Source: an optimization exercise on an open RTL-to-GDS flow (aim: small area, a short achievable clock period and few clock cycles per item). Production flows keep margins and buffers that such runs may drop.
Where RTL was checked, it was by simulation tests only, not by an equivalence proof against the original.
Not every run is shown, and edits may drop behaviour that the tests do not exercise.
The RTL of runs 7 and 8 was laid out without a check of its function.

### Gate-type map, run 1

Scale: 2 px per µm.
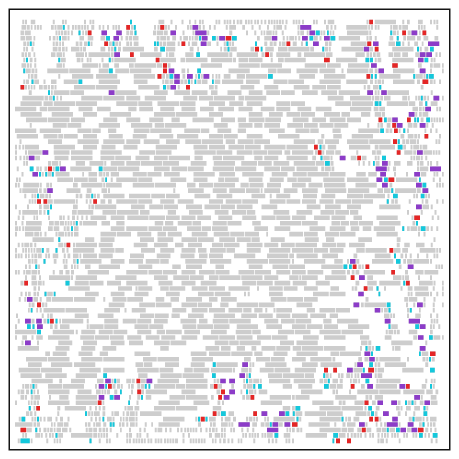
### Drive-strength map, run 1

Scale: 2 px per µm.
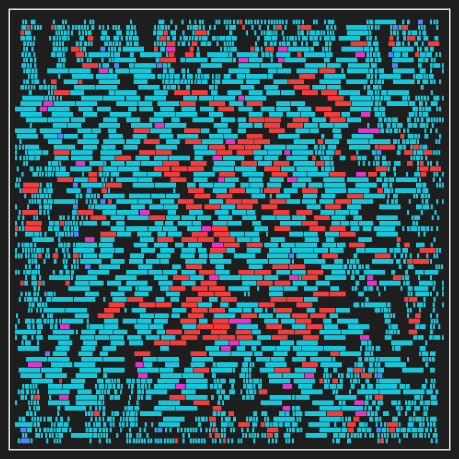
### Wiring by layer, run 1

Scale: 1.5 px per µm.
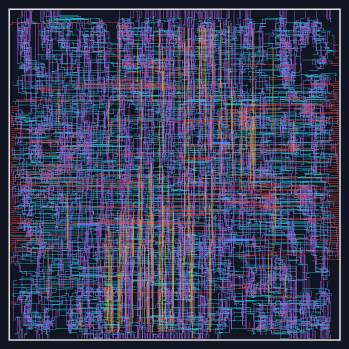
## flow/design.v in outline (module list and top-level ports)
// module skid_buffer: 14 lines
// module averaging_filter: 1614 lines
// module divide_all: 60 lines
// module div9_w10: 6 lines
// module div9_w11: 7 lines
// module div9_w11p: 8 lines
// module div9_w12p: 8 lines
// module fa: 7 lines
// module ha: 7 lines
// module axis_averaging_filter: 31 lines
module axis_averaging_filter #(
    parameter R_I=5, C_I=5, W_I=8, R_K=3, C_K=3,
              DEPTH = $clog2(R_K*C_K),
              LATENCY = DEPTH + 1)(
    input                       clk, rstn,
    output                      s_axis_averaging_ready,
    input                       s_axis_averaging_valid,
    input  [R_I*C_I*W_I-1:0]    s_axis_averaging_data,
    input                       m_axis_averaging_ready,
    output                      m_axis_averaging_valid,
    output [R_I*C_I*W_I-1:0]    m_axis_averaging_data
);
  // ...
==> flow/flow/run.sh <==
#!/bin/bash
# Layout flow: the standard ORFS flow (standard.sh), except that
#  - the combinational leaf modules listed in flow/premap.json are mapped to
#    cells first (premap.py) and handed to the standard synthesis as fixed
#    netlists; registers and all other logic go through standard synthesis;
#  - the port buffers are sky130_fd_sc_hd__buf_1 cells.
# Each tool's output goes to a log file in this folder.
set -uo pipefail
cd "$(dirname "$0")/.."
if ! python3 flow/premap.py > premap.log 2>&1; then
    echo "premap failed, using the design as is" >> premap.log
    cp design.v design_premapped.v
fi
bash standard.sh VERILOG_FILES=$PWD/design_premapped.v \
    BUFFER_PORTS_ARGS="-buffer_cell sky130_fd_sc_hd__buf_1" > standard.log 2>&1
==> flow/flow/div9_w10.v <==
module div9_w10 (s, q);
  input [9:0] s;
  wire [9:0] s;
  output [7:0] q;
  wire [7:0] q;
  wire _00_;
  wire _01_;
  wire _02_;
  wire _03_;
  wire _04_;
  wire _05_;
  wire _06_;
  wire _07_;
  wire _08_;
  wire _09_;
  wire _10_;
  wire _11_;
  wire _12_;
  wire _13_;
  wire _14_;
  wire _15_;
  wire _16_;
  wire _17_;
  wire _18_;
  wire _19_;
  wire _20_;
  wire _21_;
  wire _22_;
  wire _23_;
  wire _24_;
  wire _25_;
  wire _26_;
  wire _27_;
  wire _28_;
  wire _29_;
  wire _30_;
  wire _31_;
  wire _32_;
  sky130_fd_sc_hd__clkinv_1 _33_ (.A(s[8]), .Y(_00_));
  sky130_fd_sc_hd__nand2b_1 _34_ (.A_N(s[4]), .B(s[7]), .Y(_01_));
  sky130_fd_sc_hd__maj3_1 _35_ (.A(_00_), .B(s[5]), .C(_01_), .X(_02_));
  sky130_fd_sc_hd__nand2_1 _36_ (.A(s[6]), .B(_02_), .Y(_03_));
  sky130_fd_sc_hd__nor2_1 _37_ (.A(s[6]), .B(_02_), .Y(_04_));
  sky130_fd_sc_hd__a21oi_1 _38_ (.A1(s[9]), .A2(_03_), .B1(_04_), .Y(_05_));
  sky130_fd_sc_hd__nor2_1 _39_ (.A(s[7]), .B(_05_), .Y(_06_));
  sky130_fd_sc_hd__a21boi_0 _40_ (.A1(_00_), .A2(_06_), .B1_N(s[9]), .Y(q[6]));
  sky130_fd_sc_hd__xnor2_1 _41_ (.A(_00_), .B(_06_), .Y(q[5]));
  sky130_fd_sc_hd__nand2_1 _42_ (.A(s[7]), .B(_05_), .Y(_07_));
  sky130_fd_sc_hd__nand2b_1 _43_ (.A_N(_06_), .B(_07_), .Y(q[4]));
  sky130_fd_sc_hd__and2_0 _44_ (.A(s[9]), .B(_04_), .X(_08_));
  sky130_fd_sc_hd__xor2_1 _45_ (.A(s[4]), .B(q[4]), .X(_09_));
  sky130_fd_sc_hd__xor2_1 _46_ (.A(s[8]), .B(s[5]), .X(_10_));
  sky130_fd_sc_hd__a21oi_1 _47_ (.A1(s[4]), .A2(_07_), .B1(_06_), .Y(_11_));
  sky130_fd_sc_hd__xnor2_1 _48_ (.A(_10_), .B(_11_), .Y(_12_));
  sky130_fd_sc_hd__nor2_1 _49_ (.A(_09_), .B(_12_), .Y(_13_));
  sky130_fd_sc_hd__o21ai_0 _50_ (.A1(_05_), .A2(_08_), .B1(_13_), .Y(_14_));
  sky130_fd_sc_hd__nor2_1 _51_ (.A(s[3]), .B(_14_), .Y(_15_));
  sky130_fd_sc_hd__o21ai_0 _52_ (.A1(_09_), .A2(_12_), .B1(_08_), .Y(_16_));
  sky130_fd_sc_hd__o21ai_0 _53_ (.A1(s[9]), .A2(_03_), .B1(_05_), .Y(_17_));
  sky130_fd_sc_hd__nand2_1 _54_ (.A(_16_), .B(_17_), .Y(_18_));
  sky130_fd_sc_hd__nor2_1 _55_ (.A(_15_), .B(_18_), .Y(q[3]));
  sky130_fd_sc_hd__nand2_1 _56_ (.A(s[3]), .B(_18_), .Y(_19_));
  sky130_fd_sc_hd__nor2_1 _57_ (.A(s[2]), .B(_12_), .Y(_20_));
  sky130_fd_sc_hd__a22oi_1 _58_ (.A1(s[1]), .A2(_09_), .B1(_12_), .B2(s[2]), .Y(_21_));
  sky130_fd_sc_hd__o21ai_0 _59_ (.A1(_20_), .A2(_21_), .B1(_14_), .Y(_22_));
  sky130_fd_sc_hd__o21ai_0 _60_ (.A1(s[3]), .A2(_18_), .B1(_22_), .Y(_23_));
  sky130_fd_sc_hd__a21oi_1 _61_ (.A1(_19_), .A2(_23_), .B1(_09_), .Y(_24_));
  sky130_fd_sc_hd__xor2_1 _62_ (.A(_12_), .B(_24_), .X(_25_));
  sky130_fd_sc_hd__clkinv_1 _63_ (.A(_25_), .Y(q[2]));
  sky130_fd_sc_hd__and3_1 _64_ (.A(_09_), .B(_19_), .C(_23_), .X(_26_));
  sky130_fd_sc_hd__nor2_1 _65_ (.A(_24_), .B(_26_), .Y(q[1]));
  sky130_fd_sc_hd__nand2_1 _66_ (.A(s[0]), .B(s[1]), .Y(_27_));
  sky130_fd_sc_hd__nand2_1 _67_ (.A(q[1]), .B(_27_), .Y(_28_));
  sky130_fd_sc_hd__o221ai_1 _68_ (.A1(s[0]), .A2(s[1]), .B1(_25_), .B2(s[2]), .C1(_28_), .Y(_29_));
  sky130_fd_sc_hd__or3_1 _69_ (.A(s[3]), .B(_18_), .C(_22_), .X(_30_));
  sky130_fd_sc_hd__a22oi_1 _70_ (.A1(s[2]), .A2(_25_), .B1(_30_), .B2(_19_), .Y(_31_));
  sky130_fd_sc_hd__a21oi_1 _71_ (.A1(s[3]), .A2(_18_), .B1(_23_), .Y(_32_));
  sky130_fd_sc_hd__a21oi_1 _72_ (.A1(_29_), .A2(_31_), .B1(_32_), .Y(q[0]));
  assign q[7] = 1'h0;
endmodule
==> flow/flow/div9_w11.v <==
module div9_w11 (s, q);
  input [10:0] s;
  wire [10:0] s;
  output [7:0] q;
  wire [7:0] q;
  wire _00_;
  wire _01_;
  wire _02_;
  wire _03_;
  wire _04_;
  wire _05_;
  wire _06_;
  wire _07_;
  wire _08_;
  wire _09_;
  wire _10_;
  wire _11_;
  wire _12_;
  wire _13_;
  wire _14_;
  wire _15_;
  wire _16_;
  wire _17_;
  wire _18_;
  wire _19_;
  wire _20_;
  wire _21_;
  wire _22_;
  wire _23_;
  wire _24_;
  wire _25_;
  wire _26_;
  wire _27_;
  wire _28_;
  wire _29_;
  wire _30_;
  wire _31_;
  wire _32_;
  wire _33_;
  wire _34_;
  wire _35_;
  wire _36_;
  wire _37_;
  sky130_fd_sc_hd__clkinv_1 _38_ (.A(s[6]), .Y(_00_));
  sky130_fd_sc_hd__a21oi_1 _39_ (.A1(_00_), .A2(s[9]), .B1(s[10]), .Y(_01_));
  sky130_fd_sc_hd__or3_1 _40_ (.A(s[8]), .B(s[7]), .C(_01_), .X(_02_));
  sky130_fd_sc_hd__and2_0 _41_ (.A(s[10]), .B(_02_), .X(q[7]));
  sky130_fd_sc_hd__a21oi_1 _42_ (.A1(s[9]), .A2(_02_), .B1(s[10]), .Y(_03_));
  sky130_fd_sc_hd__nor2_1 _43_ (.A(q[7]), .B(_03_), .Y(q[6]));
  sky130_fd_sc_hd__clkinv_1 _44_ (.A(s[5]), .Y(_04_));
  sky130_fd_sc_hd__nand2b_1 _45_ (.A_N(s[9]), .B(s[6]), .Y(_05_));
  sky130_fd_sc_hd__nand3_1 _46_ (.A(s[8]), .B(_04_), .C(_05_), .Y(_06_));
  sky130_fd_sc_hd__and3_1 _47_ (.A(s[10]), .B(_00_), .C(_04_), .X(_07_));
  sky130_fd_sc_hd__a21oi_1 _48_ (.A1(s[7]), .A2(_05_), .B1(_07_), .Y(_08_));
  sky130_fd_sc_hd__a21oi_1 _49_ (.A1(s[7]), .A2(_07_), .B1(_08_), .Y(_09_));
  sky130_fd_sc_hd__o22ai_1 _50_ (.A1(s[7]), .A2(_01_), .B1(_06_), .B2(_09_), .Y(_10_));
  sky130_fd_sc_hd__xor2_1 _51_ (.A(s[8]), .B(_10_), .X(q[5]));
  sky130_fd_sc_hd__xnor2_1 _52_ (.A(_04_), .B(q[5]), .Y(_11_));
  sky130_fd_sc_hd__nor3b_1 _53_ (.A(_11_), .B(s[4]), .C_N(_09_), .Y(_12_));
  sky130_fd_sc_hd__a31oi_1 _54_ (.A1(s[7]), .A2(_01_), .A3(_06_), .B1(_10_), .Y(_13_));
  sky130_fd_sc_hd__nor2_1 _55_ (.A(_12_), .B(_13_), .Y(q[4]));
  sky130_fd_sc_hd__xnor2_1 _56_ (.A(s[6]), .B(q[6]), .Y(_14_));
  sky130_fd_sc_hd__clkinv_1 _57_ (.A(s[3]), .Y(_15_));
  sky130_fd_sc_hd__o22ai_1 _58_ (.A1(_09_), .A2(_13_), .B1(_14_), .B2(s[4]), .Y(_16_));
  sky130_fd_sc_hd__o21ai_0 _59_ (.A1(_15_), .A2(_14_), .B1(_16_), .Y(_17_));
  sky130_fd_sc_hd__or2_0 _60_ (.A(s[4]), .B(_13_), .X(_18_));
  sky130_fd_sc_hd__a21oi_1 _61_ (.A1(_17_), .A2(_18_), .B1(_11_), .Y(_19_));
  sky130_fd_sc_hd__a21oi_1 _62_ (.A1(_04_), .A2(q[5]), .B1(_19_), .Y(_20_));
  sky130_fd_sc_hd__xnor2_1 _63_ (.A(_14_), .B(_20_), .Y(_21_));
  sky130_fd_sc_hd__clkinv_1 _64_ (.A(_21_), .Y(q[3]));
  sky130_fd_sc_hd__nor2_1 _65_ (.A(s[3]), .B(_21_), .Y(_22_));
  sky130_fd_sc_hd__nand2_1 _66_ (.A(s[4]), .B(_13_), .Y(_23_));
  sky130_fd_sc_hd__nand2_1 _67_ (.A(_18_), .B(_23_), .Y(_24_));
  sky130_fd_sc_hd__nand2b_1 _68_ (.A_N(_12_), .B(_24_), .Y(_25_));
  sky130_fd_sc_hd__nand2_1 _69_ (.A(_22_), .B(_25_), .Y(_26_));
  sky130_fd_sc_hd__a31oi_1 _70_ (.A1(_11_), .A2(_18_), .A3(_26_), .B1(_19_), .Y(_27_));
  sky130_fd_sc_hd__xnor2_1 _71_ (.A(s[3]), .B(_21_), .Y(_28_));
  sky130_fd_sc_hd__nor4b_1 _72_ (.A(s[2]), .B(_24_), .C(_28_), .D_N(_11_), .Y(_29_));
  sky130_fd_sc_hd__nor2_1 _73_ (.A(_27_), .B(_29_), .Y(q[2]));
  sky130_fd_sc_hd__clkinv_1 _74_ (.A(_25_), .Y(_30_));
  sky130_fd_sc_hd__xnor2_1 _75_ (.A(_22_), .B(_30_), .Y(_31_));
  sky130_fd_sc_hd__nand2_1 _76_ (.A(_19_), .B(_31_), .Y(_32_));
  sky130_fd_sc_hd__nor2_1 _77_ (.A(s[2]), .B(_27_), .Y(_33_));
  sky130_fd_sc_hd__a211oi_1 _78_ (.A1(s[2]), .A2(_27_), .B1(_31_), .C1(s[1]), .Y(_34_));
  sky130_fd_sc_hd__nor2_1 _79_ (.A(_33_), .B(_34_), .Y(_35_));
  sky130_fd_sc_hd__a21oi_1 _80_ (.A1(_32_), .A2(_35_), .B1(_28_), .Y(_36_));
  sky130_fd_sc_hd__mux2i_1 _81_ (.A0(_31_), .A1(_30_), .S(_36_), .Y(q[1]));
  sky130_fd_sc_hd__a221o_1 _82_ (.A1(s[2]), .A2(_27_), .B1(_31_), .B2(s[1]), .C1(s[0]), .X(_37_));
  sky130_fd_sc_hd__a31o_1 _83_ (.A1(_28_), .A2(_35_), .A3(_37_), .B1(_36_), .X(q[0]));
endmodule
==> flow/flow/div9_w11p.v <==
module div9_w11p (s, q);
  input [10:0] s;
  wire [10:0] s;
  output [7:0] q;
  wire [7:0] q;
  wire _000_;
  wire _001_;
  wire _002_;
  wire _003_;
  wire _004_;
  wire _005_;
  wire _006_;
  wire _007_;
  wire _008_;
  wire _009_;
  wire _010_;
  wire _011_;
  wire _012_;
  wire _013_;
  wire _014_;
  wire _015_;
  wire _016_;
  wire _017_;
  wire _018_;
  wire _019_;
  wire _020_;
  wire _021_;
  wire _022_;
  wire _023_;
  wire _024_;
  wire _025_;
  wire _026_;
  wire _027_;
  wire _028_;
  wire _029_;
  wire _030_;
  wire _031_;
  wire _032_;
  wire _033_;
  wire _034_;
  wire _035_;
  wire _036_;
  wire _037_;
  wire _038_;
  wire _039_;
  wire _040_;
  wire _041_;
  wire _042_;
  wire _043_;
  wire _044_;
  wire _045_;
  wire _046_;
  wire _047_;
  wire _048_;
  sky130_fd_sc_hd__nor2_1 _049_ (.A(s[8]), .B(s[7]), .Y(_000_));
  sky130_fd_sc_hd__nand2_1 _050_ (.A(s[9]), .B(s[10]), .Y(_001_));
  sky130_fd_sc_hd__nor2_1 _051_ (.A(_000_), .B(_001_), .Y(q[7]));
  sky130_fd_sc_hd__clkinv_1 _052_ (.A(s[6]), .Y(_002_));
  sky130_fd_sc_hd__o22ai_1 _053_ (.A1(_000_), .A2(_001_), .B1(s[9]), .B2(s[10]), .Y(_003_));
  sky130_fd_sc_hd__a31oi_1 _054_ (.A1(_002_), .A2(_000_), .A3(_001_), .B1(_003_), .Y(q[6]));
  sky130_fd_sc_hd__clkinv_1 _055_ (.A(s[7]), .Y(_004_));
  sky130_fd_sc_hd__nor2_1 _056_ (.A(s[9]), .B(s[10]), .Y(_005_));
  sky130_fd_sc_hd__o21ai_0 _057_ (.A1(s[6]), .A2(_005_), .B1(_001_), .Y(_006_));
  sky130_fd_sc_hd__nand2_1 _058_ (.A(_004_), .B(_006_), .Y(_007_));
  sky130_fd_sc_hd__nor2_1 _059_ (.A(s[8]), .B(_007_), .Y(_008_));
  sky130_fd_sc_hd__a21oi_1 _060_ (.A1(s[8]), .A2(_007_), .B1(_008_), .Y(_009_));
  sky130_fd_sc_hd__o22ai_1 _061_ (.A1(s[6]), .A2(q[6]), .B1(_002_), .B2(_003_), .Y(_010_));
  sky130_fd_sc_hd__o21ai_0 _062_ (.A1(_004_), .A2(_006_), .B1(_007_), .Y(_011_));
  sky130_fd_sc_hd__clkinv_1 _063_ (.A(_011_), .Y(_012_));
  sky130_fd_sc_hd__nand2_1 _064_ (.A(_010_), .B(_012_), .Y(_013_));
  sky130_fd_sc_hd__nor2_1 _065_ (.A(s[5]), .B(_013_), .Y(_014_));
  sky130_fd_sc_hd__nor2_1 _066_ (.A(_009_), .B(_014_), .Y(q[5]));
  sky130_fd_sc_hd__and2_0 _067_ (.A(s[5]), .B(_009_), .X(_015_));
  sky130_fd_sc_hd__clkinv_1 _068_ (.A(s[4]), .Y(_016_));
  sky130_fd_sc_hd__nor2_1 _069_ (.A(s[5]), .B(_009_), .Y(_017_));
  sky130_fd_sc_hd__a21oi_1 _070_ (.A1(_016_), .A2(_011_), .B1(_017_), .Y(_018_));
  sky130_fd_sc_hd__nor2_1 _071_ (.A(_015_), .B(_018_), .Y(_019_));
  sky130_fd_sc_hd__o21a_1 _072_ (.A1(_008_), .A2(_019_), .B1(_010_), .X(_020_));
  sky130_fd_sc_hd__o21ai_0 _073_ (.A1(_000_), .A2(_012_), .B1(_020_), .Y(_021_));
  sky130_fd_sc_hd__o21ai_0 _074_ (.A1(_012_), .A2(_020_), .B1(_021_), .Y(q[4]));
  sky130_fd_sc_hd__nor2_1 _075_ (.A(_010_), .B(_019_), .Y(_022_));
  sky130_fd_sc_hd__nor2_1 _076_ (.A(_020_), .B(_022_), .Y(_023_));
  sky130_fd_sc_hd__nor2_1 _077_ (.A(_016_), .B(q[4]), .Y(_024_));
  sky130_fd_sc_hd__nor2_1 _078_ (.A(s[3]), .B(_023_), .Y(_025_));
  sky130_fd_sc_hd__a21o_1 _079_ (.A1(_016_), .A2(q[4]), .B1(_024_), .X(_026_));
  sky130_fd_sc_hd__nor2_1 _080_ (.A(_025_), .B(_026_), .Y(_027_));
  sky130_fd_sc_hd__nor2_1 _081_ (.A(_024_), .B(_027_), .Y(_028_));
  sky130_fd_sc_hd__a21oi_1 _082_ (.A1(_013_), .A2(_017_), .B1(_015_), .Y(_029_));
  sky130_fd_sc_hd__nand2_1 _083_ (.A(_028_), .B(_029_), .Y(_030_));
  sky130_fd_sc_hd__nor3_1 _084_ (.A(_010_), .B(_019_), .C(_030_), .Y(_031_));
  sky130_fd_sc_hd__nor2_1 _085_ (.A(_023_), .B(_031_), .Y(q[3]));
  sky130_fd_sc_hd__o21a_1 _086_ (.A1(_028_), .A2(_029_), .B1(_030_), .X(_032_));
  sky130_fd_sc_hd__nand2_1 _087_ (.A(_020_), .B(_029_), .Y(_033_));
  sky130_fd_sc_hd__clkinv_1 _088_ (.A(_033_), .Y(_034_));
  sky130_fd_sc_hd__nor2_1 _089_ (.A(s[2]), .B(_029_), .Y(_035_));
  sky130_fd_sc_hd__a21oi_1 _090_ (.A1(s[3]), .A2(_023_), .B1(_025_), .Y(_036_));
  sky130_fd_sc_hd__o21ai_0 _091_ (.A1(_034_), .A2(_035_), .B1(_036_), .Y(_037_));
  sky130_fd_sc_hd__nor2_1 _092_ (.A(_026_), .B(_037_), .Y(_038_));
  sky130_fd_sc_hd__o21ai_0 _093_ (.A1(_032_), .A2(_038_), .B1(_033_), .Y(q[2]));
  sky130_fd_sc_hd__clkinv_1 _094_ (.A(_037_), .Y(_039_));
  sky130_fd_sc_hd__a21oi_1 _095_ (.A1(_025_), .A2(_026_), .B1(_027_), .Y(_040_));
  sky130_fd_sc_hd__clkinv_1 _096_ (.A(s[1]), .Y(_041_));
  sky130_fd_sc_hd__nor2_1 _097_ (.A(s[2]), .B(_032_), .Y(_042_));
  sky130_fd_sc_hd__nand2_1 _098_ (.A(s[2]), .B(_032_), .Y(_043_));
  sky130_fd_sc_hd__o2111ai_1 _099_ (.A1(_041_), .A2(_042_), .B1(_026_), .C1(_036_), .D1(_043_), .Y(_044_));
  sky130_fd_sc_hd__o21a_1 _100_ (.A1(_039_), .A2(_040_), .B1(_044_), .X(q[1]));
  sky130_fd_sc_hd__nor2_1 _101_ (.A(s[0]), .B(s[1]), .Y(_045_));
  sky130_fd_sc_hd__a21boi_0 _102_ (.A1(s[0]), .A2(s[1]), .B1_N(q[1]), .Y(_046_));
  sky130_fd_sc_hd__o31a_1 _103_ (.A1(_042_), .A2(_045_), .A3(_046_), .B1(_043_), .X(_047_));
  sky130_fd_sc_hd__nor2_1 _104_ (.A(_031_), .B(_038_), .Y(_048_));
  sky130_fd_sc_hd__o211ai_1 _105_ (.A1(_036_), .A2(_047_), .B1(_044_), .C1(_048_), .Y(q[0]));
endmodule
==> flow/flow/div9_w12p.v <==
module div9_w12p (s, q);
  input [11:0] s;
  wire [11:0] s;
  output [7:0] q;
  wire [7:0] q;
  wire _000_;
  wire _001_;
  wire _002_;
  wire _003_;
  wire _004_;
  wire _005_;
  wire _006_;
  wire _007_;
  wire _008_;
  wire _009_;
  wire _010_;
  wire _011_;
  wire _012_;
  wire _013_;
  wire _014_;
  wire _015_;
  wire _016_;
  wire _017_;
  wire _018_;
  wire _019_;
  wire _020_;
  wire _021_;
  wire _022_;
  wire _023_;
  wire _024_;
  wire _025_;
  wire _026_;
  wire _027_;
  wire _028_;
  wire _029_;
  wire _030_;
  wire _031_;
  wire _032_;
  wire _033_;
  wire _034_;
  wire _035_;
  wire _036_;
  wire _037_;
  wire _038_;
  wire _039_;
  wire _040_;
  wire _041_;
  wire _042_;
  wire _043_;
  wire _044_;
  wire _045_;
  wire _046_;
  wire _047_;
  sky130_fd_sc_hd__nand2_1 _048_ (.A(s[10]), .B(s[11]), .Y(_000_));
  sky130_fd_sc_hd__nor2_1 _049_ (.A(s[10]), .B(s[11]), .Y(_001_));
  sky130_fd_sc_hd__or2_0 _050_ (.A(s[7]), .B(_001_), .X(_002_));
  sky130_fd_sc_hd__nor3_1 _051_ (.A(s[9]), .B(s[8]), .C(_002_), .Y(_003_));
  sky130_fd_sc_hd__a21oi_1 _052_ (.A1(_000_), .A2(_003_), .B1(_001_), .Y(q[7]));
  sky130_fd_sc_hd__clkinv_1 _053_ (.A(s[9]), .Y(_004_));
  sky130_fd_sc_hd__nand2_1 _054_ (.A(s[7]), .B(_001_), .Y(_005_));
  sky130_fd_sc_hd__nand3b_1 _055_ (.A_N(s[6]), .B(s[9]), .C(_005_), .Y(_006_));
  sky130_fd_sc_hd__a21oi_1 _056_ (.A1(_002_), .A2(_006_), .B1(s[8]), .Y(_007_));
  sky130_fd_sc_hd__a21oi_1 _057_ (.A1(s[10]), .A2(s[11]), .B1(_003_), .Y(_008_));
  sky130_fd_sc_hd__o21ai_0 _058_ (.A1(_004_), .A2(_007_), .B1(_008_), .Y(q[6]));
  sky130_fd_sc_hd__o2111ai_1 _059_ (.A1(s[6]), .A2(_004_), .B1(_000_), .C1(_002_), .D1(_005_), .Y(_009_));
  sky130_fd_sc_hd__a21oi_1 _060_ (.A1(s[6]), .A2(_004_), .B1(_009_), .Y(_010_));
  sky130_fd_sc_hd__nor2b_1 _061_ (.A(s[5]), .B_N(_010_), .Y(_011_));
  sky130_fd_sc_hd__and3_1 _062_ (.A(s[8]), .B(_002_), .C(_006_), .X(_012_));
  sky130_fd_sc_hd__a211oi_1 _063_ (.A1(s[10]), .A2(s[11]), .B1(_007_), .C1(_012_), .Y(_013_));
  sky130_fd_sc_hd__nor2_1 _064_ (.A(_011_), .B(_013_), .Y(q[5]));
  sky130_fd_sc_hd__a21oi_1 _065_ (.A1(s[8]), .A2(_011_), .B1(_009_), .Y(_014_));
  sky130_fd_sc_hd__clkinv_1 _066_ (.A(q[6]), .Y(_015_));
  sky130_fd_sc_hd__a222oi_1 _067_ (.A1(_000_), .A2(_003_), .B1(_005_), .B2(_002_), .C1(_015_), .C2(s[6]), .Y(_016_));
  sky130_fd_sc_hd__nor2_1 _068_ (.A(_014_), .B(_016_), .Y(_017_));
  sky130_fd_sc_hd__and2_0 _069_ (.A(s[5]), .B(_013_), .X(_018_));
  sky130_fd_sc_hd__nor2_1 _070_ (.A(s[4]), .B(_018_), .Y(_019_));
  sky130_fd_sc_hd__xor2_1 _071_ (.A(s[6]), .B(q[6]), .X(_020_));
  sky130_fd_sc_hd__nor2_1 _072_ (.A(s[5]), .B(_013_), .Y(_021_));
  sky130_fd_sc_hd__nor4_1 _073_ (.A(_010_), .B(_019_), .C(_020_), .D(_021_), .Y(_022_));
  sky130_fd_sc_hd__nor2_1 _074_ (.A(_017_), .B(_022_), .Y(_023_));
  sky130_fd_sc_hd__clkinv_1 _075_ (.A(_023_), .Y(q[4]));
  sky130_fd_sc_hd__nor2_1 _076_ (.A(s[4]), .B(_010_), .Y(_024_));
  sky130_fd_sc_hd__nor2_1 _077_ (.A(s[4]), .B(_023_), .Y(_025_));
  sky130_fd_sc_hd__nand2_1 _078_ (.A(s[3]), .B(_020_), .Y(_026_));
  sky130_fd_sc_hd__o22ai_1 _079_ (.A1(_017_), .A2(_024_), .B1(_025_), .B2(_026_), .Y(_027_));
  sky130_fd_sc_hd__o21bai_1 _080_ (.A1(_018_), .A2(_021_), .B1_N(_011_), .Y(_028_));
  sky130_fd_sc_hd__nand2b_1 _081_ (.A_N(_027_), .B(_028_), .Y(_029_));
  sky130_fd_sc_hd__nor2b_1 _082_ (.A(_021_), .B_N(_029_), .Y(_030_));
  sky130_fd_sc_hd__xnor2_1 _083_ (.A(_020_), .B(_030_), .Y(q[3]));
  sky130_fd_sc_hd__xnor2_1 _084_ (.A(_027_), .B(_028_), .Y(_031_));
  sky130_fd_sc_hd__clkinv_1 _085_ (.A(s[2]), .Y(_032_));
  sky130_fd_sc_hd__xnor2_1 _086_ (.A(s[4]), .B(_023_), .Y(_033_));
  sky130_fd_sc_hd__xnor2_1 _087_ (.A(s[3]), .B(q[3]), .Y(_034_));
  sky130_fd_sc_hd__nand2b_1 _088_ (.A_N(_033_), .B(_034_), .Y(_035_));
  sky130_fd_sc_hd__nor2_1 _089_ (.A(_028_), .B(_035_), .Y(_036_));
  sky130_fd_sc_hd__mux2i_1 _090_ (.A0(_031_), .A1(_032_), .S(_036_), .Y(q[2]));
  sky130_fd_sc_hd__o21ai_0 _091_ (.A1(s[2]), .A2(_031_), .B1(s[1]), .Y(_037_));
  sky130_fd_sc_hd__nand2_1 _092_ (.A(s[2]), .B(_031_), .Y(_038_));
  sky130_fd_sc_hd__and4_1 _093_ (.A(_033_), .B(_034_), .C(_037_), .D(_038_), .X(_039_));
  sky130_fd_sc_hd__nor2b_1 _094_ (.A(s[3]), .B_N(q[3]), .Y(_040_));
  sky130_fd_sc_hd__xnor2_1 _095_ (.A(_033_), .B(_040_), .Y(_041_));
  sky130_fd_sc_hd__nor2_1 _096_ (.A(_029_), .B(_035_), .Y(_042_));
  sky130_fd_sc_hd__a21oi_1 _097_ (.A1(_032_), .A2(_036_), .B1(_042_), .Y(_043_));
  sky130_fd_sc_hd__o21ai_0 _098_ (.A1(_039_), .A2(_041_), .B1(_043_), .Y(q[1]));
  sky130_fd_sc_hd__o21ai_0 _099_ (.A1(s[0]), .A2(s[1]), .B1(_041_), .Y(_044_));
  sky130_fd_sc_hd__nand2_1 _100_ (.A(s[0]), .B(s[1]), .Y(_045_));
  sky130_fd_sc_hd__nor2_1 _101_ (.A(s[2]), .B(_031_), .Y(_046_));
  sky130_fd_sc_hd__a311o_1 _102_ (.A1(_038_), .A2(_044_), .A3(_045_), .B1(_046_), .C1(_034_), .X(_047_));
  sky130_fd_sc_hd__nand3b_1 _103_ (.A_N(_039_), .B(_047_), .C(_043_), .Y(q[0]));
endmodule
==> flow/flow/premap.json <==
{
  "fa": {"ports": "input a, input b, input c, output s, output co",
         "cell": "sky130_fd_sc_hd__fa_1", "pins": {"A": "a", "B": "b", "CIN": "c", "SUM": "s", "COUT": "co"}},
  "ha": {"ports": "input a, input b, output s, output co",
         "cell": "sky130_fd_sc_hd__ha_1", "pins": {"A": "a", "B": "b", "SUM": "s", "COUT": "co"}},
  "div9_w10": {"netlist": "div9_w10.v"},
  "div9_w11": {"netlist": "div9_w11.v"},
  "div9_w11p": {"netlist": "div9_w11p.v"},
  "div9_w12p": {"netlist": "div9_w12p.v"},
  "div9_*": {"abc": ["strash", "&get -n", "&deepsyn -T 60 -S 1", "&put", "dch -f", "map -D 3200", "topo"]}
}
==> flow/flow/premap.py <==
#!/usr/bin/env python3
"""Map leaf modules of design.v to sky130hd cells before the standard flow.

flow/premap.json maps module-name patterns to one of:
  {"cell": ..., "ports": ..., "pins": {...}}  a module that is one library cell;
  {"netlist": FILE}  a cell netlist of the module kept in flow/ (made offline
                     by gen/optdiv.py); used only if yosys proves it equal to
                     the module in design.v, else the "abc" entry is used;
  {"abc": [script lines]}  map the combinational module with this ABC script.
Writes design_premapped.v: design.v with those modules replaced.
"""
import fnmatch, json, os, re, subprocess, sys

lib = os.path.join(os.environ['FLOW_HOME'], 'platforms', os.environ.get('FLOW_PLATFORM', 'sky130hd'),
                   'lib', 'sky130_fd_sc_hd__tt_025C_1v80.lib')
# the platform's don't-use cells (sky130hd config.mk: probe and lpflow cells)
dont_use = '-dont_use *probe* -dont_use *lpflow*'
cfg = json.load(open('flow/premap.json'))
src = open('design.v').read()
os.makedirs('premap', exist_ok=True)

def module_text(name):
    return re.search(r'^\s*module\s+' + re.escape(name) + r'\b.*?^\s*endmodule\b', src, re.S | re.M)

def yosys(tag, script):
    open(f'premap/{tag}.ys', 'w').write(script)
    with open(f'premap/{tag}.log', 'w') as log:
        return subprocess.Popen(['yosys', '-s', f'premap/{tag}.ys'], stdout=log, stderr=subprocess.STDOUT)

def abc_job(name, spec):
    open(f'premap/{name}.abc', 'w').write('\n'.join(spec['abc']) + '\n')
    return yosys(name, f'''read_liberty -lib {lib}
read_verilog -sv premap/{name}.v
synth -top {name} -flatten -nofsm -noshare
abc -liberty {lib} {dont_use} -script premap/{name}.abc
opt_clean -purge
stat -liberty {lib}
write_verilog -noattr -noexpr premap/{name}_mapped.v
''')

def check_job(name, netlist):
    return yosys(name + '_check', f'''read_verilog -sv premap/{name}.v
rename {name} gold
read_liberty -ignore_miss_func {lib}
read_verilog {netlist}
rename {name} gate
proc
flatten
opt_clean
miter -equiv -flatten -make_assert gold gate miter
hierarchy -top miter
flatten
opt -fast
sat -verify -prove-asserts miter
''')

names = re.findall(r'^\s*module\s+(\w+)', src, re.M)
items = []
for n in names:
    specs = [spec for pat, spec in cfg.items() if fnmatch.fnmatchcase(n, pat)]
    if specs:
        spec = dict(specs[0])
        for other in specs[1:]:          # e.g. the ABC fallback of a netlist entry
            for k, v in other.items():
                spec.setdefault(k, v)
        items.append((n, spec))

mapped, out, jobs = [], src, []
for name, spec in items:
    m = module_text(name)
    open(f'premap/{name}.v', 'w').write(m.group(0) + '\n')
    if 'cell' in spec:
        conns = ', '.join(f'.{p}({s})' for p, s in spec['pins'].items())
        mapped.append(f'module {name} ({spec["ports"]});\n  {spec["cell"]} u_cell ({conns});\nendmodule\n')
    elif 'netlist' in spec and os.path.exists('flow/' + spec['netlist']):
        jobs.append((name, spec, 'check', check_job(name, 'flow/' + spec['netlist'])))
    else:
        jobs.append((name, spec, 'abc', abc_job(name, spec)))
    out = out.replace(m.group(0), f'// module {name}: premapped below\n')
for name, spec, kind, p in jobs:
    ok = p.wait() == 0
    if kind == 'check':
        if ok:
            print(f'{name}: netlist {spec["netlist"]} proven equal')
            mapped.append(open('flow/' + spec['netlist']).read())
            continue
        print(f'{name}: netlist {spec["netlist"]} NOT proven equal, mapping with ABC')
        if 'abc' not in spec:
            sys.exit(f'no ABC script for {name}')
        ok = abc_job(name, spec).wait() == 0
    if not ok:
        sys.exit(f'yosys failed on {name}')
    mapped.append(open(f'premap/{name}_mapped.v').read())
open('design_premapped.v', 'w').write(out + '\n' + '\n'.join(mapped))
print('ok')
==> flow/standard.sh <==
#!/bin/bash
# synth_recipe.tcl (not shown) runs the flow's synth.tcl, then flattens the netlist and writes it again
# the make line also repeats each setting of config.mk as NAME=value (left out here)
make -C /OpenROAD-flow-scripts/flow DESIGN_CONFIG=/design/flow/config.mk WORK_HOME=/design/flow/orfs CLKGATE_MAP_FILE= SYNTH_SCRIPT=/design/flow/synth_recipe.tcl "${@:-finish}"
==> flow/config.mk <==
export PLATFORM = sky130hd
export DESIGN_NAME = axis_averaging_filter
export DESIGN_NICKNAME = axis_averaging_filter
export VERILOG_FILES = /design/flow/design.v
export SDC_FILE = /design/flow/constraint.sdc
export NUM_CORES = 8
export LEC_CHECK = 0
export CAP_MARGIN = 20
export CORE_MARGIN = 2
export CORE_UTILIZATION = 55
export CTS_BUF_LIST = sky130_fd_sc_hd__clkbuf_8
export CTS_CLUSTER_DIAMETER = 60
export CTS_CLUSTER_SIZE = 15
export SETUP_SLACK_MARGIN = 1.7
export SLEW_MARGIN = 20
==> flow/constraint.sdc <==
create_clock -name core_clock -period 8.5 [get_ports {clk}]
set_input_delay 1.7000 -clock core_clock [delete_from_list [all_inputs] [get_ports {clk}]]
set_output_delay 1.7000 -clock core_clock [all_outputs]
set_load 0.01 [all_outputs]
==> metrics list, run 1 <==
- After global routing, the most crowded layer is met2.
* Utilization of the core after routing: 0.6442
- Counting every sink on the clock net gives 271.
* Post-synthesis area per instance: 12.14 µm²
- Setup repair after global routing left no endpoint under its margin.
- H-Tree Level Count: 1
- Required time of the critical path: 8.85 ns
* Peak per-stage delay on the critical path: 0.60 ns
* Worst-Margin Slew: 1.107 ns
- For met2 alone, demand over resource in global routing was 0.5268.
* # IOs: 406
- Total die area: 48,180 µm²
- Standard-cell row count: 78
- Clock latency at the later pin of the worst-skew pair: 0.65 ns
- Crit Path Category: input pin to register
- Gp weighted congestion: 0.9467
- Worst setup SP type: input pin
- Number of flip-flops in the largest register: 270
- After technology mapping, the gate count stands at 2,104.
- Die outline width: 219.5 µm
- Half-perimeter wire length of the detailed placement result: 69,730 µm
- Worst slew margin relative to its limit: 0.2622
- Setup total negative slack on the finished layout was measured at 0 ns.
- Number of global-route vias before repair: 18,970
- Sequential area share after synthesis: 0.3184
* Cell at the root of the clock tree: clkbuf_8
* Count of yosys warnings during synthesis: 1
* Hold-critical path depth: 2
- Among all stages on the critical path, the largest delay is contributed by fa_1.
- The final number of max-transition violations came to 0.
- Worst path bufs/invs: 1
* Number of hold-repair buffers added at the cts stage: 0
* Antenna violations before repair: 6
* Shortest period the worst path allows: 6.709 ns
- CTS tree: built
- Detailed router's first-iteration violation count: 1,804
* Wire length of the first global-routing pass: 116,500 µm
* Status: timing/DRC/antenna clean
* IO buf count: 401
- Worst min path class: register to register
* Total CTS buffers: 29
- The die is 219.5 µm tall.
- DRC: 0
* Max capacitance violation total: 0
* Maximum buffer depth of the clock tree: 3
- Largest net degree at the start of global routing: 164
- The layout has 3,554 filler cells.
- Area taken by multi-input logic gates: 17,770 µm²
- Among all flip-flop cells after synthesis, the most frequent one is edfxtp_1.
- Across the routed clock network, the largest skew measured is 0.02776 ns.
* Clk pin slew, worst setup/hold paths: 0.09 ns
- Post-route ant nets: 0
- Across the whole layout, storage elements account for 8133 µm².
- Walking the worst path, the cells encountered are buf_1 > ha_1 > fa_1 > fa_1 > fa_1 > fa_1 > fa_1 > fa_1 > fa_1 > fa_2 > fa_1 > fa_2 > fa_1.
- The worst setup path is captured at a register.
- Final Hold Vio Count: 0
- The first detailed-routing pass ran for 6 iterations.
- Share of final-layout standard cells stronger than drive strength 1: 0.1321
- Number of cell instances on the worst register-to-register path: 3
- For this run, global-route usage on met3 was measured as 0.06391.
* Final period util: 0.7893
- Async set or reset register ratio after synthesis: 0.003690
- At the end of the flow, the number of nets in the layout was 3,299.
- Setup Slack @ Placement: 1.016 ns
- Library cells used by synthesis: 46
- In the routed layout, each cell is associated on average with a via count of 6.092.
- Endpoint arrival time on the critical path: 7.06 ns
- Fmax: 0.1491 GHz
- The initial utilization of the core area, before any placement, comes to 0.5604.
- R2r setup slk: 6.23 ns
- Synth-to-layout area growth: 14.95%
- Counting buffers and inverters, the worst setup path is 13 cells deep.
- Core outline area: 45,580 µm²
- Largest driver fanout on the critical path: 2
* Met1 demand-to-capacity share in global routing: 0.4706
- Setup violations remaining at the end of the flow were counted as 0.
- Count of flip-flops with a built-in enable after synthesis: 270
- On the critical path the largest part of the delay comes from adder cells.
Testbench counts for the RTL of run 1, summed over its fixed seeds: cycles 2,056, items 2,048.
Notes on 'Gate-type map' above:
- purple: XOR/XNOR gates (cells 110; most used xnor2_1; where spread over the die)
- red: AND and OR gates (cells 79; most used and2_0; where spread over the die)
- cyan: NAND gates (cells 193; most used nand2_1; where spread over the die)
proportion of cell area occupied by multi-input gates: 0.6053
Final Non-Filler Cells: 3,170

Notes on 'Drive-strength map' above:
- red: drive 2 (cells 275)
- magenta: drive 6 and up (cells 42)
- blue: drive 3 to 4 (cells 22)
- cyan: drive 1 or less (cells 2,228)
Plain + repair buffers: 418
Post-Layout Inst Area: 29,360 µm²
worst path setup slack after routing: 1.791 ns

Notes on 'Wiring by layer' above:
- red: met3 (wire length 7,380 µm)
- yellow: met4 (wire length 4,270 µm)
- purple: met2 (wire length 37.6 mm)
- cyan: met1 (wire length 32.0 mm)
- blue: met5 (wire length 36.8 µm)
aggregate global-route resource usage: 0.3396
DR vias: 19,310
wire length reported by the detailed router: 81,270 µm
WL/cell: 25.64 µm

## run 1: metrics by stage
stage	std cells	hold slack, ns	area, µm²
2_1_floorplan	2107	0.5927	25960
3_3_place_gp	3106	0.5222	28210
3_5_place_dp	3106	0.5410	28210
4_1_cts	3152	0.5632	28860
5_1_grt	3170	0.5985	29360
6_report	3170	0.5518	29360
## run 1: Yosys cell counts, types with 6 or more instances
master / instances / share of area
nand3_1: 6 / 0.0012
a21o_1: 6 / 0.0018
edfxtp_1: 270 / 0.32
mux2i_1: 15 / 0.0059
a31o_1: 6 / 0.0021
nor4_1: 9 / 0.0022
a21oi_1: 146 / 0.029
fa_1: 468 / 0.37
a31oi_1: 18 / 0.0044
nand2_1: 129 / 0.019
xor2_1: 27 / 0.0093
and2_0: 25 / 0.0061
o21a_1: 18 / 0.0053
o31a_1: 6 / 0.0021
and4_1: 9 / 0.0031
a222oi_1: 9 / 0.0035
nor3_1: 15 / 0.0029
a21boi_0: 10 / 0.0029
nor2_1: 283 / 0.042
ha_1: 75 / 0.037
o21bai_1: 9 / 0.0026
nor2b_1: 27 / 0.0066
o21ai_0: 98 / 0.019
a221o_1: 6 / 0.0024
o2111ai_1: 15 / 0.0051
nor4b_1: 6 / 0.0021
or2_0: 15 / 0.0037
o22ai_1: 33 / 0.0081
o211ai_1: 6 / 0.0018
a311o_1: 9 / 0.0035
clkinv_1: 116 / 0.017
a22oi_1: 8 / 0.0024
nand3b_1: 18 / 0.0053
a211oi_1: 15 / 0.0044
nor3b_1: 6 / 0.0018
xnor2_1: 83 / 0.028
and3_1: 19 / 0.0047
nand2b_1: 39 / 0.0096
or3_1: 10 / 0.0024
## run 1: final cells by class
| cell class | instances | share of cell area |
|---|---|---|
| clock inverter | 17 | 0.006947 |
| clock buffer | 29 | 0.01359 |
| inverter | 116 | 0.01483 |
| antenna | 3 | 0.0002557 |
| multi-input combinational | 1716 | 0.6053 |
| sequential | 271 | 0.2770 |
| tap | 600 | 0.02557 |
| timing repair buffer | 418 | 0.05647 |
## run 1: layer usage
metal	vias to the layer above	routed length, µm
li1	8275	-
met1	9777	31960
met2	1054	37620
met3	201	7382
met4	6	4270
met5	-	36
## run 1: cells in the final DEF, fill, tap and decap left out, drive strengths merged, types with 33 or more instances in the layout
cell type  count
fa           468
buf          409
nor2         283
edfxtp       270
a21oi        146
nand2        129
clkinv       122
o21ai         98
xnor2         83
ha            75
nand2b        40
clkbuf        38
o22ai         33
## run 1: what timing repair did
action | 4_1_cts | 5_1_grt
pin swaps | 0 | 21
gates resized for setup | 18 | 120
setup endpoints to repair | 11 | 41
buffers inserted | 0 | 15
## run 1: kinds of logic after synthesis
kind of cell	Yosys count	synth area share
AND/OR/NAND/NOR	618	0.1130
adder cells (fa/ha/maj)	547	0.4051
AO/OA/AOI/OAI	422	0.1015
flip-flops	271	0.3184
buffers and inverters	120	0.01822
XOR/XNOR	110	0.03772
multiplexers	15	0.005878
other	1	0.0001468
## run 1: worst reg2reg max path: cells and delay by family (launching register included)
kind / cells / cell delay (ns)
buffers and inverters: 1 / 0.88
AND/OR/NAND/NOR: 2 / 0.47
flip-flops: 1 / 0.42
### Congestion heat map, run 1

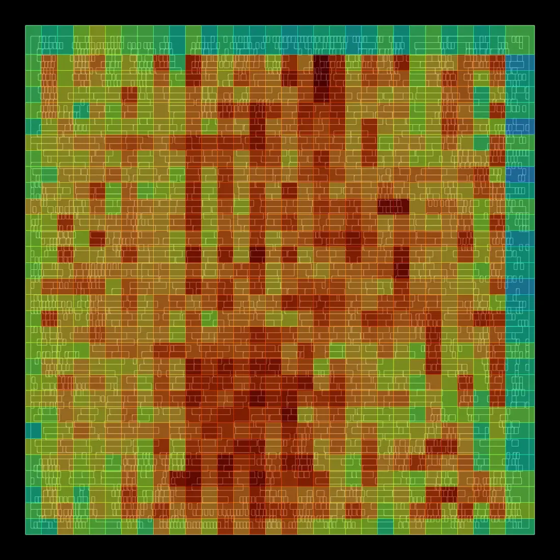

==> run 2: changes to the inputs <==
--- a/flow/config.mk
+++ b/flow/config.mk
@@ -13,2 +13,3 @@
 export CTS_CLUSTER_SIZE = 15
+export GPL_ROUTABILITY_DRIVEN = 0
 export SETUP_SLACK_MARGIN = 1.7
### Congestion heat map, run 2

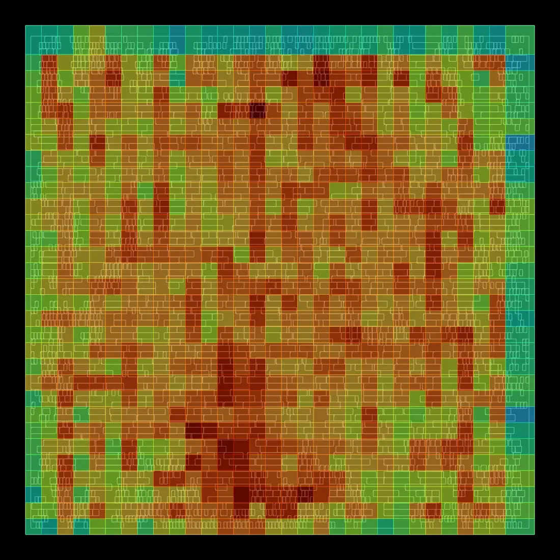
most crowded layer after global routing: met2
met2 demand-to-capacity share in global routing: 0.5312
WL/cell: 24.92 µm
utilization of the core after routing: 0.6488

### Drive-strength map, run 2

Scale: 2 px per µm.
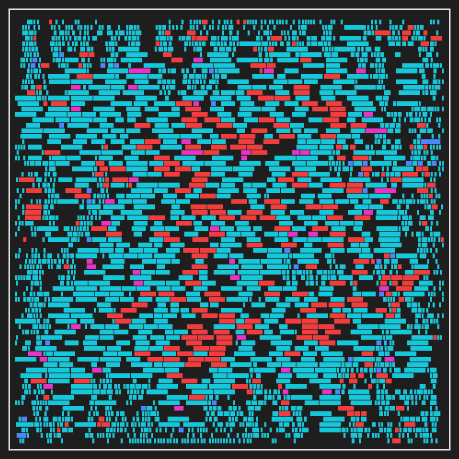
- blue: drive 3 to 4 (cells 34)
- red: drive 2 (cells 283)
- cyan: drive 1 or less (cells 2,223)
- magenta: drive 6 and up (cells 42)
synth-to-layout area growth: 15.77%
Post-Layout Inst Area: 29,570 µm²
worst path setup slack after routing: 1.819 ns
Plain + repair buffers: 430

==> metrics list, run 2 <==
- The startpoint type of the worst setup path is an input pin (unchanged).
- The total global routing track utilization was 0.3336 (was 0.3396).
- Total die area: 48,180 µm² (unchanged)
- Cell count after synthesis: 2,104 (unchanged)
- The wire length of the first global-routing pass was 114,700 µm (was 116,500 µm).
* CTS tree: built (unchanged)
- Compound-gate portion of the synthesized area: 0.1015 (unchanged)
* Main combinational cell family by area after synthesis: adder cells (unchanged)
- H-Tree Level Count: 1 (unchanged)
- The path type of the worst setup path was input pin to register (unchanged).
- Max Transition Viols Final: 0 (unchanged)
* Highest-count cells in the layout ignoring fill and taps: buf_1 (393), fa_1 (292), edfxtp_1 (270) (was buf_1 (391), fa_1 (291), edfxtp_1 (270))
- The die outline width was 219.5 µm (unchanged).
- Worst slew margin relative to its limit: 0.3055 (was 0.2622)
- Most Frequent Cell on Critical Path: fa_2 (was fa_1)
- The warning count from the yosys run was 1 (unchanged).
- Status: timing/DRC/antenna clean (unchanged)
- The number of antenna violations at the first check in global routing came to 6 (unchanged).
- The area share of xor/xnor cells in the synthesized design is 0.03772 (unchanged).
* DR vias: 19,120 (was 19,310)
- The initial core utilization was 0.5604 (unchanged).
- The biggest area consumer among synthesized cells is fa_1 (unchanged).
- Hold-critical path depth: 2 (unchanged)
- Largest net degree at the start of global routing: 167 (was 164)
* Most numerous cell in the Yosys netlist: fa_1 (unchanged)
- The transition at the pin with the smallest max-transition slack came to 1.042 ns (was 1.107 ns).
- The area of the core came to 45,580 µm² (unchanged).
* Shortest period the worst path allows: 6.681 ns (was 6.709 ns)
- The number of remaining DRC errors is 0 (unchanged).
- Sequential area share after synthesis: 0.3184 (unchanged)
* Unrepaired setup endpoints after global routing: yes (was no)
* Number of global-route vias before repair: 18,980 (was 18,970)
- The maximum root-to-sink buffer count is 3 (unchanged).
- Total of endpoints with negative setup slack in the final report: 0 (unchanged)
- Leading post-synthesis cells by instance count: fa_1 (468), nor2_1 (283), edfxtp_1 (270) (unchanged)
- IO buf count: 401 (unchanged)
* Initial DRT Pass Iterations: 7 (was 6)
- Share of Yosys cell area claimed by the top area cell type: 0.3668 (unchanged)
* Standard-cell row count: 78 (unchanged)
- The fraction of registers with async set or reset after synthesis came to 0.003690 (unchanged).
- The number of max-cap violations was 0 (unchanged).
- Final Hold Vio Count: 0 (unchanged)
* Sink Count: 271 (unchanged)
* Final Skew: 0.03875 ns (was 0.02776 ns)
- Mux share of post-synthesis cell area: 0.005878 (unchanged)
- Detailed router's first-iteration violation count: 1,796 (was 1,804)
- The register-to-register setup slack was 6.32 ns (was 6.23 ns).
* Synthesized-area fraction occupied by and/or/nand/nor cells: 0.1130 (unchanged)
- The number of enable flip-flop cells after synthesis is 270 (unchanged).
- The cell at the root of the clock tree is clkbuf_8 (unchanged).
* Post-synthesis area per instance: 12.14 µm² (unchanged)
* Endpoint arrival time on the critical path: 7.07 ns (was 7.06 ns)
- Worst min path class: register to register (unchanged)
- The detailed placement HPWL is 68,650 µm (was 69,730 µm).
* Total CTS buffers: 28 (was 29)
* Largest driver fanout on the critical path: 4 (was 2)
* Critical path endpoint category: register (unchanged)
- The dominant register cell in the synthesized netlist is edfxtp_1 (unchanged).
- Fmax: 0.1497 GHz (was 0.1491 GHz)
* Post-route ant nets: 0 (unchanged)
* Wire length reported by the detailed router: 79,400 µm (was 81,270 µm)
* Setup Slack @ Placement: 0.9933 ns (was 1.016 ns)
* # IOs: 406 (unchanged)
* Largest cells by area after synthesis: fa_1 (37%), edfxtp_1 (32%), nor2_1 (4.2%) (unchanged)
- The slowest stage cell on the critical path is fa_2 (was fa_1).
- The vertical die dimension is 219.5 µm (unchanged).
- The share of the clock period used by the worst path after layout was 0.7860 (was 0.7893).
* Critical-path cell list: buf_1 > ha_1 > fa_2 > fa_2 > fa_2 > fa_2 > fa_2 > fa_2 > fa_1 > fa_1 > fa_1 > fa_1 > fa_1 (was buf_1 > ha_1 > fa_1 > fa_1 > fa_1 > fa_1 > fa_1 > fa_1 > fa_1 > fa_2 > fa_1 > fa_2 > fa_1)
- The post-synthesis share of cell area spent on full adders, half adders and majority gates is 0.4051 (unchanged).
* Library cells used by synthesis: 46 (unchanged)
* Final setup TNS: 0 ns (unchanged)
- Share of final-layout standard cells stronger than drive strength 1: 0.1390 (was 0.1321)
* Required time of the critical path: 8.89 ns (was 8.85 ns)
* Number of flip-flops in the largest register: 270 (unchanged)
- The clock latency on the worst-skew pair came to 0.65 ns (about the same).
### Gate-type map, run 2

Scale: 2 px per µm.
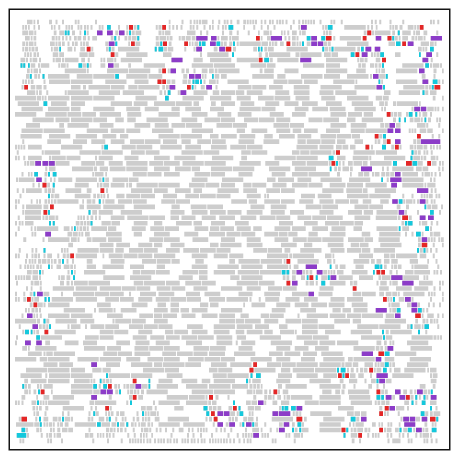
- purple: XOR/XNOR gates (cells 110; most used xnor2_1; where spread over the die)
- red: AND and OR gates (cells 79; most used and2_0; where spread over the die)
- cyan: NAND gates (cells 193; most used nand2_1; where spread over the die)
Final Non-Filler Cells: 3,186
most common library cell in the layout ignoring fill and taps: buf_1

## run 2: cell counts after synthesis
No cell type changed its count.
## run 2: critical path, delay by kind of cell
kind	cells	cell delay, ns
fa+ha+maj	12	5.20
buf+inv	1	0.17
## run 2: area by class of cell
cell class | count | area (µm²)
timing repair buffer | 430 | 1745
clock inverter | 20 | 239.0
antenna | 4 | 10.01
fill | 3529 | 16010
sequential | 271 | 8133
tap | 600 | 750.7
multi-input combinational | 1716 | 17860
inverter | 116 | 435.4
clock buffer | 29 | 399.1
## run 2: kinds of logic after synthesis
| kind of cell | after synthesis |
|---|---|
| simple gates | 618 |
| compound gates | 422 |
| buf+inv | 120 |
| other cells | 1 |
| fa+ha+maj | 547 |
| xor+xnor | 110 |
| flops | 271 |
| mux | 15 |
## run 2: per-stage QoR
stage               instance area (µm²)  hold slack, ns  std cells
global placement                  28210          0.5235       3106
global route                      29560          0.5959       3184
floorplan                         25960          0.5927       2107
finish                            29570          0.5487       3186
detailed placement                28210          0.5378       3106
CTS                               28900          0.5579       3156
## run 2: per-layer routing
layer,GRT usage,wire [µm],vias up
met5,0,36,-
met4,0.1160,3081,6
met3,0.04928,6591,156
met2,0.5312,37490,968
met1,0.4742,32200,9672
li1,-,-,8313
## run 2: repair_timing
| action | CTS | global route |
|---|---|---|
| buffers inserted | 1 | 26 |
| pin swaps | 0 | 21 |
| endpoints found under the setup margin | 12 | 39 |
| resized for setup | 16 | 130 |
| endpoints found under the hold margin | 0 | 0 |
| hold buffers | 0 | 0 |
### M4 wires, run 2

Scale: 1.5 px per µm.
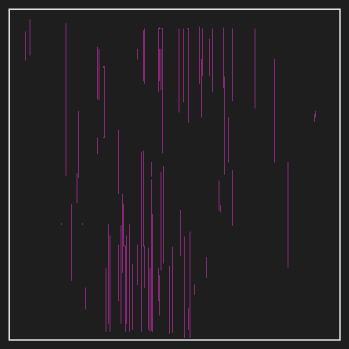

==> run 3: changes to the inputs <==
--- a/flow/config.mk
+++ b/flow/config.mk
@@ -7,3 +7,3 @@
 export LEC_CHECK = 0
-export CAP_MARGIN = 20
+export CAP_MARGIN = 5
 export CORE_MARGIN = 2
@@ -13,4 +13,3 @@
 export CTS_CLUSTER_SIZE = 15
-export GPL_ROUTABILITY_DRIVEN = 0
 export SETUP_SLACK_MARGIN = 1.7
-export SLEW_MARGIN = 20
+export SLEW_MARGIN = 5
### M4 wires, run 3

Scale: 1.5 px per µm.
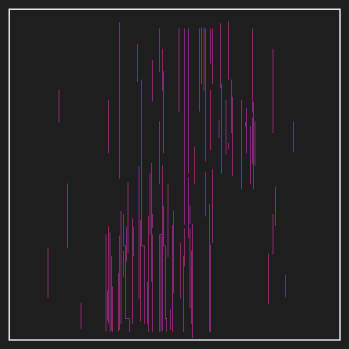
- longest straight run: 131 µm
- main direction: vertical
- nets with wire on the layer: 75

==> metrics list, run 3 <==
* Status: timing/DRC/antenna clean (unchanged)
- Worst path setup slack after routing: 1.791 ns (was 1.819 ns)
* Sink Count: 271 (unchanged)
* Max Transition Viols Final: 0 (unchanged)
* DRC: 0 (unchanged)
- The final hold slack was 0.5518 ns (was 0.5487 ns).
- Critical path's slowest cell: fa_1 (was fa_2)
* H-Tree Level Count: 1 (unchanged)
* Total of endpoints with negative setup slack in the final report: 0 (unchanged)
- The maximum number of pins on one net before global-route repair was 164 (was 167).
- Highest-count cells in the layout ignoring fill and taps: buf_1 (391), fa_1 (291), edfxtp_1 (270) (was buf_1 (393), fa_1 (292), edfxtp_1 (270)).
* Clock latency at the later pin of the worst-skew pair: 0.65 ns (about the same)
- The cell count of the worst reg-to-reg path came to 3 (unchanged).
- The cell at the root of the clock tree is clkbuf_8 (unchanged).
- The die outline width is 219.5 µm (unchanged).
- Primary FF master, synth: edfxtp_1 (unchanged)
- The count of filler cells inserted in the layout is 3,554 (was 3,529).
- Count of flip-flops with a built-in enable after synthesis: 270 (unchanged)
- Setup Slack @ Placement: 1.016 ns (was 0.9933 ns)
* Placed cells: 3,106 (unchanged)
- The filler-free cell count of the finished design was 3,170 (was 3,186).
* Total CTS buffers: 29 (was 28)
- The share of the yosys chip area belonging to registers is 0.3184 (unchanged).
- The area share of xor/xnor cells in the synthesized design was 0.03772 (unchanged).
* Compound-gate portion of the synthesized area: 0.1015 (unchanged)
- The gate count of the mapped netlist was 2,104 (unchanged).
- Leading post-synthesis cells by instance count: fa_1 (468), nor2_1 (283), edfxtp_1 (270) (unchanged).
* Area post-placement: 28,210 µm² (unchanged)
- The register-to-register setup slack is 6.23 ns (was 6.32 ns).
- Core outline area: 45,580 µm² (unchanged)
* IO buf count: 401 (unchanged)
* Cell area after synthesis: 25,540 µm² (unchanged)
- Most numerous cell in the Yosys netlist: fa_1 (unchanged)
- Synthesized-area fraction occupied by and/or/nand/nor cells: 0.1130 (unchanged)
* Shortest period the worst path allows: 6.709 ns (was 6.681 ns)
- # IOs: 406 (unchanged)
- Post-Layout Inst Area: 29,360 µm² (was 29,570 µm²)
- The clock tree from TritonCTS is built (unchanged).
- WL/cell: 25.64 µm (was 24.92 µm)
- The most common cell after layout, fill and taps aside was buf_1 (unchanged).
- Number of global-route vias before repair: 18,970 (was 18,980)
* Worst min path class: register to register (unchanged)
* Async set or reset register ratio after synthesis: 0.003690 (unchanged)
- The first-pass iteration count of the detailed router is 6 (was 7).
- The total vias in the final route came to 19,310 (was 19,120).
- Total gr overflow: 0 (unchanged)
- Critical path endpoint category: register (unchanged)
* Share of synthesized cell area in full adder, half adder and majority cells: 0.4051 (unchanged)
- Max capacitance violation total: 0 (unchanged)
- Share of Yosys cell area claimed by the top area cell type: 0.3668 (unchanged)
* Wire length reported by the detailed router: 81,270 µm (was 79,400 µm)
- The number of vias per cell after detailed routing was 6.092 (was 6.000).
- Largest driver fanout on the critical path: 2 (was 4)
* Count of nets after finishing: 3,299 (was 3,310)
- The count of final hold-check violations was 0 (unchanged).
- The number of nets still failing antenna checks after routing was 0 (unchanged).
* Largest cells by area after synthesis: fa_1 (37%), edfxtp_1 (32%), nor2_1 (4.2%) (unchanged)
- Endpoint arrival time on the critical path: 7.06 ns (was 7.07 ns)
* Number of hold-repair buffers added at the cts stage: 0 (unchanged)
- The maximum root-to-sink buffer count is 3 (unchanged).
- Utilization of the core after routing: 0.6442 (was 0.6488)
- The layout overhead on the synthesized area is 14.95% (was 15.77%).
- The transition at the pin with the smallest max-transition slack was 1.107 ns (was 1.042 ns).
- Post-synthesis area per instance: 12.14 µm² (unchanged)
- Mux share of post-synthesis cell area: 0.005878 (unchanged)
- The total die area is 48,180 µm² (unchanged).
- Unrepaired setup endpoints after global routing: no (was yes).
* Gp weighted congestion: 0.9467
- The worst clock skew is 0.02776 ns (was 0.03875 ns).
- The path type of the worst setup path was input pin to register (unchanged).
- The required time at the worst-slack endpoint was 8.85 ns (was 8.89 ns).
- The total global routing track utilization is 0.3396 (was 0.3336).
* Count of yosys warnings during synthesis: 1 (unchanged)
* Standard-cell row count: 78 (unchanged)
- The wire length of the first global-routing pass came to 116,500 µm (was 114,700 µm).
* Worst slew margin relative to its limit: 0.2622 (was 0.3055)
* Critical-path cell list: buf_1 > ha_1 > fa_1 > fa_1 > fa_1 > fa_1 > fa_1 > fa_1 > fa_1 > fa_2 > fa_1 > fa_2 > fa_1 (was buf_1 > ha_1 > fa_2 > fa_2 > fa_2 > fa_2 > fa_2 > fa_2 > fa_1 > fa_1 > fa_1 > fa_1 > fa_1)
* Main combinational cell family by area after synthesis: adder cells (unchanged)
- Worst setup SP type: input pin (unchanged)
* Cell accounting for the most synthesized area: fa_1 (unchanged)
* Peak per-stage delay on the critical path: 0.60 ns (was 0.70 ns)
- Detailed router's first-iteration violation count: 1,804 (was 1,796)
* Share of final-layout standard cells stronger than drive strength 1: 0.1321 (was 0.1390)
- Die H: 219.5 µm (unchanged)
- Most Frequent Cell on Critical Path: fa_1 (was fa_2)
- The share of the clock period used by the worst path after layout was 0.7893 (was 0.7860).
- The distinct cell type count after synthesis is 46 (unchanged).
- The number of flip-flops in the largest register came to 270 (unchanged).
- The clock edge transition at the registers on the reported setup and hold paths came to 0.09 ns (about the same).
- Fmax: 0.1491 GHz (was 0.1497 GHz)
* Half-perimeter wire length of the detailed placement result: 69,730 µm (was 68,650 µm)
- The initial core utilization came to 0.5604 (unchanged).
- Antenna violations before repair: 6 (unchanged)
- Flip-flop and latch count after synthesis: 271 (unchanged)
- Hold-critical path depth: 2 (unchanged)
* Final setup TNS: 0 ns (unchanged)
[run 3: area by class of cell]
| type | instances | area, µm² | share of cell area |
|---|---|---|---|
| multi-input cells | 1716 | 17770 | 0.6053 |
| flip-flops and latches | 271 | 8133 | 0.2770 |
| repair buffers | 418 | 1658 | 0.05647 |
| well taps | 600 | 750.7 | 0.02557 |
| inverters | 116 | 435.4 | 0.01483 |
| clock buffers | 29 | 399.1 | 0.01359 |
| clock inverters | 17 | 203.9 | 0.006947 |
| diodes | 3 | 7.507 | 0.0002557 |
[run 3: cell families after synthesis]
| family | count (synthesis) |
|---|---|
| and+or+nand+nor | 618 |
| adders and majority gates | 547 |
| AOI/OAI and AO/OA | 422 |
| DFF | 271 |
| buffers and inverters | 120 |
| xor gates and xnor gates | 110 |
| muxes | 15 |
| other | 1 |
[run 3: routing by layer]
layer | part of all wire | global-route usage
met5 | 0.00044 | 0
met3 | 0.091 | 0.06391
met1 | 0.39 | 0.4706
met2 | 0.46 | 0.5268
met4 | 0.053 | 0.1543
[run 3: worst max-delay path: cells and delay by family]
kind | cells | cell delay (ns)
buffers and inverters | 1 | 0.13
adders and majority gates | 12 | 5.24
[run 3: what timing repair did]
item,CTS,global route
gates resized for setup,18,120
setup buffers,0,15
cloned,0,0
pin swaps,0,21
endpoints found under the setup margin,11,41
==> run 4: changes to the inputs <==
--- a/flow/config.mk
+++ b/flow/config.mk
@@ -7,3 +7,3 @@
 export LEC_CHECK = 0
-export CAP_MARGIN = 5
+export CAP_MARGIN = 20
 export CORE_MARGIN = 2
@@ -11,5 +11,5 @@
 export CTS_BUF_LIST = sky130_fd_sc_hd__clkbuf_8
-export CTS_CLUSTER_DIAMETER = 60
-export CTS_CLUSTER_SIZE = 15
+export CTS_CLUSTER_DIAMETER = 65
+export CTS_CLUSTER_SIZE = 17
 export SETUP_SLACK_MARGIN = 1.7
-export SLEW_MARGIN = 5
+export SLEW_MARGIN = 20
### Drive-strength map, run 4

Scale: 2 px per µm.
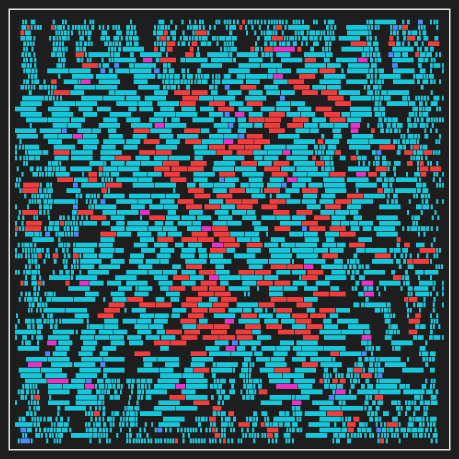
- red: drive 2 (cells 272)
- cyan: drive 1 or less (cells 2,233)
- magenta: drive 6 and up (cells 33)
- blue: drive 3 to 4 (cells 33)
Plain + repair buffers: 425
Post-Layout Inst Area: 29,370 µm²

### Gate-type map, run 4

Scale: 2 px per µm.
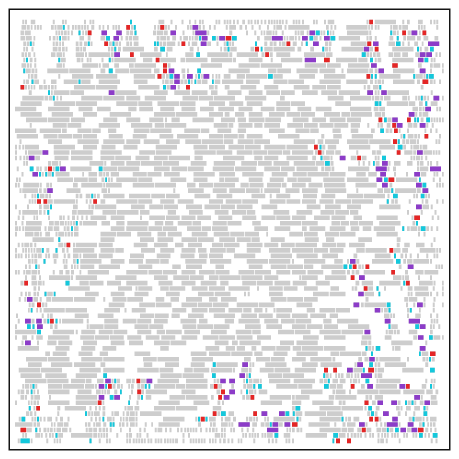
- purple: XOR/XNOR gates (cells 110; most used xnor2_1; where spread over the die)
- cyan: NAND gates (cells 193; most used nand2_1; where spread over the die)
- red: AND and OR gates (cells 79; most used and2_0; where spread over the die)
Final Non-Filler Cells: 3,175
proportion of cell area occupied by multi-input gates: 0.6050

==> metrics list, run 4 <==
* Status: timing/DRC/antenna clean (unchanged)
- The total global routing track utilization came to 0.3390 (was 0.3396).
- Library cells used by synthesis: 46 (unchanged)
* Post-synthesis area per instance: 12.14 µm² (unchanged)
- Endpoint arrival time on the critical path: 7.04 ns (was 7.06 ns)
* Largest driver fanout on the critical path: 2 (unchanged)
- Footprint of the flip-flops and latches: 8133 µm² (unchanged)
* Count of nets after finishing: 3,302 (was 3,299)
- DRC: 0 (unchanged)
- The dominant combinational cell family by area after synthesis is adder cells (unchanged).
* Mux share of post-synthesis cell area: 0.005878 (unchanged)
- Worst setup SP type: input pin (unchanged)
* Worst min path class: register to register (unchanged)
- Async set or reset register ratio after synthesis: 0.003690 (unchanged)
* Count of yosys warnings during synthesis: 1 (unchanged)
- Total gr overflow: 0 (unchanged)
- Total CTS buffers: 25 (was 29)
* Fmax: 0.1499 GHz (was 0.1491 GHz)
* WL/cell: 25.59 µm (was 25.64 µm)
* Placed cells: 3,106 (unchanged)
- The number of vias per cell after detailed routing is 6.055 (was 6.092).
* Largest cells by area after synthesis: fa_1 (37%), edfxtp_1 (32%), nor2_1 (4.2%) (unchanged)
- Fill cell instance count of the final layout: 3,570 (was 3,554)
* Largest net degree at the start of global routing: 164 (unchanged)
- The worst clock skew came to 0.02309 ns (was 0.02776 ns).
- The area share of the largest cell type after synthesis is 0.3668 (unchanged).
* R2r setup slk: 6.22 ns (was 6.23 ns)
- The detailed placement HPWL came to 69,730 µm (unchanged).
- The count of final hold-check violations came to 0 (unchanged).
- Compound-gate portion of the synthesized area: 0.1015 (unchanged)
- The minimum clock period is 6.673 ns (was 6.709 ns).
- Initial DRT Pass Iterations: 6 (unchanged)
- Standard-cell row count: 78 (unchanged)
- Leading post-synthesis cells by instance count: fa_1 (468), nor2_1 (283), edfxtp_1 (270) (unchanged).
- # IOs: 406 (unchanged)
- The share of synthesized cell area in and, or, nand and nor gates came to 0.1130 (unchanged).
- The count of buffers inserted at the top-level ports came to 401 (unchanged).
- The wire length of the first global-routing pass came to 116,200 µm (was 116,500 µm).
- Detailed router's first-iteration violation count: 1,675 (was 1,804)
* Sequential area share after synthesis: 0.3184 (unchanged)
- The die outline width was 219.5 µm (unchanged).
* Initial Utilization: 0.5604 (unchanged)
- The transition at the pin with the smallest max-transition slack was 1.115 ns (was 1.107 ns).
- Maximum buffer depth of the clock tree: 3 (unchanged)
* Flip-flop and latch count after synthesis: 271 (unchanged)
* Clock latency at the later pin of the worst-skew pair: 0.61 ns (was 0.65 ns)
* Cell at the root of the clock tree: clkbuf_8 (unchanged)
* Most numerous cell in the Yosys netlist: fa_1 (unchanged)
- Total die area: 48,180 µm² (unchanged)
* Total of endpoints with negative setup slack in the final report: 0 (unchanged)
* Worst slew margin relative to its limit: 0.2564 (was 0.2622)
- Unrepaired setup endpoints after global routing: yes (was no).
* Most common library cell in the layout ignoring fill and taps: buf_1 (unchanged)
* Clk pin slew, worst setup/hold paths: 0.10 ns (was 0.09 ns)
- The gate count of the mapped netlist came to 2,104 (unchanged).
- Number of flip-flops in the largest register: 270 (unchanged)
- The final-layout setup total negative slack came to 0 ns (unchanged).
- Highest-count cells in the layout ignoring fill and taps: buf_1 (392), fa_1 (288), edfxtp_1 (270) (was buf_1 (391), fa_1 (291), edfxtp_1 (270))
- Hold-critical path depth: 2 (unchanged)
- Antenna violations before repair: 6 (unchanged)
- The area of the core is 45,580 µm² (unchanged).
- The required time at the worst-slack endpoint is 8.86 ns (was 8.85 ns).
* Primary FF master, synth: edfxtp_1 (unchanged)
- The number of sinks on the clock net was 271 (unchanged).
- Share of synthesized cell area in full adder, half adder and majority cells: 0.4051 (unchanged)
- Synth-to-layout area growth: 14.99% (was 14.95%)
* Max Transition Viols Final: 0 (unchanged)
- Post-route ant nets: 0 (unchanged)
- Cell area after synthesis: 25,540 µm² (unchanged)
* Number of cell instances on the worst register-to-register path: 3 (unchanged)
* Gp weighted congestion: 0.9467 (unchanged)
- The critical path endpoint category was a register (unchanged).
* Count of flip-flops with a built-in enable after synthesis: 270 (unchanged)
- Area taken by multi-input logic gates: 17,770 µm² (about the same)
* Max capacitance violation total: 0 (unchanged)
- The path type of the worst setup path is input pin to register (unchanged).
- Cell accounting for the most synthesized area: fa_1 (unchanged)
- XOR/XNOR share of the synthesized area: 0.03772 (unchanged)
- Die H: 219.5 µm (unchanged)
* H-Tree Level Count: 1 (unchanged)
* Final period util: 0.7850 (was 0.7893)
- Number of global-route vias before repair: 19,000 (was 18,970)
- Share of final-layout standard cells stronger than drive strength 1: 0.1315 (was 0.1321)
- The number of hold-repair buffers added at the cts stage came to 0 (unchanged).
- CTS tree: built (unchanged)
### M4 wires, run 4

Scale: 1.5 px per µm.
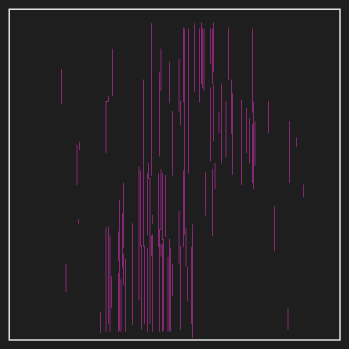
- share of all routed wire: 5.0%
- main direction: vertical
- wire length on this layer: 4,020 µm
- nets with wire on the layer: 72
- longest straight run: 137 µm
DR vias: 19,230
wire length reported by the detailed router: 81,250 µm

[run 4: cell counts after synthesis]
Identical to the previous run, type by type.
[run 4: final cells by class]
class / count / area share
multi-input cells: 1716 / 0.6050
flip-flops and latches: 271 / 0.2769
repair buffers: 425 / 0.05819
well taps: 600 / 0.02556
inverters: 116 / 0.01482
clock buffers: 25 / 0.01171
clock inverters: 18 / 0.007455
diodes: 4 / 0.0003408
[run 4: metrics by stage]
step	setup WS (ns)	area (µm²)	utilization	hold slack [ns]
CTS	1.681	28800	0.6320	0.5641
global placement	1.022	28210	0.6190	0.5222
finish	1.827	29370	0.6445	0.5525
detailed placement	1.016	28210	0.6190	0.5410
floorplan	1.639	25960	-	0.5927
global route	1.598	29370	0.6444	0.5989
[run 4: per-layer routing]
metal,vias to the layer above,global-route usage,part of all wire
met5,-,0,0.00054
met4,6,0.1473,0.049
met3,196,0.06818,0.086
met2,951,0.5312,0.47
met1,9788,0.4644,0.40
li1,8284,-,-
[run 4: cell families (layout without fill, tap and decap cells)]
family / count (synthesis) / count (layout)
buffers and inverters: 120 / 584
other: 1 / 8
flip-flops: 271 / 271
AO/OA/AOI/OAI: 422 / 422
XOR/XNOR: 110 / 110
multiplexers: 15 / 15
adder cells (fa/ha/maj): 547 / 547
AND/OR/NAND/NOR: 618 / 618
[run 4: timing repair]
item / CTS / global route
endpoints found under the setup margin: 10 / 39
buffers inserted: 0 / 22
pin swaps: 0 / 21
hold endpoints to repair: 0 / 0
gates resized for setup: 14 / 122
[run 4: worst max-delay path, cell delays in order]
cell and delay, ns:
buf_1 0.12, ha_1 0.21, fa_1 0.38, fa_1 0.39, fa_1 0.39, fa_1 0.45
fa_1 0.42, fa_1 0.59, fa_1 0.60, fa_2 0.50, fa_1 0.47, fa_2 0.37
fa_1 0.45
### Wiring by layer, run 4

Scale: 1.5 px per µm.
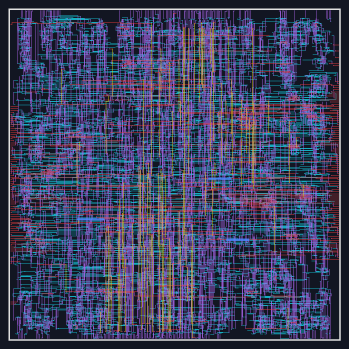

==> run 5: changes to the inputs <==
==> flow/flow/div9_w12p.v (replaced) <==
module div9_w12p (s, q);
  input [11:0] s;
  wire [11:0] s;
  output [7:0] q;
  wire [7:0] q;
  wire _000_;
  wire _001_;
  wire _002_;
  wire _003_;
  wire _004_;
  wire _005_;
  wire _006_;
  wire _007_;
  wire _008_;
  wire _009_;
  wire _010_;
  wire _011_;
  wire _012_;
  wire _013_;
  wire _014_;
  wire _015_;
  wire _016_;
  wire _017_;
  wire _018_;
  wire _019_;
  wire _020_;
  wire _021_;
  wire _022_;
  wire _023_;
  wire _024_;
  wire _025_;
  wire _026_;
  wire _027_;
  wire _028_;
  wire _029_;
  wire _030_;
  wire _031_;
  wire _032_;
  wire _033_;
  wire _034_;
  wire _035_;
  wire _036_;
  wire _037_;
  wire _038_;
  wire _039_;
  wire _040_;
  wire _041_;
  wire _042_;
  wire _043_;
  wire _044_;
  wire _045_;
  wire _046_;
  wire _047_;
  wire _048_;
  wire _049_;
  wire _050_;
  wire _051_;
  wire _052_;
  wire _053_;
  wire _054_;
  wire _055_;
  wire _056_;
  wire _057_;
  wire _058_;
  wire _059_;
  wire _060_;
  wire _061_;
  wire _062_;
  wire _063_;
  sky130_fd_sc_hd__nor2_1 _064_ (.A(s[10]), .B(s[11]), .Y(_000_));
  sky130_fd_sc_hd__nor2_1 _065_ (.A(s[7]), .B(_000_), .Y(_001_));
  sky130_fd_sc_hd__nand2_1 _066_ (.A(s[10]), .B(s[11]), .Y(_002_));
  sky130_fd_sc_hd__nor2_1 _067_ (.A(s[9]), .B(s[8]), .Y(_003_));
  sky130_fd_sc_hd__a31oi_1 _068_ (.A1(_001_), .A2(_002_), .A3(_003_), .B1(_000_), .Y(q[7]));
  sky130_fd_sc_hd__clkinv_1 _069_ (.A(s[6]), .Y(_004_));
  sky130_fd_sc_hd__a21oi_1 _070_ (.A1(_004_), .A2(s[9]), .B1(_001_), .Y(_005_));
  sky130_fd_sc_hd__clkinv_1 _071_ (.A(_005_), .Y(_006_));
  sky130_fd_sc_hd__nand2_1 _072_ (.A(_000_), .B(s[7]), .Y(_007_));
  sky130_fd_sc_hd__nand3b_1 _073_ (.A_N(s[8]), .B(_006_), .C(_007_), .Y(_008_));
  sky130_fd_sc_hd__nand2_1 _074_ (.A(_008_), .B(s[9]), .Y(_009_));
  sky130_fd_sc_hd__nand2_1 _075_ (.A(_001_), .B(_003_), .Y(_010_));
  sky130_fd_sc_hd__nand3_1 _076_ (.A(_009_), .B(_002_), .C(_010_), .Y(q[6]));
  sky130_fd_sc_hd__clkinv_1 _077_ (.A(_007_), .Y(_011_));
  sky130_fd_sc_hd__o21ai_0 _078_ (.A1(_011_), .A2(_005_), .B1(s[8]), .Y(_012_));
  sky130_fd_sc_hd__nand3_1 _079_ (.A(_008_), .B(_002_), .C(_012_), .Y(_013_));
  sky130_fd_sc_hd__clkinv_1 _080_ (.A(_013_), .Y(_014_));
  sky130_fd_sc_hd__clkinv_1 _081_ (.A(_002_), .Y(_015_));
  sky130_fd_sc_hd__nor3_1 _082_ (.A(_015_), .B(_011_), .C(_006_), .Y(_016_));
  sky130_fd_sc_hd__o21ai_0 _083_ (.A1(_004_), .A2(s[9]), .B1(_016_), .Y(_017_));
  sky130_fd_sc_hd__nor2_1 _084_ (.A(s[5]), .B(_017_), .Y(_018_));
  sky130_fd_sc_hd__nor2_1 _085_ (.A(_014_), .B(_018_), .Y(q[5]));
  sky130_fd_sc_hd__clkinv_1 _086_ (.A(s[5]), .Y(_019_));
  sky130_fd_sc_hd__nor2_1 _087_ (.A(_019_), .B(_013_), .Y(_020_));
  sky130_fd_sc_hd__nor2_1 _088_ (.A(s[5]), .B(_014_), .Y(_021_));
  sky130_fd_sc_hd__clkinv_1 _089_ (.A(_021_), .Y(_022_));
  sky130_fd_sc_hd__xor2_1 _090_ (.A(_004_), .B(q[6]), .X(_023_));
  sky130_fd_sc_hd__o2111ai_1 _091_ (.A1(s[4]), .A2(_020_), .B1(_017_), .C1(_022_), .D1(_023_), .Y(_024_));
  sky130_fd_sc_hd__nor2_1 _092_ (.A(_004_), .B(q[6]), .Y(_025_));
  sky130_fd_sc_hd__o22ai_1 _093_ (.A1(_001_), .A2(_011_), .B1(_015_), .B2(_010_), .Y(_026_));
  sky130_fd_sc_hd__nand2_1 _094_ (.A(_018_), .B(s[8]), .Y(_027_));
  sky130_fd_sc_hd__nand2_1 _095_ (.A(_027_), .B(_016_), .Y(_028_));
  sky130_fd_sc_hd__o21ai_0 _096_ (.A1(_025_), .A2(_026_), .B1(_028_), .Y(_029_));
  sky130_fd_sc_hd__nand2_1 _097_ (.A(_024_), .B(_029_), .Y(q[4]));
  sky130_fd_sc_hd__clkinv_1 _098_ (.A(s[4]), .Y(_030_));
  sky130_fd_sc_hd__nand2_1 _099_ (.A(q[4]), .B(_030_), .Y(_031_));
  sky130_fd_sc_hd__nand3b_1 _100_ (.A_N(_023_), .B(_031_), .C(s[3]), .Y(_032_));
  sky130_fd_sc_hd__nand2_1 _101_ (.A(_017_), .B(_030_), .Y(_033_));
  sky130_fd_sc_hd__nand2_1 _102_ (.A(_029_), .B(_033_), .Y(_034_));
  sky130_fd_sc_hd__a21oi_1 _103_ (.A1(_021_), .A2(_017_), .B1(_020_), .Y(_035_));
  sky130_fd_sc_hd__nand3_1 _104_ (.A(_032_), .B(_034_), .C(_035_), .Y(_036_));
  sky130_fd_sc_hd__nand2_1 _105_ (.A(_036_), .B(_022_), .Y(_037_));
  sky130_fd_sc_hd__xor2_1 _106_ (.A(_023_), .B(_037_), .X(_038_));
  sky130_fd_sc_hd__clkinv_1 _107_ (.A(_038_), .Y(q[3]));
  sky130_fd_sc_hd__or2_2 _108_ (.A(s[3]), .B(_038_), .X(_039_));
  sky130_fd_sc_hd__nand2_1 _109_ (.A(_038_), .B(s[3]), .Y(_040_));
  sky130_fd_sc_hd__nand2_1 _110_ (.A(_039_), .B(_040_), .Y(_041_));
  sky130_fd_sc_hd__clkinv_1 _111_ (.A(_041_), .Y(_042_));
  sky130_fd_sc_hd__xor2_1 _112_ (.A(_030_), .B(q[4]), .X(_043_));
  sky130_fd_sc_hd__nand2_1 _113_ (.A(_042_), .B(_043_), .Y(_044_));
  sky130_fd_sc_hd__nor2_1 _114_ (.A(_035_), .B(_044_), .Y(_045_));
  sky130_fd_sc_hd__nand2_1 _115_ (.A(_032_), .B(_034_), .Y(_046_));
  sky130_fd_sc_hd__xnor2_1 _116_ (.A(_035_), .B(_046_), .Y(_047_));
  sky130_fd_sc_hd__clkinv_1 _117_ (.A(_047_), .Y(_048_));
  sky130_fd_sc_hd__clkinv_1 _118_ (.A(s[2]), .Y(_049_));
  sky130_fd_sc_hd__nand2_1 _119_ (.A(_045_), .B(_049_), .Y(_050_));
  sky130_fd_sc_hd__o21a_1 _120_ (.A1(_045_), .A2(_048_), .B1(_050_), .X(q[2]));
  sky130_fd_sc_hd__o21ai_0 _121_ (.A1(_036_), .A2(_044_), .B1(_050_), .Y(_051_));
  sky130_fd_sc_hd__clkinv_1 _122_ (.A(_051_), .Y(_052_));
  sky130_fd_sc_hd__nand2_1 _123_ (.A(_048_), .B(_049_), .Y(_053_));
  sky130_fd_sc_hd__nor2_1 _124_ (.A(_049_), .B(_048_), .Y(_054_));
  sky130_fd_sc_hd__a211oi_1 _125_ (.A1(_053_), .A2(s[1]), .B1(_043_), .C1(_054_), .Y(_055_));
  sky130_fd_sc_hd__nand2_1 _126_ (.A(_042_), .B(_055_), .Y(_056_));
  sky130_fd_sc_hd__xor2_1 _127_ (.A(_043_), .B(_039_), .X(_057_));
  sky130_fd_sc_hd__nand2_1 _128_ (.A(_056_), .B(_057_), .Y(_058_));
  sky130_fd_sc_hd__nand2_1 _129_ (.A(_052_), .B(_058_), .Y(q[1]));
  sky130_fd_sc_hd__clkinv_1 _130_ (.A(s[0]), .Y(_059_));
  sky130_fd_sc_hd__clkinv_1 _131_ (.A(s[1]), .Y(_060_));
  sky130_fd_sc_hd__nor2_1 _132_ (.A(_059_), .B(_060_), .Y(_061_));
  sky130_fd_sc_hd__a21oi_1 _133_ (.A1(_059_), .A2(_060_), .B1(_057_), .Y(_062_));
  sky130_fd_sc_hd__o311ai_0 _134_ (.A1(_054_), .A2(_061_), .A3(_062_), .B1(_041_), .C1(_053_), .Y(_063_));
  sky130_fd_sc_hd__nand3_1 _135_ (.A(_052_), .B(_056_), .C(_063_), .Y(q[0]));
endmodule
--- a/flow/config.mk
+++ b/flow/config.mk
@@ -11,4 +11,4 @@
 export CTS_BUF_LIST = sky130_fd_sc_hd__clkbuf_8
-export CTS_CLUSTER_DIAMETER = 65
-export CTS_CLUSTER_SIZE = 17
+export CTS_CLUSTER_DIAMETER = 60
+export CTS_CLUSTER_SIZE = 15
 export SETUP_SLACK_MARGIN = 1.7
### Wiring by layer, run 5

Scale: 1.5 px per µm.
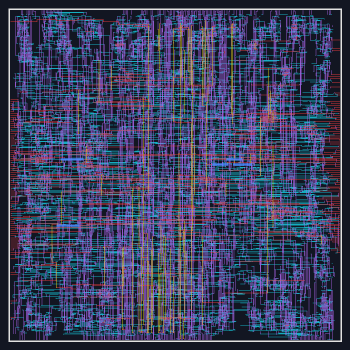
- purple: met2 (wire length 37.6 mm)
- red: met3 (wire length 6,800 µm)
- blue: met5 (wire length 57.0 µm)
- cyan: met1 (wire length 31.9 mm)
- yellow: met4 (wire length 3,000 µm)
aggregate global-route resource usage: 0.3314
wire length reported by the detailed router: 79,340 µm
DR vias: 19,480
WL/cell: 23.77 µm

### Drive-strength map, run 5

Scale: 2 px per µm.
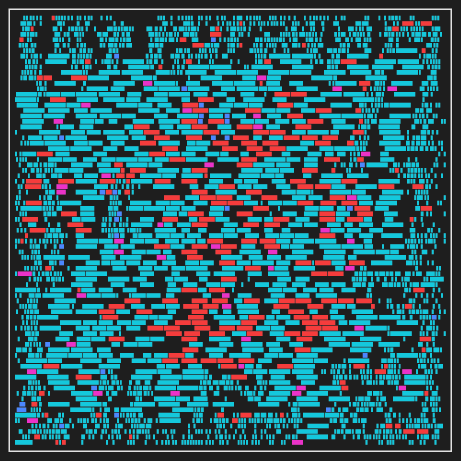
- red: drive 2 (cells 244)
- cyan: drive 1 or less (cells 2,407)
- magenta: drive 6 and up (cells 42)
- blue: drive 3 to 4 (cells 31)
synth-to-layout area growth: 14.67%
Post-Layout Inst Area: 29,500 µm²
worst path setup slack after routing: 1.797 ns
Plain + repair buffers: 426

==> metrics list, run 5 <==
* Async set or reset register ratio after synthesis: 0.003690 (unchanged)
- # IOs: 406 (unchanged)
- Endpoint arrival time on the critical path: 7.08 ns (was 7.04 ns)
* Number of global-route vias before repair: 18,890 (was 19,000)
- The placed instance count came to 3,257 (was 3,106).
* Count of nets after finishing: 3,452 (was 3,302)
- The area share of the largest cell type after synthesis was 0.3642 (was 0.3668).
- The final-layout setup total negative slack came to 0 ns (unchanged).
- Detailed router's first-iteration violation count: 1,522 (was 1,675)
- Most numerous cell in the Yosys netlist: fa_1 (unchanged)
* Fill cell instance count of the final layout: 3,737 (was 3,570)
- The initial core utilization was 0.5549 (was 0.5604).
- Cell accounting for the most synthesized area: fa_1 (unchanged)
- The kind of cell adding the most delay to the critical path is adder cells (unchanged).
- The number of antenna violations at the first check in global routing is 10 (was 6).
- Status: timing/DRC/antenna clean (unchanged)
* Initial DRT Pass Iterations: 5 (was 6)
* Sink Count: 271 (unchanged)
* Worst-Margin Slew: 0.9431 ns (was 1.115 ns)
* H-Tree Level Count: 1 (unchanged)
- The final estimated routing congestion in global placement is 0.9792 (was 0.9467).
- The gate count of the mapped netlist is 2,248 (was 2,104).
* M1 WL: 31,920 µm (was 32,320 µm)
- The maximum clock frequency came to 0.1492 GHz (was 0.1499 GHz).
* Wire length on met2: 37,570 µm (was 37,920 µm)
- Share of final-layout standard cells stronger than drive strength 1: 0.1164 (was 0.1315)
- The share of the yosys chip area belonging to registers is 0.3162 (was 0.3184).
- Cell area after synthesis: 25,720 µm² (was 25,540 µm²)
- Wire length of the first global-routing pass: 114,200 µm (was 116,200 µm)
* Worst min path class: register to register (unchanged)
- Clk pin slew, worst setup/hold paths: 0.08 ns (was 0.10 ns)
- Total die area: 48,510 µm² (was 48,180 µm²)
* Total of endpoints with negative setup slack in the final report: 0 (unchanged)
- The clock latency on the worst-skew pair came to 0.65 ns (was 0.61 ns).
- The warning count from the yosys run came to 1 (unchanged).
* R2r setup slk: 6.02 ns (was 6.22 ns)
- Required time of the critical path: 8.88 ns (was 8.86 ns)
* Total CTS buffers: 30 (was 25)
- Leading post-synthesis cells by instance count: fa_1 (468), nor2_1 (283), edfxtp_1 (270) (unchanged)
- Ratio of routed vias to standard cells: 5.836 (was 6.055)
- The filler-free cell count of the finished design came to 3,337 (was 3,175).
- Critical path endpoint category: register (unchanged)
* Final period util: 0.7886 (was 0.7850)
- The dominant register cell in the synthesized netlist is edfxtp_1 (unchanged).
- Number of hold-repair buffers added at the cts stage: 0 (unchanged)
- Flip-flop and latch count after synthesis: 271 (unchanged)
- The detailed placement HPWL came to 68,930 µm (was 69,730 µm).
- Unrepaired setup endpoints after global routing: yes (unchanged)
* Crit Path Category: input pin to register (unchanged)
- Area taken by multi-input logic gates: 17,450 µm² (was 17,770 µm²)
- The total number of cells along the worst setup path was 13 (unchanged).
* Worst slew margin relative to its limit: 0.3713 (was 0.2564)
- Number of flip-flops in the largest register: 270 (unchanged)
- The number of enable flip-flop cells after synthesis came to 270 (unchanged).
- Core outline area: 46,360 µm² (was 45,580 µm²)
- Critical-path cell list: buf_2 > ha_1 > fa_1 > fa_1 > fa_1 > fa_1 > fa_1 > fa_2 > fa_1 > fa_1 > fa_1 > fa_1 > fa_1 (was buf_1 > ha_1 > fa_1 > fa_1 > fa_1 > fa_1 > fa_1 > fa_1 > fa_1 > fa_2 > fa_1 > fa_2 > fa_1)
- Post-synthesis area per instance: 11.44 µm² (was 12.14 µm²)
- Largest cells by area after synthesis: fa_1 (36%), edfxtp_1 (32%), nor2_1 (4.1%) (was fa_1 (37%), edfxtp_1 (32%), nor2_1 (4.2%))
* Shortest period the worst path allows: 6.703 ns (was 6.673 ns)
- Setup Slack @ Placement: 0.9865 ns (was 1.016 ns)
- Maximum buffer depth of the clock tree: 3 (unchanged)
- Top layer in use: met5 (unchanged)
- The cell count of the worst reg-to-reg path is 3 (unchanged).
- The worst clock skew was 0.02247 ns (was 0.02309 ns).
- The startpoint type of the worst setup path is an input pin (unchanged).
- The die outline width is 220.3 µm (was 219.5 µm).
- The final number of max-transition violations is 0 (unchanged).
* Worst path bufs/invs: 1 (unchanged)
### Congestion heat map, run 5

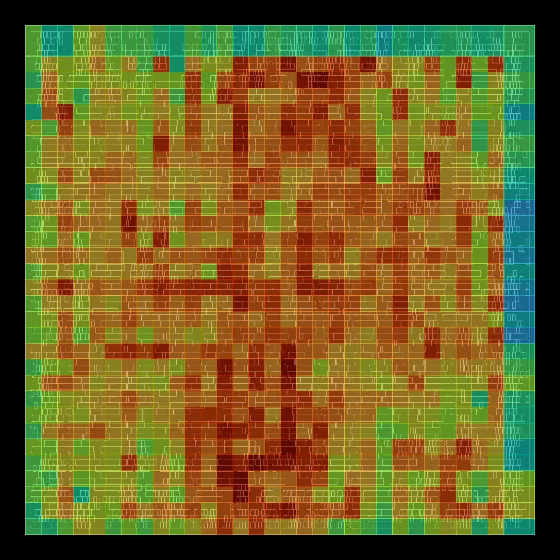
met1 demand-to-capacity share in global routing: 0.4654
utilization of the core after routing: 0.6363
met3 demand-to-capacity share in global routing: 0.06089

## run 5: cell count changes after synthesis, sizes merged, moves of 18 or more
cell / change
a21oi: -27
nand2: +135
clkinv: +99
nand2b: -18
xor2: +27
nand3: +36
nor2b: -27
xnor2: -36
## run 5: cell type report
type	instances	share of cell area
multi-input cells	1761	0.5918
flip-flops and latches	271	0.2757
repair buffers	426	0.05816
inverters	215	0.02736
well taps	607	0.02575
clock buffers	31	0.01447
clock inverters	20	0.006278
diodes	6	0.0005090
## run 5: kinds of logic (layout without fill, tap and decap cells)
kind of cell | count (synthesis) | in the layout | synth area share
simple gates | 708 | 708 | 0.1183
fa+ha+maj | 547 | 547 | 0.4023
compound gates | 395 | 395 | 0.09378
flops | 271 | 271 | 0.3162
buf+inv | 219 | 692 | 0.03254
xor+xnor | 101 | 101 | 0.03439
mux | 6 | 6 | 0.002335
other cells | 1 | 10 | 0.0001458
## run 5: worst min-delay path, cell delays in order, from the launching register on
cell      delay [ns]
dfrtp_1         0.40
nand2b_4        0.07
nand2b_1        0.06
## run 5: metal layers
layer | GRT usage | vias up
li1 | - | 8609
met1 | 0.4654 | 9807
met2 | 0.5302 | 902
met3 | 0.06089 | 148
met4 | 0.1056 | 10
met5 | 0 | -
## run 5: through the flow
step | instance area, µm² | hold WS (ns)
6_report | 29500 | 0.5618
5_1_grt | 29490 | 0.5980
2_1_floorplan | 26140 | 0.5927
4_1_cts | 29020 | 0.5761
3_3_place_gp | 28400 | 0.5276
3_5_place_dp | 28400 | 0.5556
## run 5: timing repair
| item | CTS | global route |
|---|---|---|
| gates resized for setup | 3 | 89 |
| pin swaps | 0 | 21 |
| setup endpoints to repair | 2 | 34 |
| buffers inserted | 0 | 23 |
### Gate-type map, run 5

Scale: 2 px per µm.
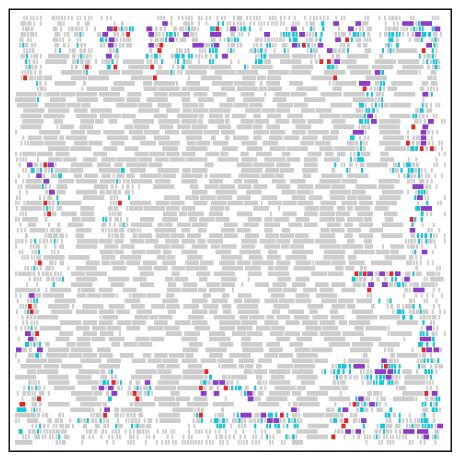

==> run 6: changes to the inputs <==
--- a/flow/config.mk
+++ b/flow/config.mk
@@ -13,3 +13,3 @@
 export CTS_CLUSTER_SIZE = 15
-export SETUP_SLACK_MARGIN = 1.7
+export SETUP_SLACK_MARGIN = 1.9
 export SLEW_MARGIN = 20
### Gate-type map, run 6

Scale: 2 px per µm.
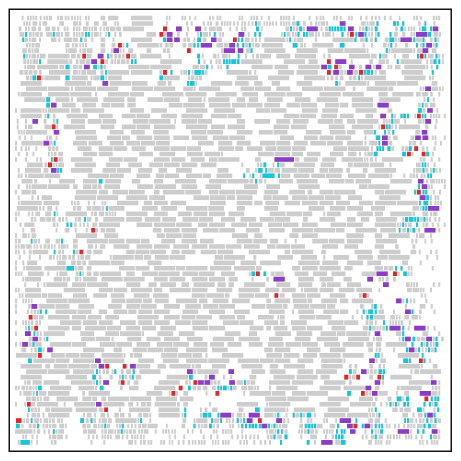
- cyan: NAND gates (cells 346; most used nand2_1; where spread over the die)
- purple: XOR/XNOR gates (cells 101; most used xnor2_1; where spread over the die)
- red: AND and OR gates (cells 52; most used and2_0; where spread over the die)
proportion of cell area occupied by multi-input gates: 0.5911
Final Non-Filler Cells: 3,389

### M4 wires, run 6

Scale: 1.5 px per µm.
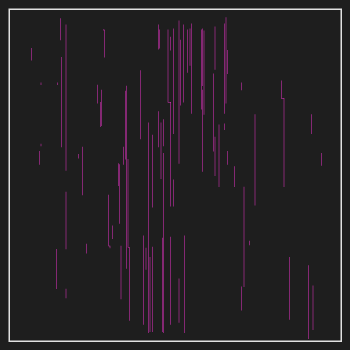
- longest straight run: 140 µm
- wire length on this layer: 3,040 µm
wire length reported by the detailed router: 83,630 µm
DR vias: 19,950

==> metrics list, run 6 <==
- The minimum clock period came to 6.547 ns (was 6.703 ns).
* Count of flip-flops with a built-in enable after synthesis: 270 (unchanged)
- Critical path endpoint category: register (unchanged)
- Count of nets after finishing: 3,503 (was 3,452)
- Area taken by multi-input logic gates: 18,070 µm² (was 17,450 µm²)
- Number of cell instances on the worst register-to-register path: 3 (unchanged)
* Share of final-layout standard cells stronger than drive strength 1: 0.1951 (was 0.1164)
* Core outline area: 46,360 µm² (unchanged)
- Die H: 220.3 µm (unchanged)
* Flip-flop and latch count after synthesis: 271 (unchanged)
- The final estimated routing congestion in global placement came to 0.9743 (was 0.9792).
- The mean cell area of the mapped netlist is 11.44 µm² (unchanged).
- Worst min path class: register to register (unchanged)
- Total of endpoints with negative setup slack in the final report: 0 (unchanged)
* Antenna violations before repair: 6 (was 10)
- The worst hold path cell count is 2 (unchanged).
* Total CTS buffers: 31 (was 30)
- Highest-count cells in the layout ignoring fill and taps: buf_1 (389), edfxtp_1 (270), fa_2 (261) (was buf_1 (393), fa_1 (297), nor2_1 (274))
- Worst-Margin Slew: 1.012 ns (was 0.9431 ns)
- Fmax: 0.1527 GHz (was 0.1492 GHz)
- Cell accounting for the most synthesized area: fa_1 (unchanged)
* Half-perimeter wire length of the detailed placement result: 71,700 µm (was 68,930 µm)
* Clk pin slew, worst setup/hold paths: 0.09 ns (was 0.08 ns)
- DRC: 0 (unchanged)
- The number of sinks on the clock net was 271 (unchanged).
- Library cells used by synthesis: 42 (unchanged)
* Worst path setup slack after routing: 1.953 ns (was 1.797 ns)
- The count of buffers inserted at the top-level ports is 401 (unchanged).
- Cell at the root of the clock tree: clkbuf_8 (unchanged)
* Initial DRT Pass Iterations: 5 (unchanged)
- The share of the clock period used by the worst path after layout is 0.7703 (was 0.7886).
- Die outline width: 220.3 µm (unchanged)
* Endpoint arrival time on the critical path: 6.96 ns (was 7.08 ns)
- Largest driver fanout on the critical path: 3 (unchanged)
- Primary FF master, synth: edfxtp_1 (unchanged)
- Largest cells by area after synthesis: fa_1 (36%), edfxtp_1 (32%), nor2_1 (4.1%) (unchanged).
- Number of hold-repair buffers added at the cts stage: 0 (unchanged)
* Count of yosys warnings during synthesis: 1 (unchanged)
- The post-synthesis instance area was 25,720 µm² (unchanged).
- The H-tree depth was 1 (unchanged).
* Footprint of the flip-flops and latches: 8133 µm² (unchanged)
* Setup Slack @ Placement: 1.146 ns (was 0.9865 ns)
- The clock latency on the worst-skew pair was 0.67 ns (was 0.65 ns).
- CTS tree: built (unchanged)
- Detailed router's first-iteration violation count: 1,773 (was 1,522)
- The I/O pin count came to 406 (unchanged).
* Initial Utilization: 0.5549 (unchanged)
* Max Transition Viols Final: 0 (unchanged)
* Post-route ant nets: 0 (unchanged)
* Worst hold margin: 0.5481 ns (was 0.5618 ns)
- The maximum number of pins on one net before global-route repair is 174 (was 145).
* Ratio of routed vias to standard cells: 5.887 (was 5.836)
- Final setup TNS: 0 ns (unchanged)
- The maximum root-to-sink buffer count is 3 (unchanged).
- Cell count after synthesis: 2,248 (unchanged)
- Total die area: 48,510 µm² (unchanged)
* Share of Yosys cell area claimed by the top area cell type: 0.3642 (unchanged)
- The fraction of registers with async set or reset after synthesis is 0.003690 (unchanged).
* Fill cell instance count of the final layout: 3,634 (was 3,737)
- Number of flip-flops in the largest register: 270 (unchanged)
- Worst setup SP type: input pin (unchanged)
- Final Skew: 0.02338 ns (was 0.02247 ns)
- Worst slew margin relative to its limit: 0.3250 (was 0.3713)
- The number of standard-cell rows in the floorplan was 79 (unchanged).
* R2r setup slk: 6.38 ns (was 6.02 ns)
* Most common library cell in the layout ignoring fill and taps: buf_1 (unchanged)
- Status: timing/DRC/antenna clean (unchanged).
- The wire length of the first global-routing pass is 116,800 µm (was 114,200 µm).
- The layout overhead on the synthesized area is 18.86% (was 14.67%).
- Final Hold Vio Count: 0 (unchanged)
* Sequential area share after synthesis: 0.3162 (unchanged)
- Unrepaired setup endpoints after global routing: yes (unchanged)
- The number of global-route vias before repair is 18,910 (was 18,890).
- Max capacitance violation total: 0 (unchanged)
- Leading post-synthesis cells by instance count: fa_1 (468), nor2_1 (283), edfxtp_1 (270) (unchanged).
- Required time of the critical path: 8.91 ns (was 8.88 ns)
- Crit Path Category: input pin to register (unchanged)
- Total gr overflow: 0 (unchanged)
- The most numerous cell in the Yosys netlist was fa_1 (unchanged).
### Wiring by layer, run 6

Scale: 1.5 px per µm.
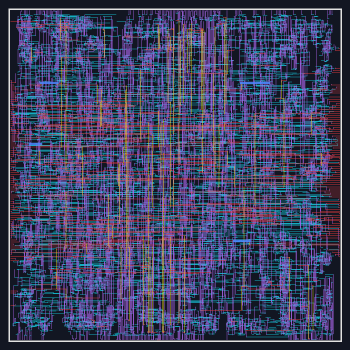
- cyan: met1 (wire length 33.1 mm)
- red: met3 (wire length 8,270 µm)
- blue: met5 (wire length 46.9 µm)
- yellow: met4 (wire length 3,040 µm)
- purple: met2 (wire length 39.1 mm)
WL/cell: 24.68 µm
aggregate global-route resource usage: 0.3423

-- run 6: timing repair --
item	4_1_cts	5_1_grt
buffers inserted	0	73
pin swaps	1	65
resized for setup	11	189
setup endpoints to repair	12	41
-- run 6: final cells by class --
| class | count | share of cell area |
|---|---|---|
| clock inverter | 24 | 0.008430 |
| tap | 607 | 0.02484 |
| sequential | 271 | 0.2660 |
| multi-input combinational | 1761 | 0.5911 |
| timing repair buffer | 476 | 0.06896 |
| inverter | 215 | 0.02640 |
| antenna | 4 | 0.0003274 |
| clock buffer | 31 | 0.01395 |
-- run 6: cells by family (layout without fill, tap and decap cells) --
group / Yosys count / count (layout) / share of synthesized area
AND/OR/NAND/NOR: 708 / 708 / 0.1183
multiplexers: 6 / 6 / 0.002335
XOR/XNOR: 101 / 101 / 0.03439
other: 1 / 8 / 0.0001458
flip-flops: 271 / 271 / 0.3162
adder cells (fa/ha/maj): 547 / 547 / 0.4023
buffers and inverters: 219 / 746 / 0.03254
AO/OA/AOI/OAI: 395 / 395 / 0.09378
-- run 6: worst max-delay path, cell delays in order --
cell and delay (ns):
buf_1 0.16, ha_4 0.20, fa_2 0.36, fa_2 0.68, fa_2 0.53, fa_2 0.41
fa_2 0.37, fa_2 0.38, fa_2 0.49, fa_1 0.45, fa_1 0.41, fa_2 0.38
fa_2 0.43
-- run 6: metrics by stage --
stage               instances  utilization  area [µm²]
detailed placement       3257       0.6190       28700
floorplan                2251            -       26430
global placement         3257       0.6190       28700
CTS                      3312       0.6340       29390
global route             3385       0.6593       30560
finish                   3389       0.6595       30570
-- run 6: routing by layer --
metal | track usage | wire [µm]
met1 | 0.4827 | 33130
met2 | 0.5331 | 39130
met3 | 0.07849 | 8270
met4 | 0.1092 | 3044
met5 | 0 | 46
### Congestion heat map, run 6

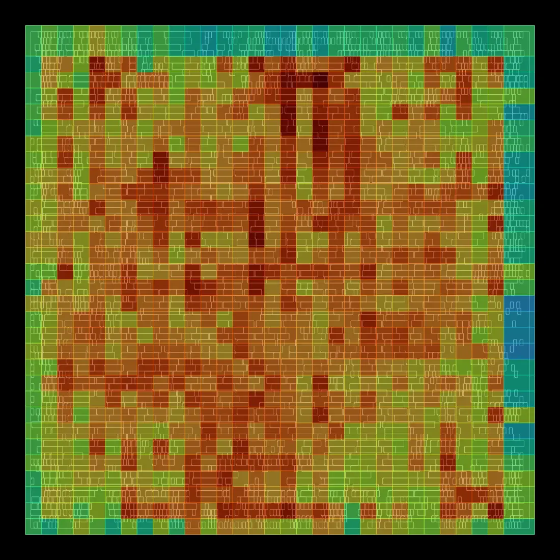

--- run 7: outline of the changes from run 6 ---
flow/design.v: 1762 -> 1747 lines; modules unchanged: 7
  averaging_filter: edited, 1614 -> 1569 lines
  divide_all: edited, 60 -> 90 lines
  axis_averaging_filter: edited, 31 -> 31 lines
==> module axis_averaging_filter as of run 7 <==
module axis_averaging_filter #(
    parameter R_I=5, C_I=5, W_I=8, R_K=3, C_K=3,
              DEPTH = $clog2(R_K*C_K),
              LATENCY = DEPTH + 1)(
    input                       clk, rstn,
    output                      s_axis_averaging_ready,
    input                       s_axis_averaging_valid,
    input  [R_I*C_I*W_I-1:0]    s_axis_averaging_data,
    input                       m_axis_averaging_ready,
    output                      m_axis_averaging_valid,
    output [R_I*C_I*W_I-1:0]    m_axis_averaging_data
);
    wire [309:0] sums, sums_q;
    averaging_filter AVERAGING_FILTER (
        .img(s_axis_averaging_data),
        .sums(sums)
    );
    skid_buffer #(.WIDTH(310)) SKID (
        .clk(clk), .rstn(rstn),
        .s_ready(s_axis_averaging_ready),
        .s_valid(s_axis_averaging_valid),
        .s_data (sums),
        .m_ready(m_axis_averaging_ready),
        .m_valid(m_axis_averaging_valid),
        .m_data (sums_q)
    );
    divide_all DIVIDE (
        .sums(sums_q),
        .final_img(m_axis_averaging_data)
    );
endmodule
==> flow/flow/div9_w12p.v (replaced) <==
module div9_w12p (s, q);
  input [11:0] s;
  wire [11:0] s;
  output [7:0] q;
  wire [7:0] q;
  wire _000_;
  wire _001_;
  wire _002_;
  wire _003_;
  wire _004_;
  wire _005_;
  wire _006_;
  wire _007_;
  wire _008_;
  wire _009_;
  wire _010_;
  wire _011_;
  wire _012_;
  wire _013_;
  wire _014_;
  wire _015_;
  wire _016_;
  wire _017_;
  wire _018_;
  wire _019_;
  wire _020_;
  wire _021_;
  wire _022_;
  wire _023_;
  wire _024_;
  wire _025_;
  wire _026_;
  wire _027_;
  wire _028_;
  wire _029_;
  wire _030_;
  wire _031_;
  wire _032_;
  wire _033_;
  wire _034_;
  wire _035_;
  wire _036_;
  wire _037_;
  wire _038_;
  wire _039_;
  wire _040_;
  wire _041_;
  wire _042_;
  wire _043_;
  wire _044_;
  wire _045_;
  wire _046_;
  wire _047_;
  sky130_fd_sc_hd__nand2_1 _048_ (.A(s[10]), .B(s[11]), .Y(_000_));
  sky130_fd_sc_hd__nor2_1 _049_ (.A(s[10]), .B(s[11]), .Y(_001_));
  sky130_fd_sc_hd__or2_0 _050_ (.A(s[7]), .B(_001_), .X(_002_));
  sky130_fd_sc_hd__nor3_1 _051_ (.A(s[9]), .B(s[8]), .C(_002_), .Y(_003_));
  sky130_fd_sc_hd__a21oi_1 _052_ (.A1(_000_), .A2(_003_), .B1(_001_), .Y(q[7]));
  sky130_fd_sc_hd__clkinv_1 _053_ (.A(s[9]), .Y(_004_));
  sky130_fd_sc_hd__nand2_1 _054_ (.A(s[7]), .B(_001_), .Y(_005_));
  sky130_fd_sc_hd__nand3b_1 _055_ (.A_N(s[6]), .B(s[9]), .C(_005_), .Y(_006_));
  sky130_fd_sc_hd__a21oi_1 _056_ (.A1(_002_), .A2(_006_), .B1(s[8]), .Y(_007_));
  sky130_fd_sc_hd__a21oi_1 _057_ (.A1(s[10]), .A2(s[11]), .B1(_003_), .Y(_008_));
  sky130_fd_sc_hd__o21ai_0 _058_ (.A1(_004_), .A2(_007_), .B1(_008_), .Y(q[6]));
  sky130_fd_sc_hd__o2111ai_1 _059_ (.A1(s[6]), .A2(_004_), .B1(_000_), .C1(_002_), .D1(_005_), .Y(_009_));
  sky130_fd_sc_hd__a21oi_1 _060_ (.A1(s[6]), .A2(_004_), .B1(_009_), .Y(_010_));
  sky130_fd_sc_hd__nor2b_1 _061_ (.A(s[5]), .B_N(_010_), .Y(_011_));
  sky130_fd_sc_hd__and3_1 _062_ (.A(s[8]), .B(_002_), .C(_006_), .X(_012_));
  sky130_fd_sc_hd__a211oi_1 _063_ (.A1(s[10]), .A2(s[11]), .B1(_007_), .C1(_012_), .Y(_013_));
  sky130_fd_sc_hd__nor2_1 _064_ (.A(_011_), .B(_013_), .Y(q[5]));
  sky130_fd_sc_hd__a21oi_1 _065_ (.A1(s[8]), .A2(_011_), .B1(_009_), .Y(_014_));
  sky130_fd_sc_hd__clkinv_1 _066_ (.A(q[6]), .Y(_015_));
  sky130_fd_sc_hd__a222oi_1 _067_ (.A1(_000_), .A2(_003_), .B1(_005_), .B2(_002_), .C1(_015_), .C2(s[6]), .Y(_016_));
  sky130_fd_sc_hd__nor2_1 _068_ (.A(_014_), .B(_016_), .Y(_017_));
  sky130_fd_sc_hd__and2_0 _069_ (.A(s[5]), .B(_013_), .X(_018_));
  sky130_fd_sc_hd__nor2_1 _070_ (.A(s[4]), .B(_018_), .Y(_019_));
  sky130_fd_sc_hd__xor2_1 _071_ (.A(s[6]), .B(q[6]), .X(_020_));
  sky130_fd_sc_hd__nor2_1 _072_ (.A(s[5]), .B(_013_), .Y(_021_));
  sky130_fd_sc_hd__nor4_1 _073_ (.A(_010_), .B(_019_), .C(_020_), .D(_021_), .Y(_022_));
  sky130_fd_sc_hd__nor2_1 _074_ (.A(_017_), .B(_022_), .Y(_023_));
  sky130_fd_sc_hd__clkinv_1 _075_ (.A(_023_), .Y(q[4]));
  sky130_fd_sc_hd__nor2_1 _076_ (.A(s[4]), .B(_010_), .Y(_024_));
  sky130_fd_sc_hd__nor2_1 _077_ (.A(s[4]), .B(_023_), .Y(_025_));
  sky130_fd_sc_hd__nand2_1 _078_ (.A(s[3]), .B(_020_), .Y(_026_));
  sky130_fd_sc_hd__o22ai_1 _079_ (.A1(_017_), .A2(_024_), .B1(_025_), .B2(_026_), .Y(_027_));
  sky130_fd_sc_hd__o21bai_1 _080_ (.A1(_018_), .A2(_021_), .B1_N(_011_), .Y(_028_));
  sky130_fd_sc_hd__nand2b_1 _081_ (.A_N(_027_), .B(_028_), .Y(_029_));
  sky130_fd_sc_hd__nor2b_1 _082_ (.A(_021_), .B_N(_029_), .Y(_030_));
  sky130_fd_sc_hd__xnor2_1 _083_ (.A(_020_), .B(_030_), .Y(q[3]));
  sky130_fd_sc_hd__xnor2_1 _084_ (.A(_027_), .B(_028_), .Y(_031_));
  sky130_fd_sc_hd__clkinv_1 _085_ (.A(s[2]), .Y(_032_));
  sky130_fd_sc_hd__xnor2_1 _086_ (.A(s[4]), .B(_023_), .Y(_033_));
  sky130_fd_sc_hd__xnor2_1 _087_ (.A(s[3]), .B(q[3]), .Y(_034_));
  sky130_fd_sc_hd__nand2b_1 _088_ (.A_N(_033_), .B(_034_), .Y(_035_));
  sky130_fd_sc_hd__nor2_1 _089_ (.A(_028_), .B(_035_), .Y(_036_));
  sky130_fd_sc_hd__mux2i_1 _090_ (.A0(_031_), .A1(_032_), .S(_036_), .Y(q[2]));
  sky130_fd_sc_hd__o21ai_0 _091_ (.A1(s[2]), .A2(_031_), .B1(s[1]), .Y(_037_));
  sky130_fd_sc_hd__nand2_1 _092_ (.A(s[2]), .B(_031_), .Y(_038_));
  sky130_fd_sc_hd__and4_1 _093_ (.A(_033_), .B(_034_), .C(_037_), .D(_038_), .X(_039_));
  sky130_fd_sc_hd__nor2b_1 _094_ (.A(s[3]), .B_N(q[3]), .Y(_040_));
  sky130_fd_sc_hd__xnor2_1 _095_ (.A(_033_), .B(_040_), .Y(_041_));
  sky130_fd_sc_hd__nor2_1 _096_ (.A(_029_), .B(_035_), .Y(_042_));
  sky130_fd_sc_hd__a21oi_1 _097_ (.A1(_032_), .A2(_036_), .B1(_042_), .Y(_043_));
  sky130_fd_sc_hd__o21ai_0 _098_ (.A1(_039_), .A2(_041_), .B1(_043_), .Y(q[1]));
  sky130_fd_sc_hd__o21ai_0 _099_ (.A1(s[0]), .A2(s[1]), .B1(_041_), .Y(_044_));
  sky130_fd_sc_hd__nand2_1 _100_ (.A(s[0]), .B(s[1]), .Y(_045_));
  sky130_fd_sc_hd__nor2_1 _101_ (.A(s[2]), .B(_031_), .Y(_046_));
  sky130_fd_sc_hd__a311o_1 _102_ (.A1(_038_), .A2(_044_), .A3(_045_), .B1(_046_), .C1(_034_), .X(_047_));
  sky130_fd_sc_hd__nand3b_1 _103_ (.A_N(_039_), .B(_047_), .C(_043_), .Y(q[0]));
endmodule
--- a/flow/config.mk
+++ b/flow/config.mk
@@ -12,4 +12,4 @@
 export CTS_CLUSTER_DIAMETER = 60
 export CTS_CLUSTER_SIZE = 15
-export SETUP_SLACK_MARGIN = 1.9
+export SETUP_SLACK_MARGIN = 1.3
 export SLEW_MARGIN = 20
### Congestion heat map, run 7

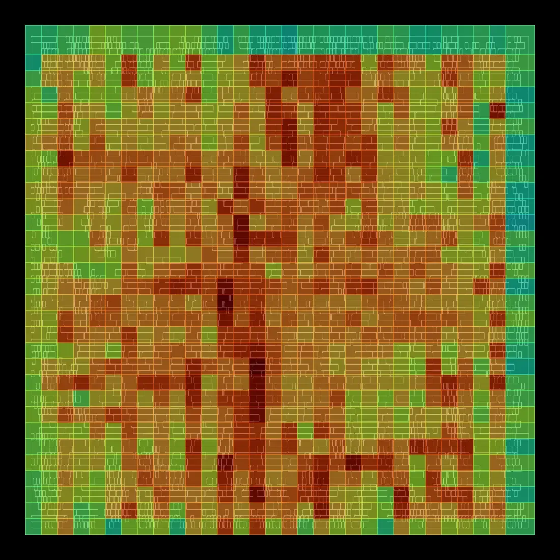
aggregate global-route resource usage: 0.3422
utilization of the core after routing: 0.6403

### M4 wires, run 7

Scale: 1.5 px per µm.
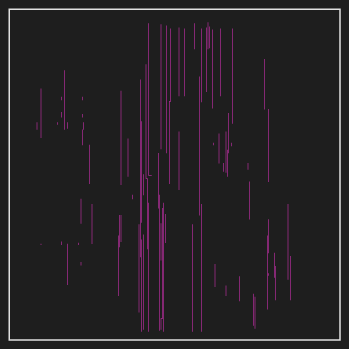
- nets with wire on the layer: 60
- main direction: vertical
- share of all routed wire: 3.5%
- longest straight run: 118 µm
DR vias: 19,250
wire length reported by the detailed router: 81,930 µm

==> metrics list, run 7 <==
* Status: timing/DRC/antenna clean (unchanged)
* Crit Path Category: register to primary output (was input pin to register)
* Async set or reset register ratio after synthesis: 0.003690 (unchanged)
- # IOs: 406 (unchanged)
- The worst hold path cell count was 2 (unchanged).
* CTS tree: built (unchanged)
- The detailed placement HPWL is 70,970 µm (was 71,700 µm).
* Initial DRT Pass Iterations: 6 (was 5)
- Post-Layout Inst Area: 29,180 µm² (was 30,570 µm²)
- The vertical die dimension is 219.5 µm (was 220.3 µm).
- The cell at the root of the clock tree was clkbuf_8 (unchanged).
* Library cells used by synthesis: 46 (was 42)
- The top fanout value on the critical path is 5 (was 3).
- Most common library cell in the layout ignoring fill and taps: fa_1 (was buf_1)
* Final period util: 0.8276 (was 0.7703)
* Cell area after synthesis: 25,540 µm² (was 25,720 µm²)
* Die outline width: 219.5 µm (was 220.3 µm)
* Number of cell instances on the worst register-to-register path: 3 (unchanged)
- DRC: 0 (unchanged)
- Required time of the critical path: 6.80 ns (was 8.91 ns)
- Endpoint arrival time on the critical path: 5.33 ns (was 6.96 ns)
- Max capacitance violation total: 0 (unchanged)
* Highest-count cells in the layout ignoring fill and taps: fa_1 (457), buf_1 (395), edfxtp_1 (270) (was buf_1 (389), edfxtp_1 (270), fa_2 (261))
* Standard-cell row count: 78 (was 79)
- The final hold slack came to 0.5457 ns (was 0.5481 ns).
- The wire length of the first global-routing pass is 117,000 µm (was 116,800 µm).
- Share of Yosys cell area claimed by the top area cell type: 0.3668 (was 0.3642)
- The most numerous cell in the Yosys netlist is fa_1 (unchanged).
* Count of yosys warnings during synthesis: 1 (unchanged)
- The remaining global-route overflow is 0 (unchanged).
* Max Transition Viols Final: 0 (unchanged)
* Final Skew: 0.02426 ns (was 0.02338 ns)
- Fmax: 0.1422 GHz (was 0.1527 GHz)
- The worst slack at placement came to 0.9884 ns (was 1.146 ns).
* Ratio of routed vias to standard cells: 6.023 (was 5.887)
- Total die area: 48,180 µm² (was 48,510 µm²)
* Cell count after synthesis: 2,104 (was 2,248)
- Worst setup SP type: register (was input pin)
- The register-to-register setup slack came to 5.96 ns (was 6.38 ns).
- Worst path setup slack after routing: 1.466 ns (was 1.953 ns)
- The detail-routed net length per standard cell was 25.63 µm (was 24.68 µm).
- Number of global-route vias before repair: 18,760 (was 18,910)
- Sink Count: 271 (unchanged)
* Worst slew margin relative to its limit: 0.2743 (was 0.3250)
- Clk pin slew, worst setup/hold paths: 0.10 ns (was 0.09 ns)
- Largest cells by area after synthesis: fa_1 (37%), edfxtp_1 (32%), nor2_1 (4.2%) (was fa_1 (36%), edfxtp_1 (32%), nor2_1 (4.1%)).
* Flip-flop and latch count after synthesis: 271 (unchanged)
- The placed instance count came to 3,106 (was 3,257).
- Count of flip-flops with a built-in enable after synthesis: 270 (unchanged)
- IO buf count: 401 (unchanged)
- Share of final-layout standard cells stronger than drive strength 1: 0.07443 (was 0.1951)
- Post-synthesis area per instance: 12.14 µm² (was 11.44 µm²)
- Final setup TNS: 0 ns (unchanged)
- The number of flip-flops in the largest register was 270 (unchanged).
* Maximum buffer depth of the clock tree: 3 (unchanged)
* Clock latency at the later pin of the worst-skew pair: 0.63 ns (was 0.67 ns)
- Post-route ant nets: 0 (unchanged)
- Largest net degree at the start of global routing: 139 (was 174)
- Number of hold-repair buffers added at the cts stage: 0 (unchanged)
- Primary FF master, synth: edfxtp_1 (unchanged)
- The area of the core came to 45,580 µm² (was 46,360 µm²).
* Worst-Margin Slew: 1.089 ns (was 1.012 ns)
- The count of final hold-check violations was 0 (unchanged).
- Count of nets after finishing: 3,317 (was 3,503)
- The biggest area consumer among synthesized cells was fa_1 (unchanged).
* Detailed router's first-iteration violation count: 1,750 (was 1,773)
- Total CTS buffers: 31 (unchanged)
* Final Non-Filler Cells: 3,196 (was 3,389)
* Antenna violations before repair: 12 (was 6)
- Worst min path class: register to register (unchanged)
- Unrepaired setup endpoints after global routing: yes (unchanged).
- The minimum clock period came to 7.034 ns (was 6.547 ns).
* Gp weighted congestion: 0.9778 (was 0.9743)
- The critical path endpoint category is a primary output (was register).
- The share of the yosys chip area belonging to registers is 0.3184 (was 0.3162).
- Initial Utilization: 0.5604 (was 0.5549)
- The placed standard-cell area came to 27,810 µm² (was 28,700 µm²).
- The H-tree depth was 1 (unchanged).
- The final number of setup-violating endpoints was 0 (unchanged).
- Leading post-synthesis cells by instance count: fa_1 (468), nor2_1 (283), edfxtp_1 (270) (unchanged)
### Drive-strength map, run 7

Scale: 2 px per µm.
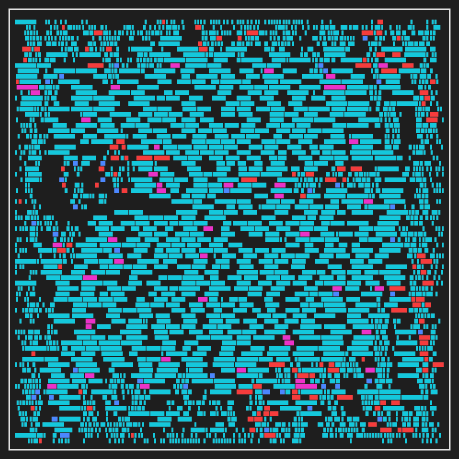
- cyan: drive 1 or less (cells 2,400)
- magenta: drive 6 and up (cells 41)
- red: drive 2 (cells 110)
- blue: drive 3 to 4 (cells 42)
synth-to-layout area growth: 14.25%
Plain + repair buffers: 434

run 7: critical path, stage by stage, from the launching register on:
cell	delay (ns)
edfxtp_1	0.49
fa_1	0.45
fa_2	0.39
nor2_1	0.17
or2_1	0.22
a21oi_1	0.15
a211oi_2	0.24
and2_0	0.20
nor2_1	0.06
nor4_2	0.41
nor2_4	0.08
nor2_1	0.13
o22ai_2	0.11
nand2b_1	0.18
nor2b_2	0.19
xnor2_2	0.19
nor2b_1	0.19
xnor2_1	0.15
o21ai_0	0.12
a311o_1	0.32
nand3b_1	0.09
buf_1	0.16
run 7: timing repair:
| action | in CTS | in global routing |
|---|---|---|
| setup buffers | 0 | 31 |
| resized for setup | 17 | 121 |
| endpoints found under the setup margin | 11 | 33 |
| pin swaps | 1 | 25 |
| gates cloned | 0 | 0 |
run 7: cell type report:
cell class                 count  area [µm²]
fill                        3615       16390
antenna                        3       7.507
sequential                   271        8133
tap                          600       750.7
clock buffer                  31       426.7
timing repair buffer         434        1773
inverter                     116       435.4
clock inverter                25       250.2
multi-input combinational   1716       17410
run 7: logic make-up after synthesis:
kind of cell,synth area share
AOI/OAI and AO/OA,0.1015
xor gates and xnor gates,0.03772
adders and majority gates,0.4051
buffers and inverters,0.01822
DFF,0.3184
muxes,0.005878
other,0.0001468
and+or+nand+nor,0.1130
run 7: layer usage:
layer | wire length, µm | track usage
met3 | 7535 | 0.07302
met2 | 37780 | 0.5301
met1 | 33640 | 0.4934
met4 | 2844 | 0.09775
met5 | 123 | 0
run 7: metrics by stage:
step,utilization
floorplan,-
global placement,0.6101
detailed placement,0.6101
CTS,0.6261
global route,0.6401
finish,0.6403
### Gate-type map, run 7

Scale: 2 px per µm.
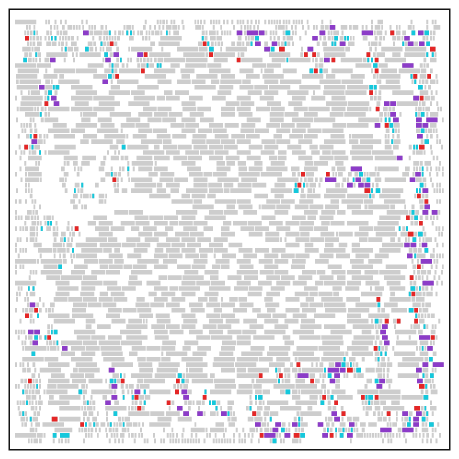

==> run 8: changes to the inputs <==
--- a/flow/config.mk
+++ b/flow/config.mk
@@ -13,3 +13,3 @@
 export CTS_CLUSTER_SIZE = 15
-export SETUP_SLACK_MARGIN = 1.3
+export SETUP_SLACK_MARGIN = 1.7
 export SLEW_MARGIN = 20
### Gate-type map, run 8

Scale: 2 px per µm.
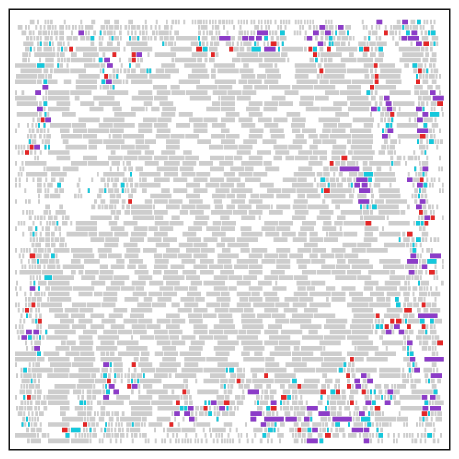
- purple: XOR/XNOR gates (cells 110; most used xnor2_1; where spread over the die)
- red: AND and OR gates (cells 79; most used and3_1; where spread over the die)
- cyan: NAND gates (cells 193; most used nand2_1; where spread over the die)
most common library cell in the layout ignoring fill and taps: fa_1
proportion of cell area occupied by multi-input gates: 0.5889
Final Non-Filler Cells: 3,308

### Wiring by layer, run 8

Scale: 1.5 px per µm.
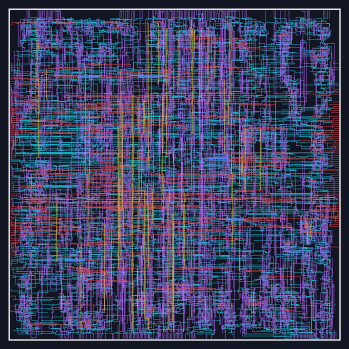
- red: met3 (wire length 8,310 µm)
- purple: met2 (wire length 39.9 mm)
- cyan: met1 (wire length 33.4 mm)
- blue: met5 (wire length 62.6 µm)
- yellow: met4 (wire length 3,590 µm)
DR vias: 20,090
aggregate global-route resource usage: 0.3508
wire length reported by the detailed router: 85,220 µm
WL/cell: 25.76 µm

==> metrics list, run 8 <==
- Status: timing/DRC/antenna clean (unchanged).
- The startpoint type of the worst setup path is a register (unchanged).
- Crit Path Category: register to primary output (unchanged)
- The area share of the largest cell type after synthesis came to 0.3668 (unchanged).
- The maximum clock frequency is 0.1470 GHz (was 0.1422 GHz).
- Hold-critical path depth: 2 (unchanged)
* Required time of the critical path: 6.80 ns (about the same)
- Number of cell instances on the worst register-to-register path: 3 (unchanged)
- The die outline width was 219.5 µm (unchanged).
- The gate count of the mapped netlist was 2,104 (unchanged).
- The dominant register cell in the synthesized netlist is edfxtp_1 (unchanged).
- The placed instance count is 3,106 (unchanged).
* Fill cell instance count of the final layout: 3,434 (was 3,615)
- Max capacitance violation total: 0 (unchanged)
- The warning count from the yosys run came to 1 (unchanged).
- Final period util: 0.8003 (was 0.8276)
- Highest-count cells in the layout ignoring fill and taps: fa_1 (432), buf_1 (381), edfxtp_1 (270) (was fa_1 (457), buf_1 (395), edfxtp_1 (270)).
- The final hold slack is 0.5585 ns (was 0.5457 ns).
- Number of global-route vias before repair: 19,200 (was 18,760)
- DRC: 0 (unchanged)
- Largest cells by area after synthesis: fa_1 (37%), edfxtp_1 (32%), nor2_1 (4.2%) (unchanged)
- The biggest area consumer among synthesized cells was fa_1 (unchanged).
* Antenna violations before repair: 6 (was 12)
- Worst min path class: register to register (unchanged)
- The final-layout setup total negative slack came to 0 ns (unchanged).
- The final core utilization is 0.6792 (was 0.6403).
* Sink Count: 271 (unchanged)
- The critical path endpoint category is a primary output (unchanged).
- Share of final-layout standard cells stronger than drive strength 1: 0.1843 (was 0.07443)
- The count of buffers inserted at the top-level ports is 401 (unchanged).
* Number of flip-flops in the largest register: 270 (unchanged)
- The post-synthesis instance area is 25,540 µm² (unchanged).
- Post-route ant nets: 0 (unchanged)
- Total gr overflow: 0 (unchanged)
* Clock latency at the later pin of the worst-skew pair: 0.61 ns (was 0.63 ns)
- The H-tree depth was 2 (was 1).
- Initial Utilization: 0.5604 (unchanged)
- The number of buffers inserted during clock tree synthesis was 34 (was 31).
* R2r setup slk: 6.21 ns (was 5.96 ns)
- Unrepaired setup endpoints after global routing: yes (unchanged)
* Worst-Margin Slew: 1.050 ns (was 1.089 ns)
* Half-perimeter wire length of the detailed placement result: 71,560 µm (was 70,970 µm)
* Max Transition Viols Final: 0 (unchanged)
* Gp weighted congestion: 0.9983 (was 0.9778)
- Detailed router's first-iteration violation count: 1,784 (was 1,750)
* Ratio of routed vias to standard cells: 6.072 (was 6.023)
- The cell at the root of the clock tree is clkbuf_8 (unchanged).
- The placed standard-cell area was 27,810 µm² (about the same).
- Most numerous cell in the Yosys netlist: fa_1 (unchanged)
- Setup Slack @ Placement: 1.045 ns (was 0.9884 ns)
* Standard-cell row count: 78 (unchanged)
* Maximum buffer depth of the clock tree: 3 (unchanged)
- Total die area: 48,180 µm² (unchanged)
- Largest net degree at the start of global routing: 163 (was 139)
* Count of flip-flops with a built-in enable after synthesis: 270 (unchanged)
* Initial DRT Pass Iterations: 6 (unchanged)
- Sequential area share after synthesis: 0.3184 (unchanged)
- The clock edge transition at the registers on the reported setup and hold paths was 0.08 ns (was 0.10 ns).
### Drive-strength map, run 8

Scale: 2 px per µm.
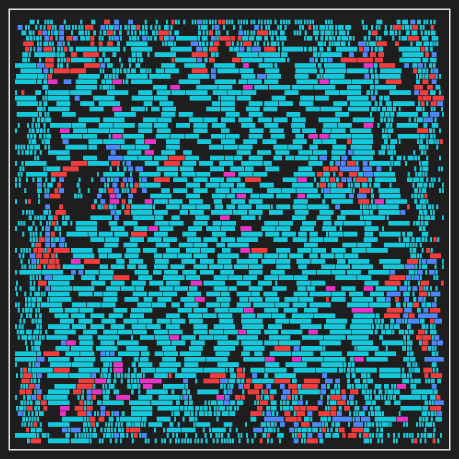
- red: drive 2 (cells 248)
- magenta: drive 6 and up (cells 53)
- cyan: drive 1 or less (cells 2,208)
- blue: drive 3 to 4 (cells 198)
synth-to-layout area growth: 21.20%
Plain + repair buffers: 544
worst path setup slack after routing: 1.697 ns
Post-Layout Inst Area: 30,960 µm²

==> run 8: cell types whose count changed in the layout (fill, tap and decap cells not counted), moves of 21 or more <==
cell,previous run,this run
buf_4,32,141
nor2_1,263,217
nor2_2,19,55
fa_1,457,432
fa_2,11,36
o21ai_0,83,62
==> run 8: area by class of cell <==
class	instances	area, µm²	area share
flip-flops and latches	271	8133	0.2627
well taps	600	750.7	0.02425
multi-input cells	1716	18230	0.5889
repair buffers	544	2620	0.08464
inverters	116	435.4	0.01407
diodes	1	2.502	0.00008084
clock buffers	37	509.2	0.01645
clock inverters	23	276.5	0.008933
==> run 8: metal layers <==
layer | up-vias | GRT usage | share of wire
li1 | 8547 | - | -
met1 | 10270 | 0.4879 | 0.39
met2 | 1072 | 0.5464 | 0.47
met3 | 189 | 0.07757 | 0.097
met4 | 10 | 0.1318 | 0.042
met5 | - | 0 | 0.00073
==> run 8: kinds of logic after synthesis <==
| kind of cell | share of synthesized area |
|---|---|
| simple gates | 0.1130 |
| fa+ha+maj | 0.4051 |
| compound gates | 0.1015 |
| flops | 0.3184 |
| buf+inv | 0.01822 |
| xor+xnor | 0.03772 |
| mux | 0.005878 |
| other cells | 0.0001468 |
==> run 8: critical path: stages, from the launching register on <==
cell and delay, ns:
edfxtp_1 0.49, fa_2 0.40, fa_2 0.50, nor2_2 0.27, o22ai_2 0.16, a31oi_2 0.23, o22ai_2 0.13, o21a_2 0.17
o21ai_2 0.07, o21ai_2 0.10, nor2_2 0.14, a21o_1 0.15, nor2_2 0.06, nor2_2 0.13, nand2_1 0.08, o21a_1 0.16
nor2_2 0.15, o2111ai_2 0.16, o21a_1 0.16, a21boi_1 0.13, o31a_1 0.29, o211ai_1 0.20, buf_2 0.17
==> run 8: timing repair <==
item | CTS | global route
setup buffers | 32 | 109
pin swaps | 28 | 142
endpoints found under the hold margin | 0 | 0
endpoints found under the setup margin | 34 | 38
gates resized for setup | 117 | 274

==> separate check: timing with driven ports <==
In the flow no input, the clock included, has a driving cell. The finished layouts below were timed again as built, in two steps. Step 1 assumes that a clkbuf_16 drives the clock port and a buf_2 every other input. Step 2 moves the port delays by t, midway between the first and last clock arrival at a register: inputs arrive t later, outputs are due t later. That takes back most of the time a late clock gives input paths. a / b / c = ideal ports / drivers / drivers and shift; a / b = the first two.
run | shift t [ns] | setup WS [ns] | clock arrival spread, ns | slew at the worst register clock pin (ns) | worst data-port slew with drivers (ns)
run 1 | 0.682 | 1.791 / 1.820 / 1.137 | 0.042 / 0.043 | 0.11 / 0.11 | 0.11
run 2 | 0.685 | 1.819 / 1.781 / 1.162 | 0.042 / 0.042 | 0.10 / 0.10 | 0.11
run 3 | 0.682 | 1.791 / 1.820 / 1.137 | 0.042 / 0.043 | 0.11 / 0.11 | 0.11
run 4 | 0.662 | 1.827 / 1.833 / 1.192 | 0.034 / 0.034 | 0.11 / 0.11 | 0.11
run 5 | 0.695 | 1.797 / 1.827 / 1.132 | 0.024 / 0.024 | 0.10 / 0.10 | 0.11
run 6 | 0.725 | 1.953 / 1.933 / 1.253 | 0.042 / 0.042 | 0.10 / 0.10 | 0.10
run 7 | 0.677 | 1.466 / 1.410 / 0.892 | 0.033 / 0.033 | 0.10 / 0.10 | 0.12
run 8 | 0.657 | 1.697 / 1.641 / 1.146 | 0.025 / 0.025 | 0.10 / 0.10 | 0.11
After both steps every run listed still meets setup and hold. For run 6, which loses most, drivers alone change the setup slack by -0.020 ns; drivers and shift together by -0.700 ns.
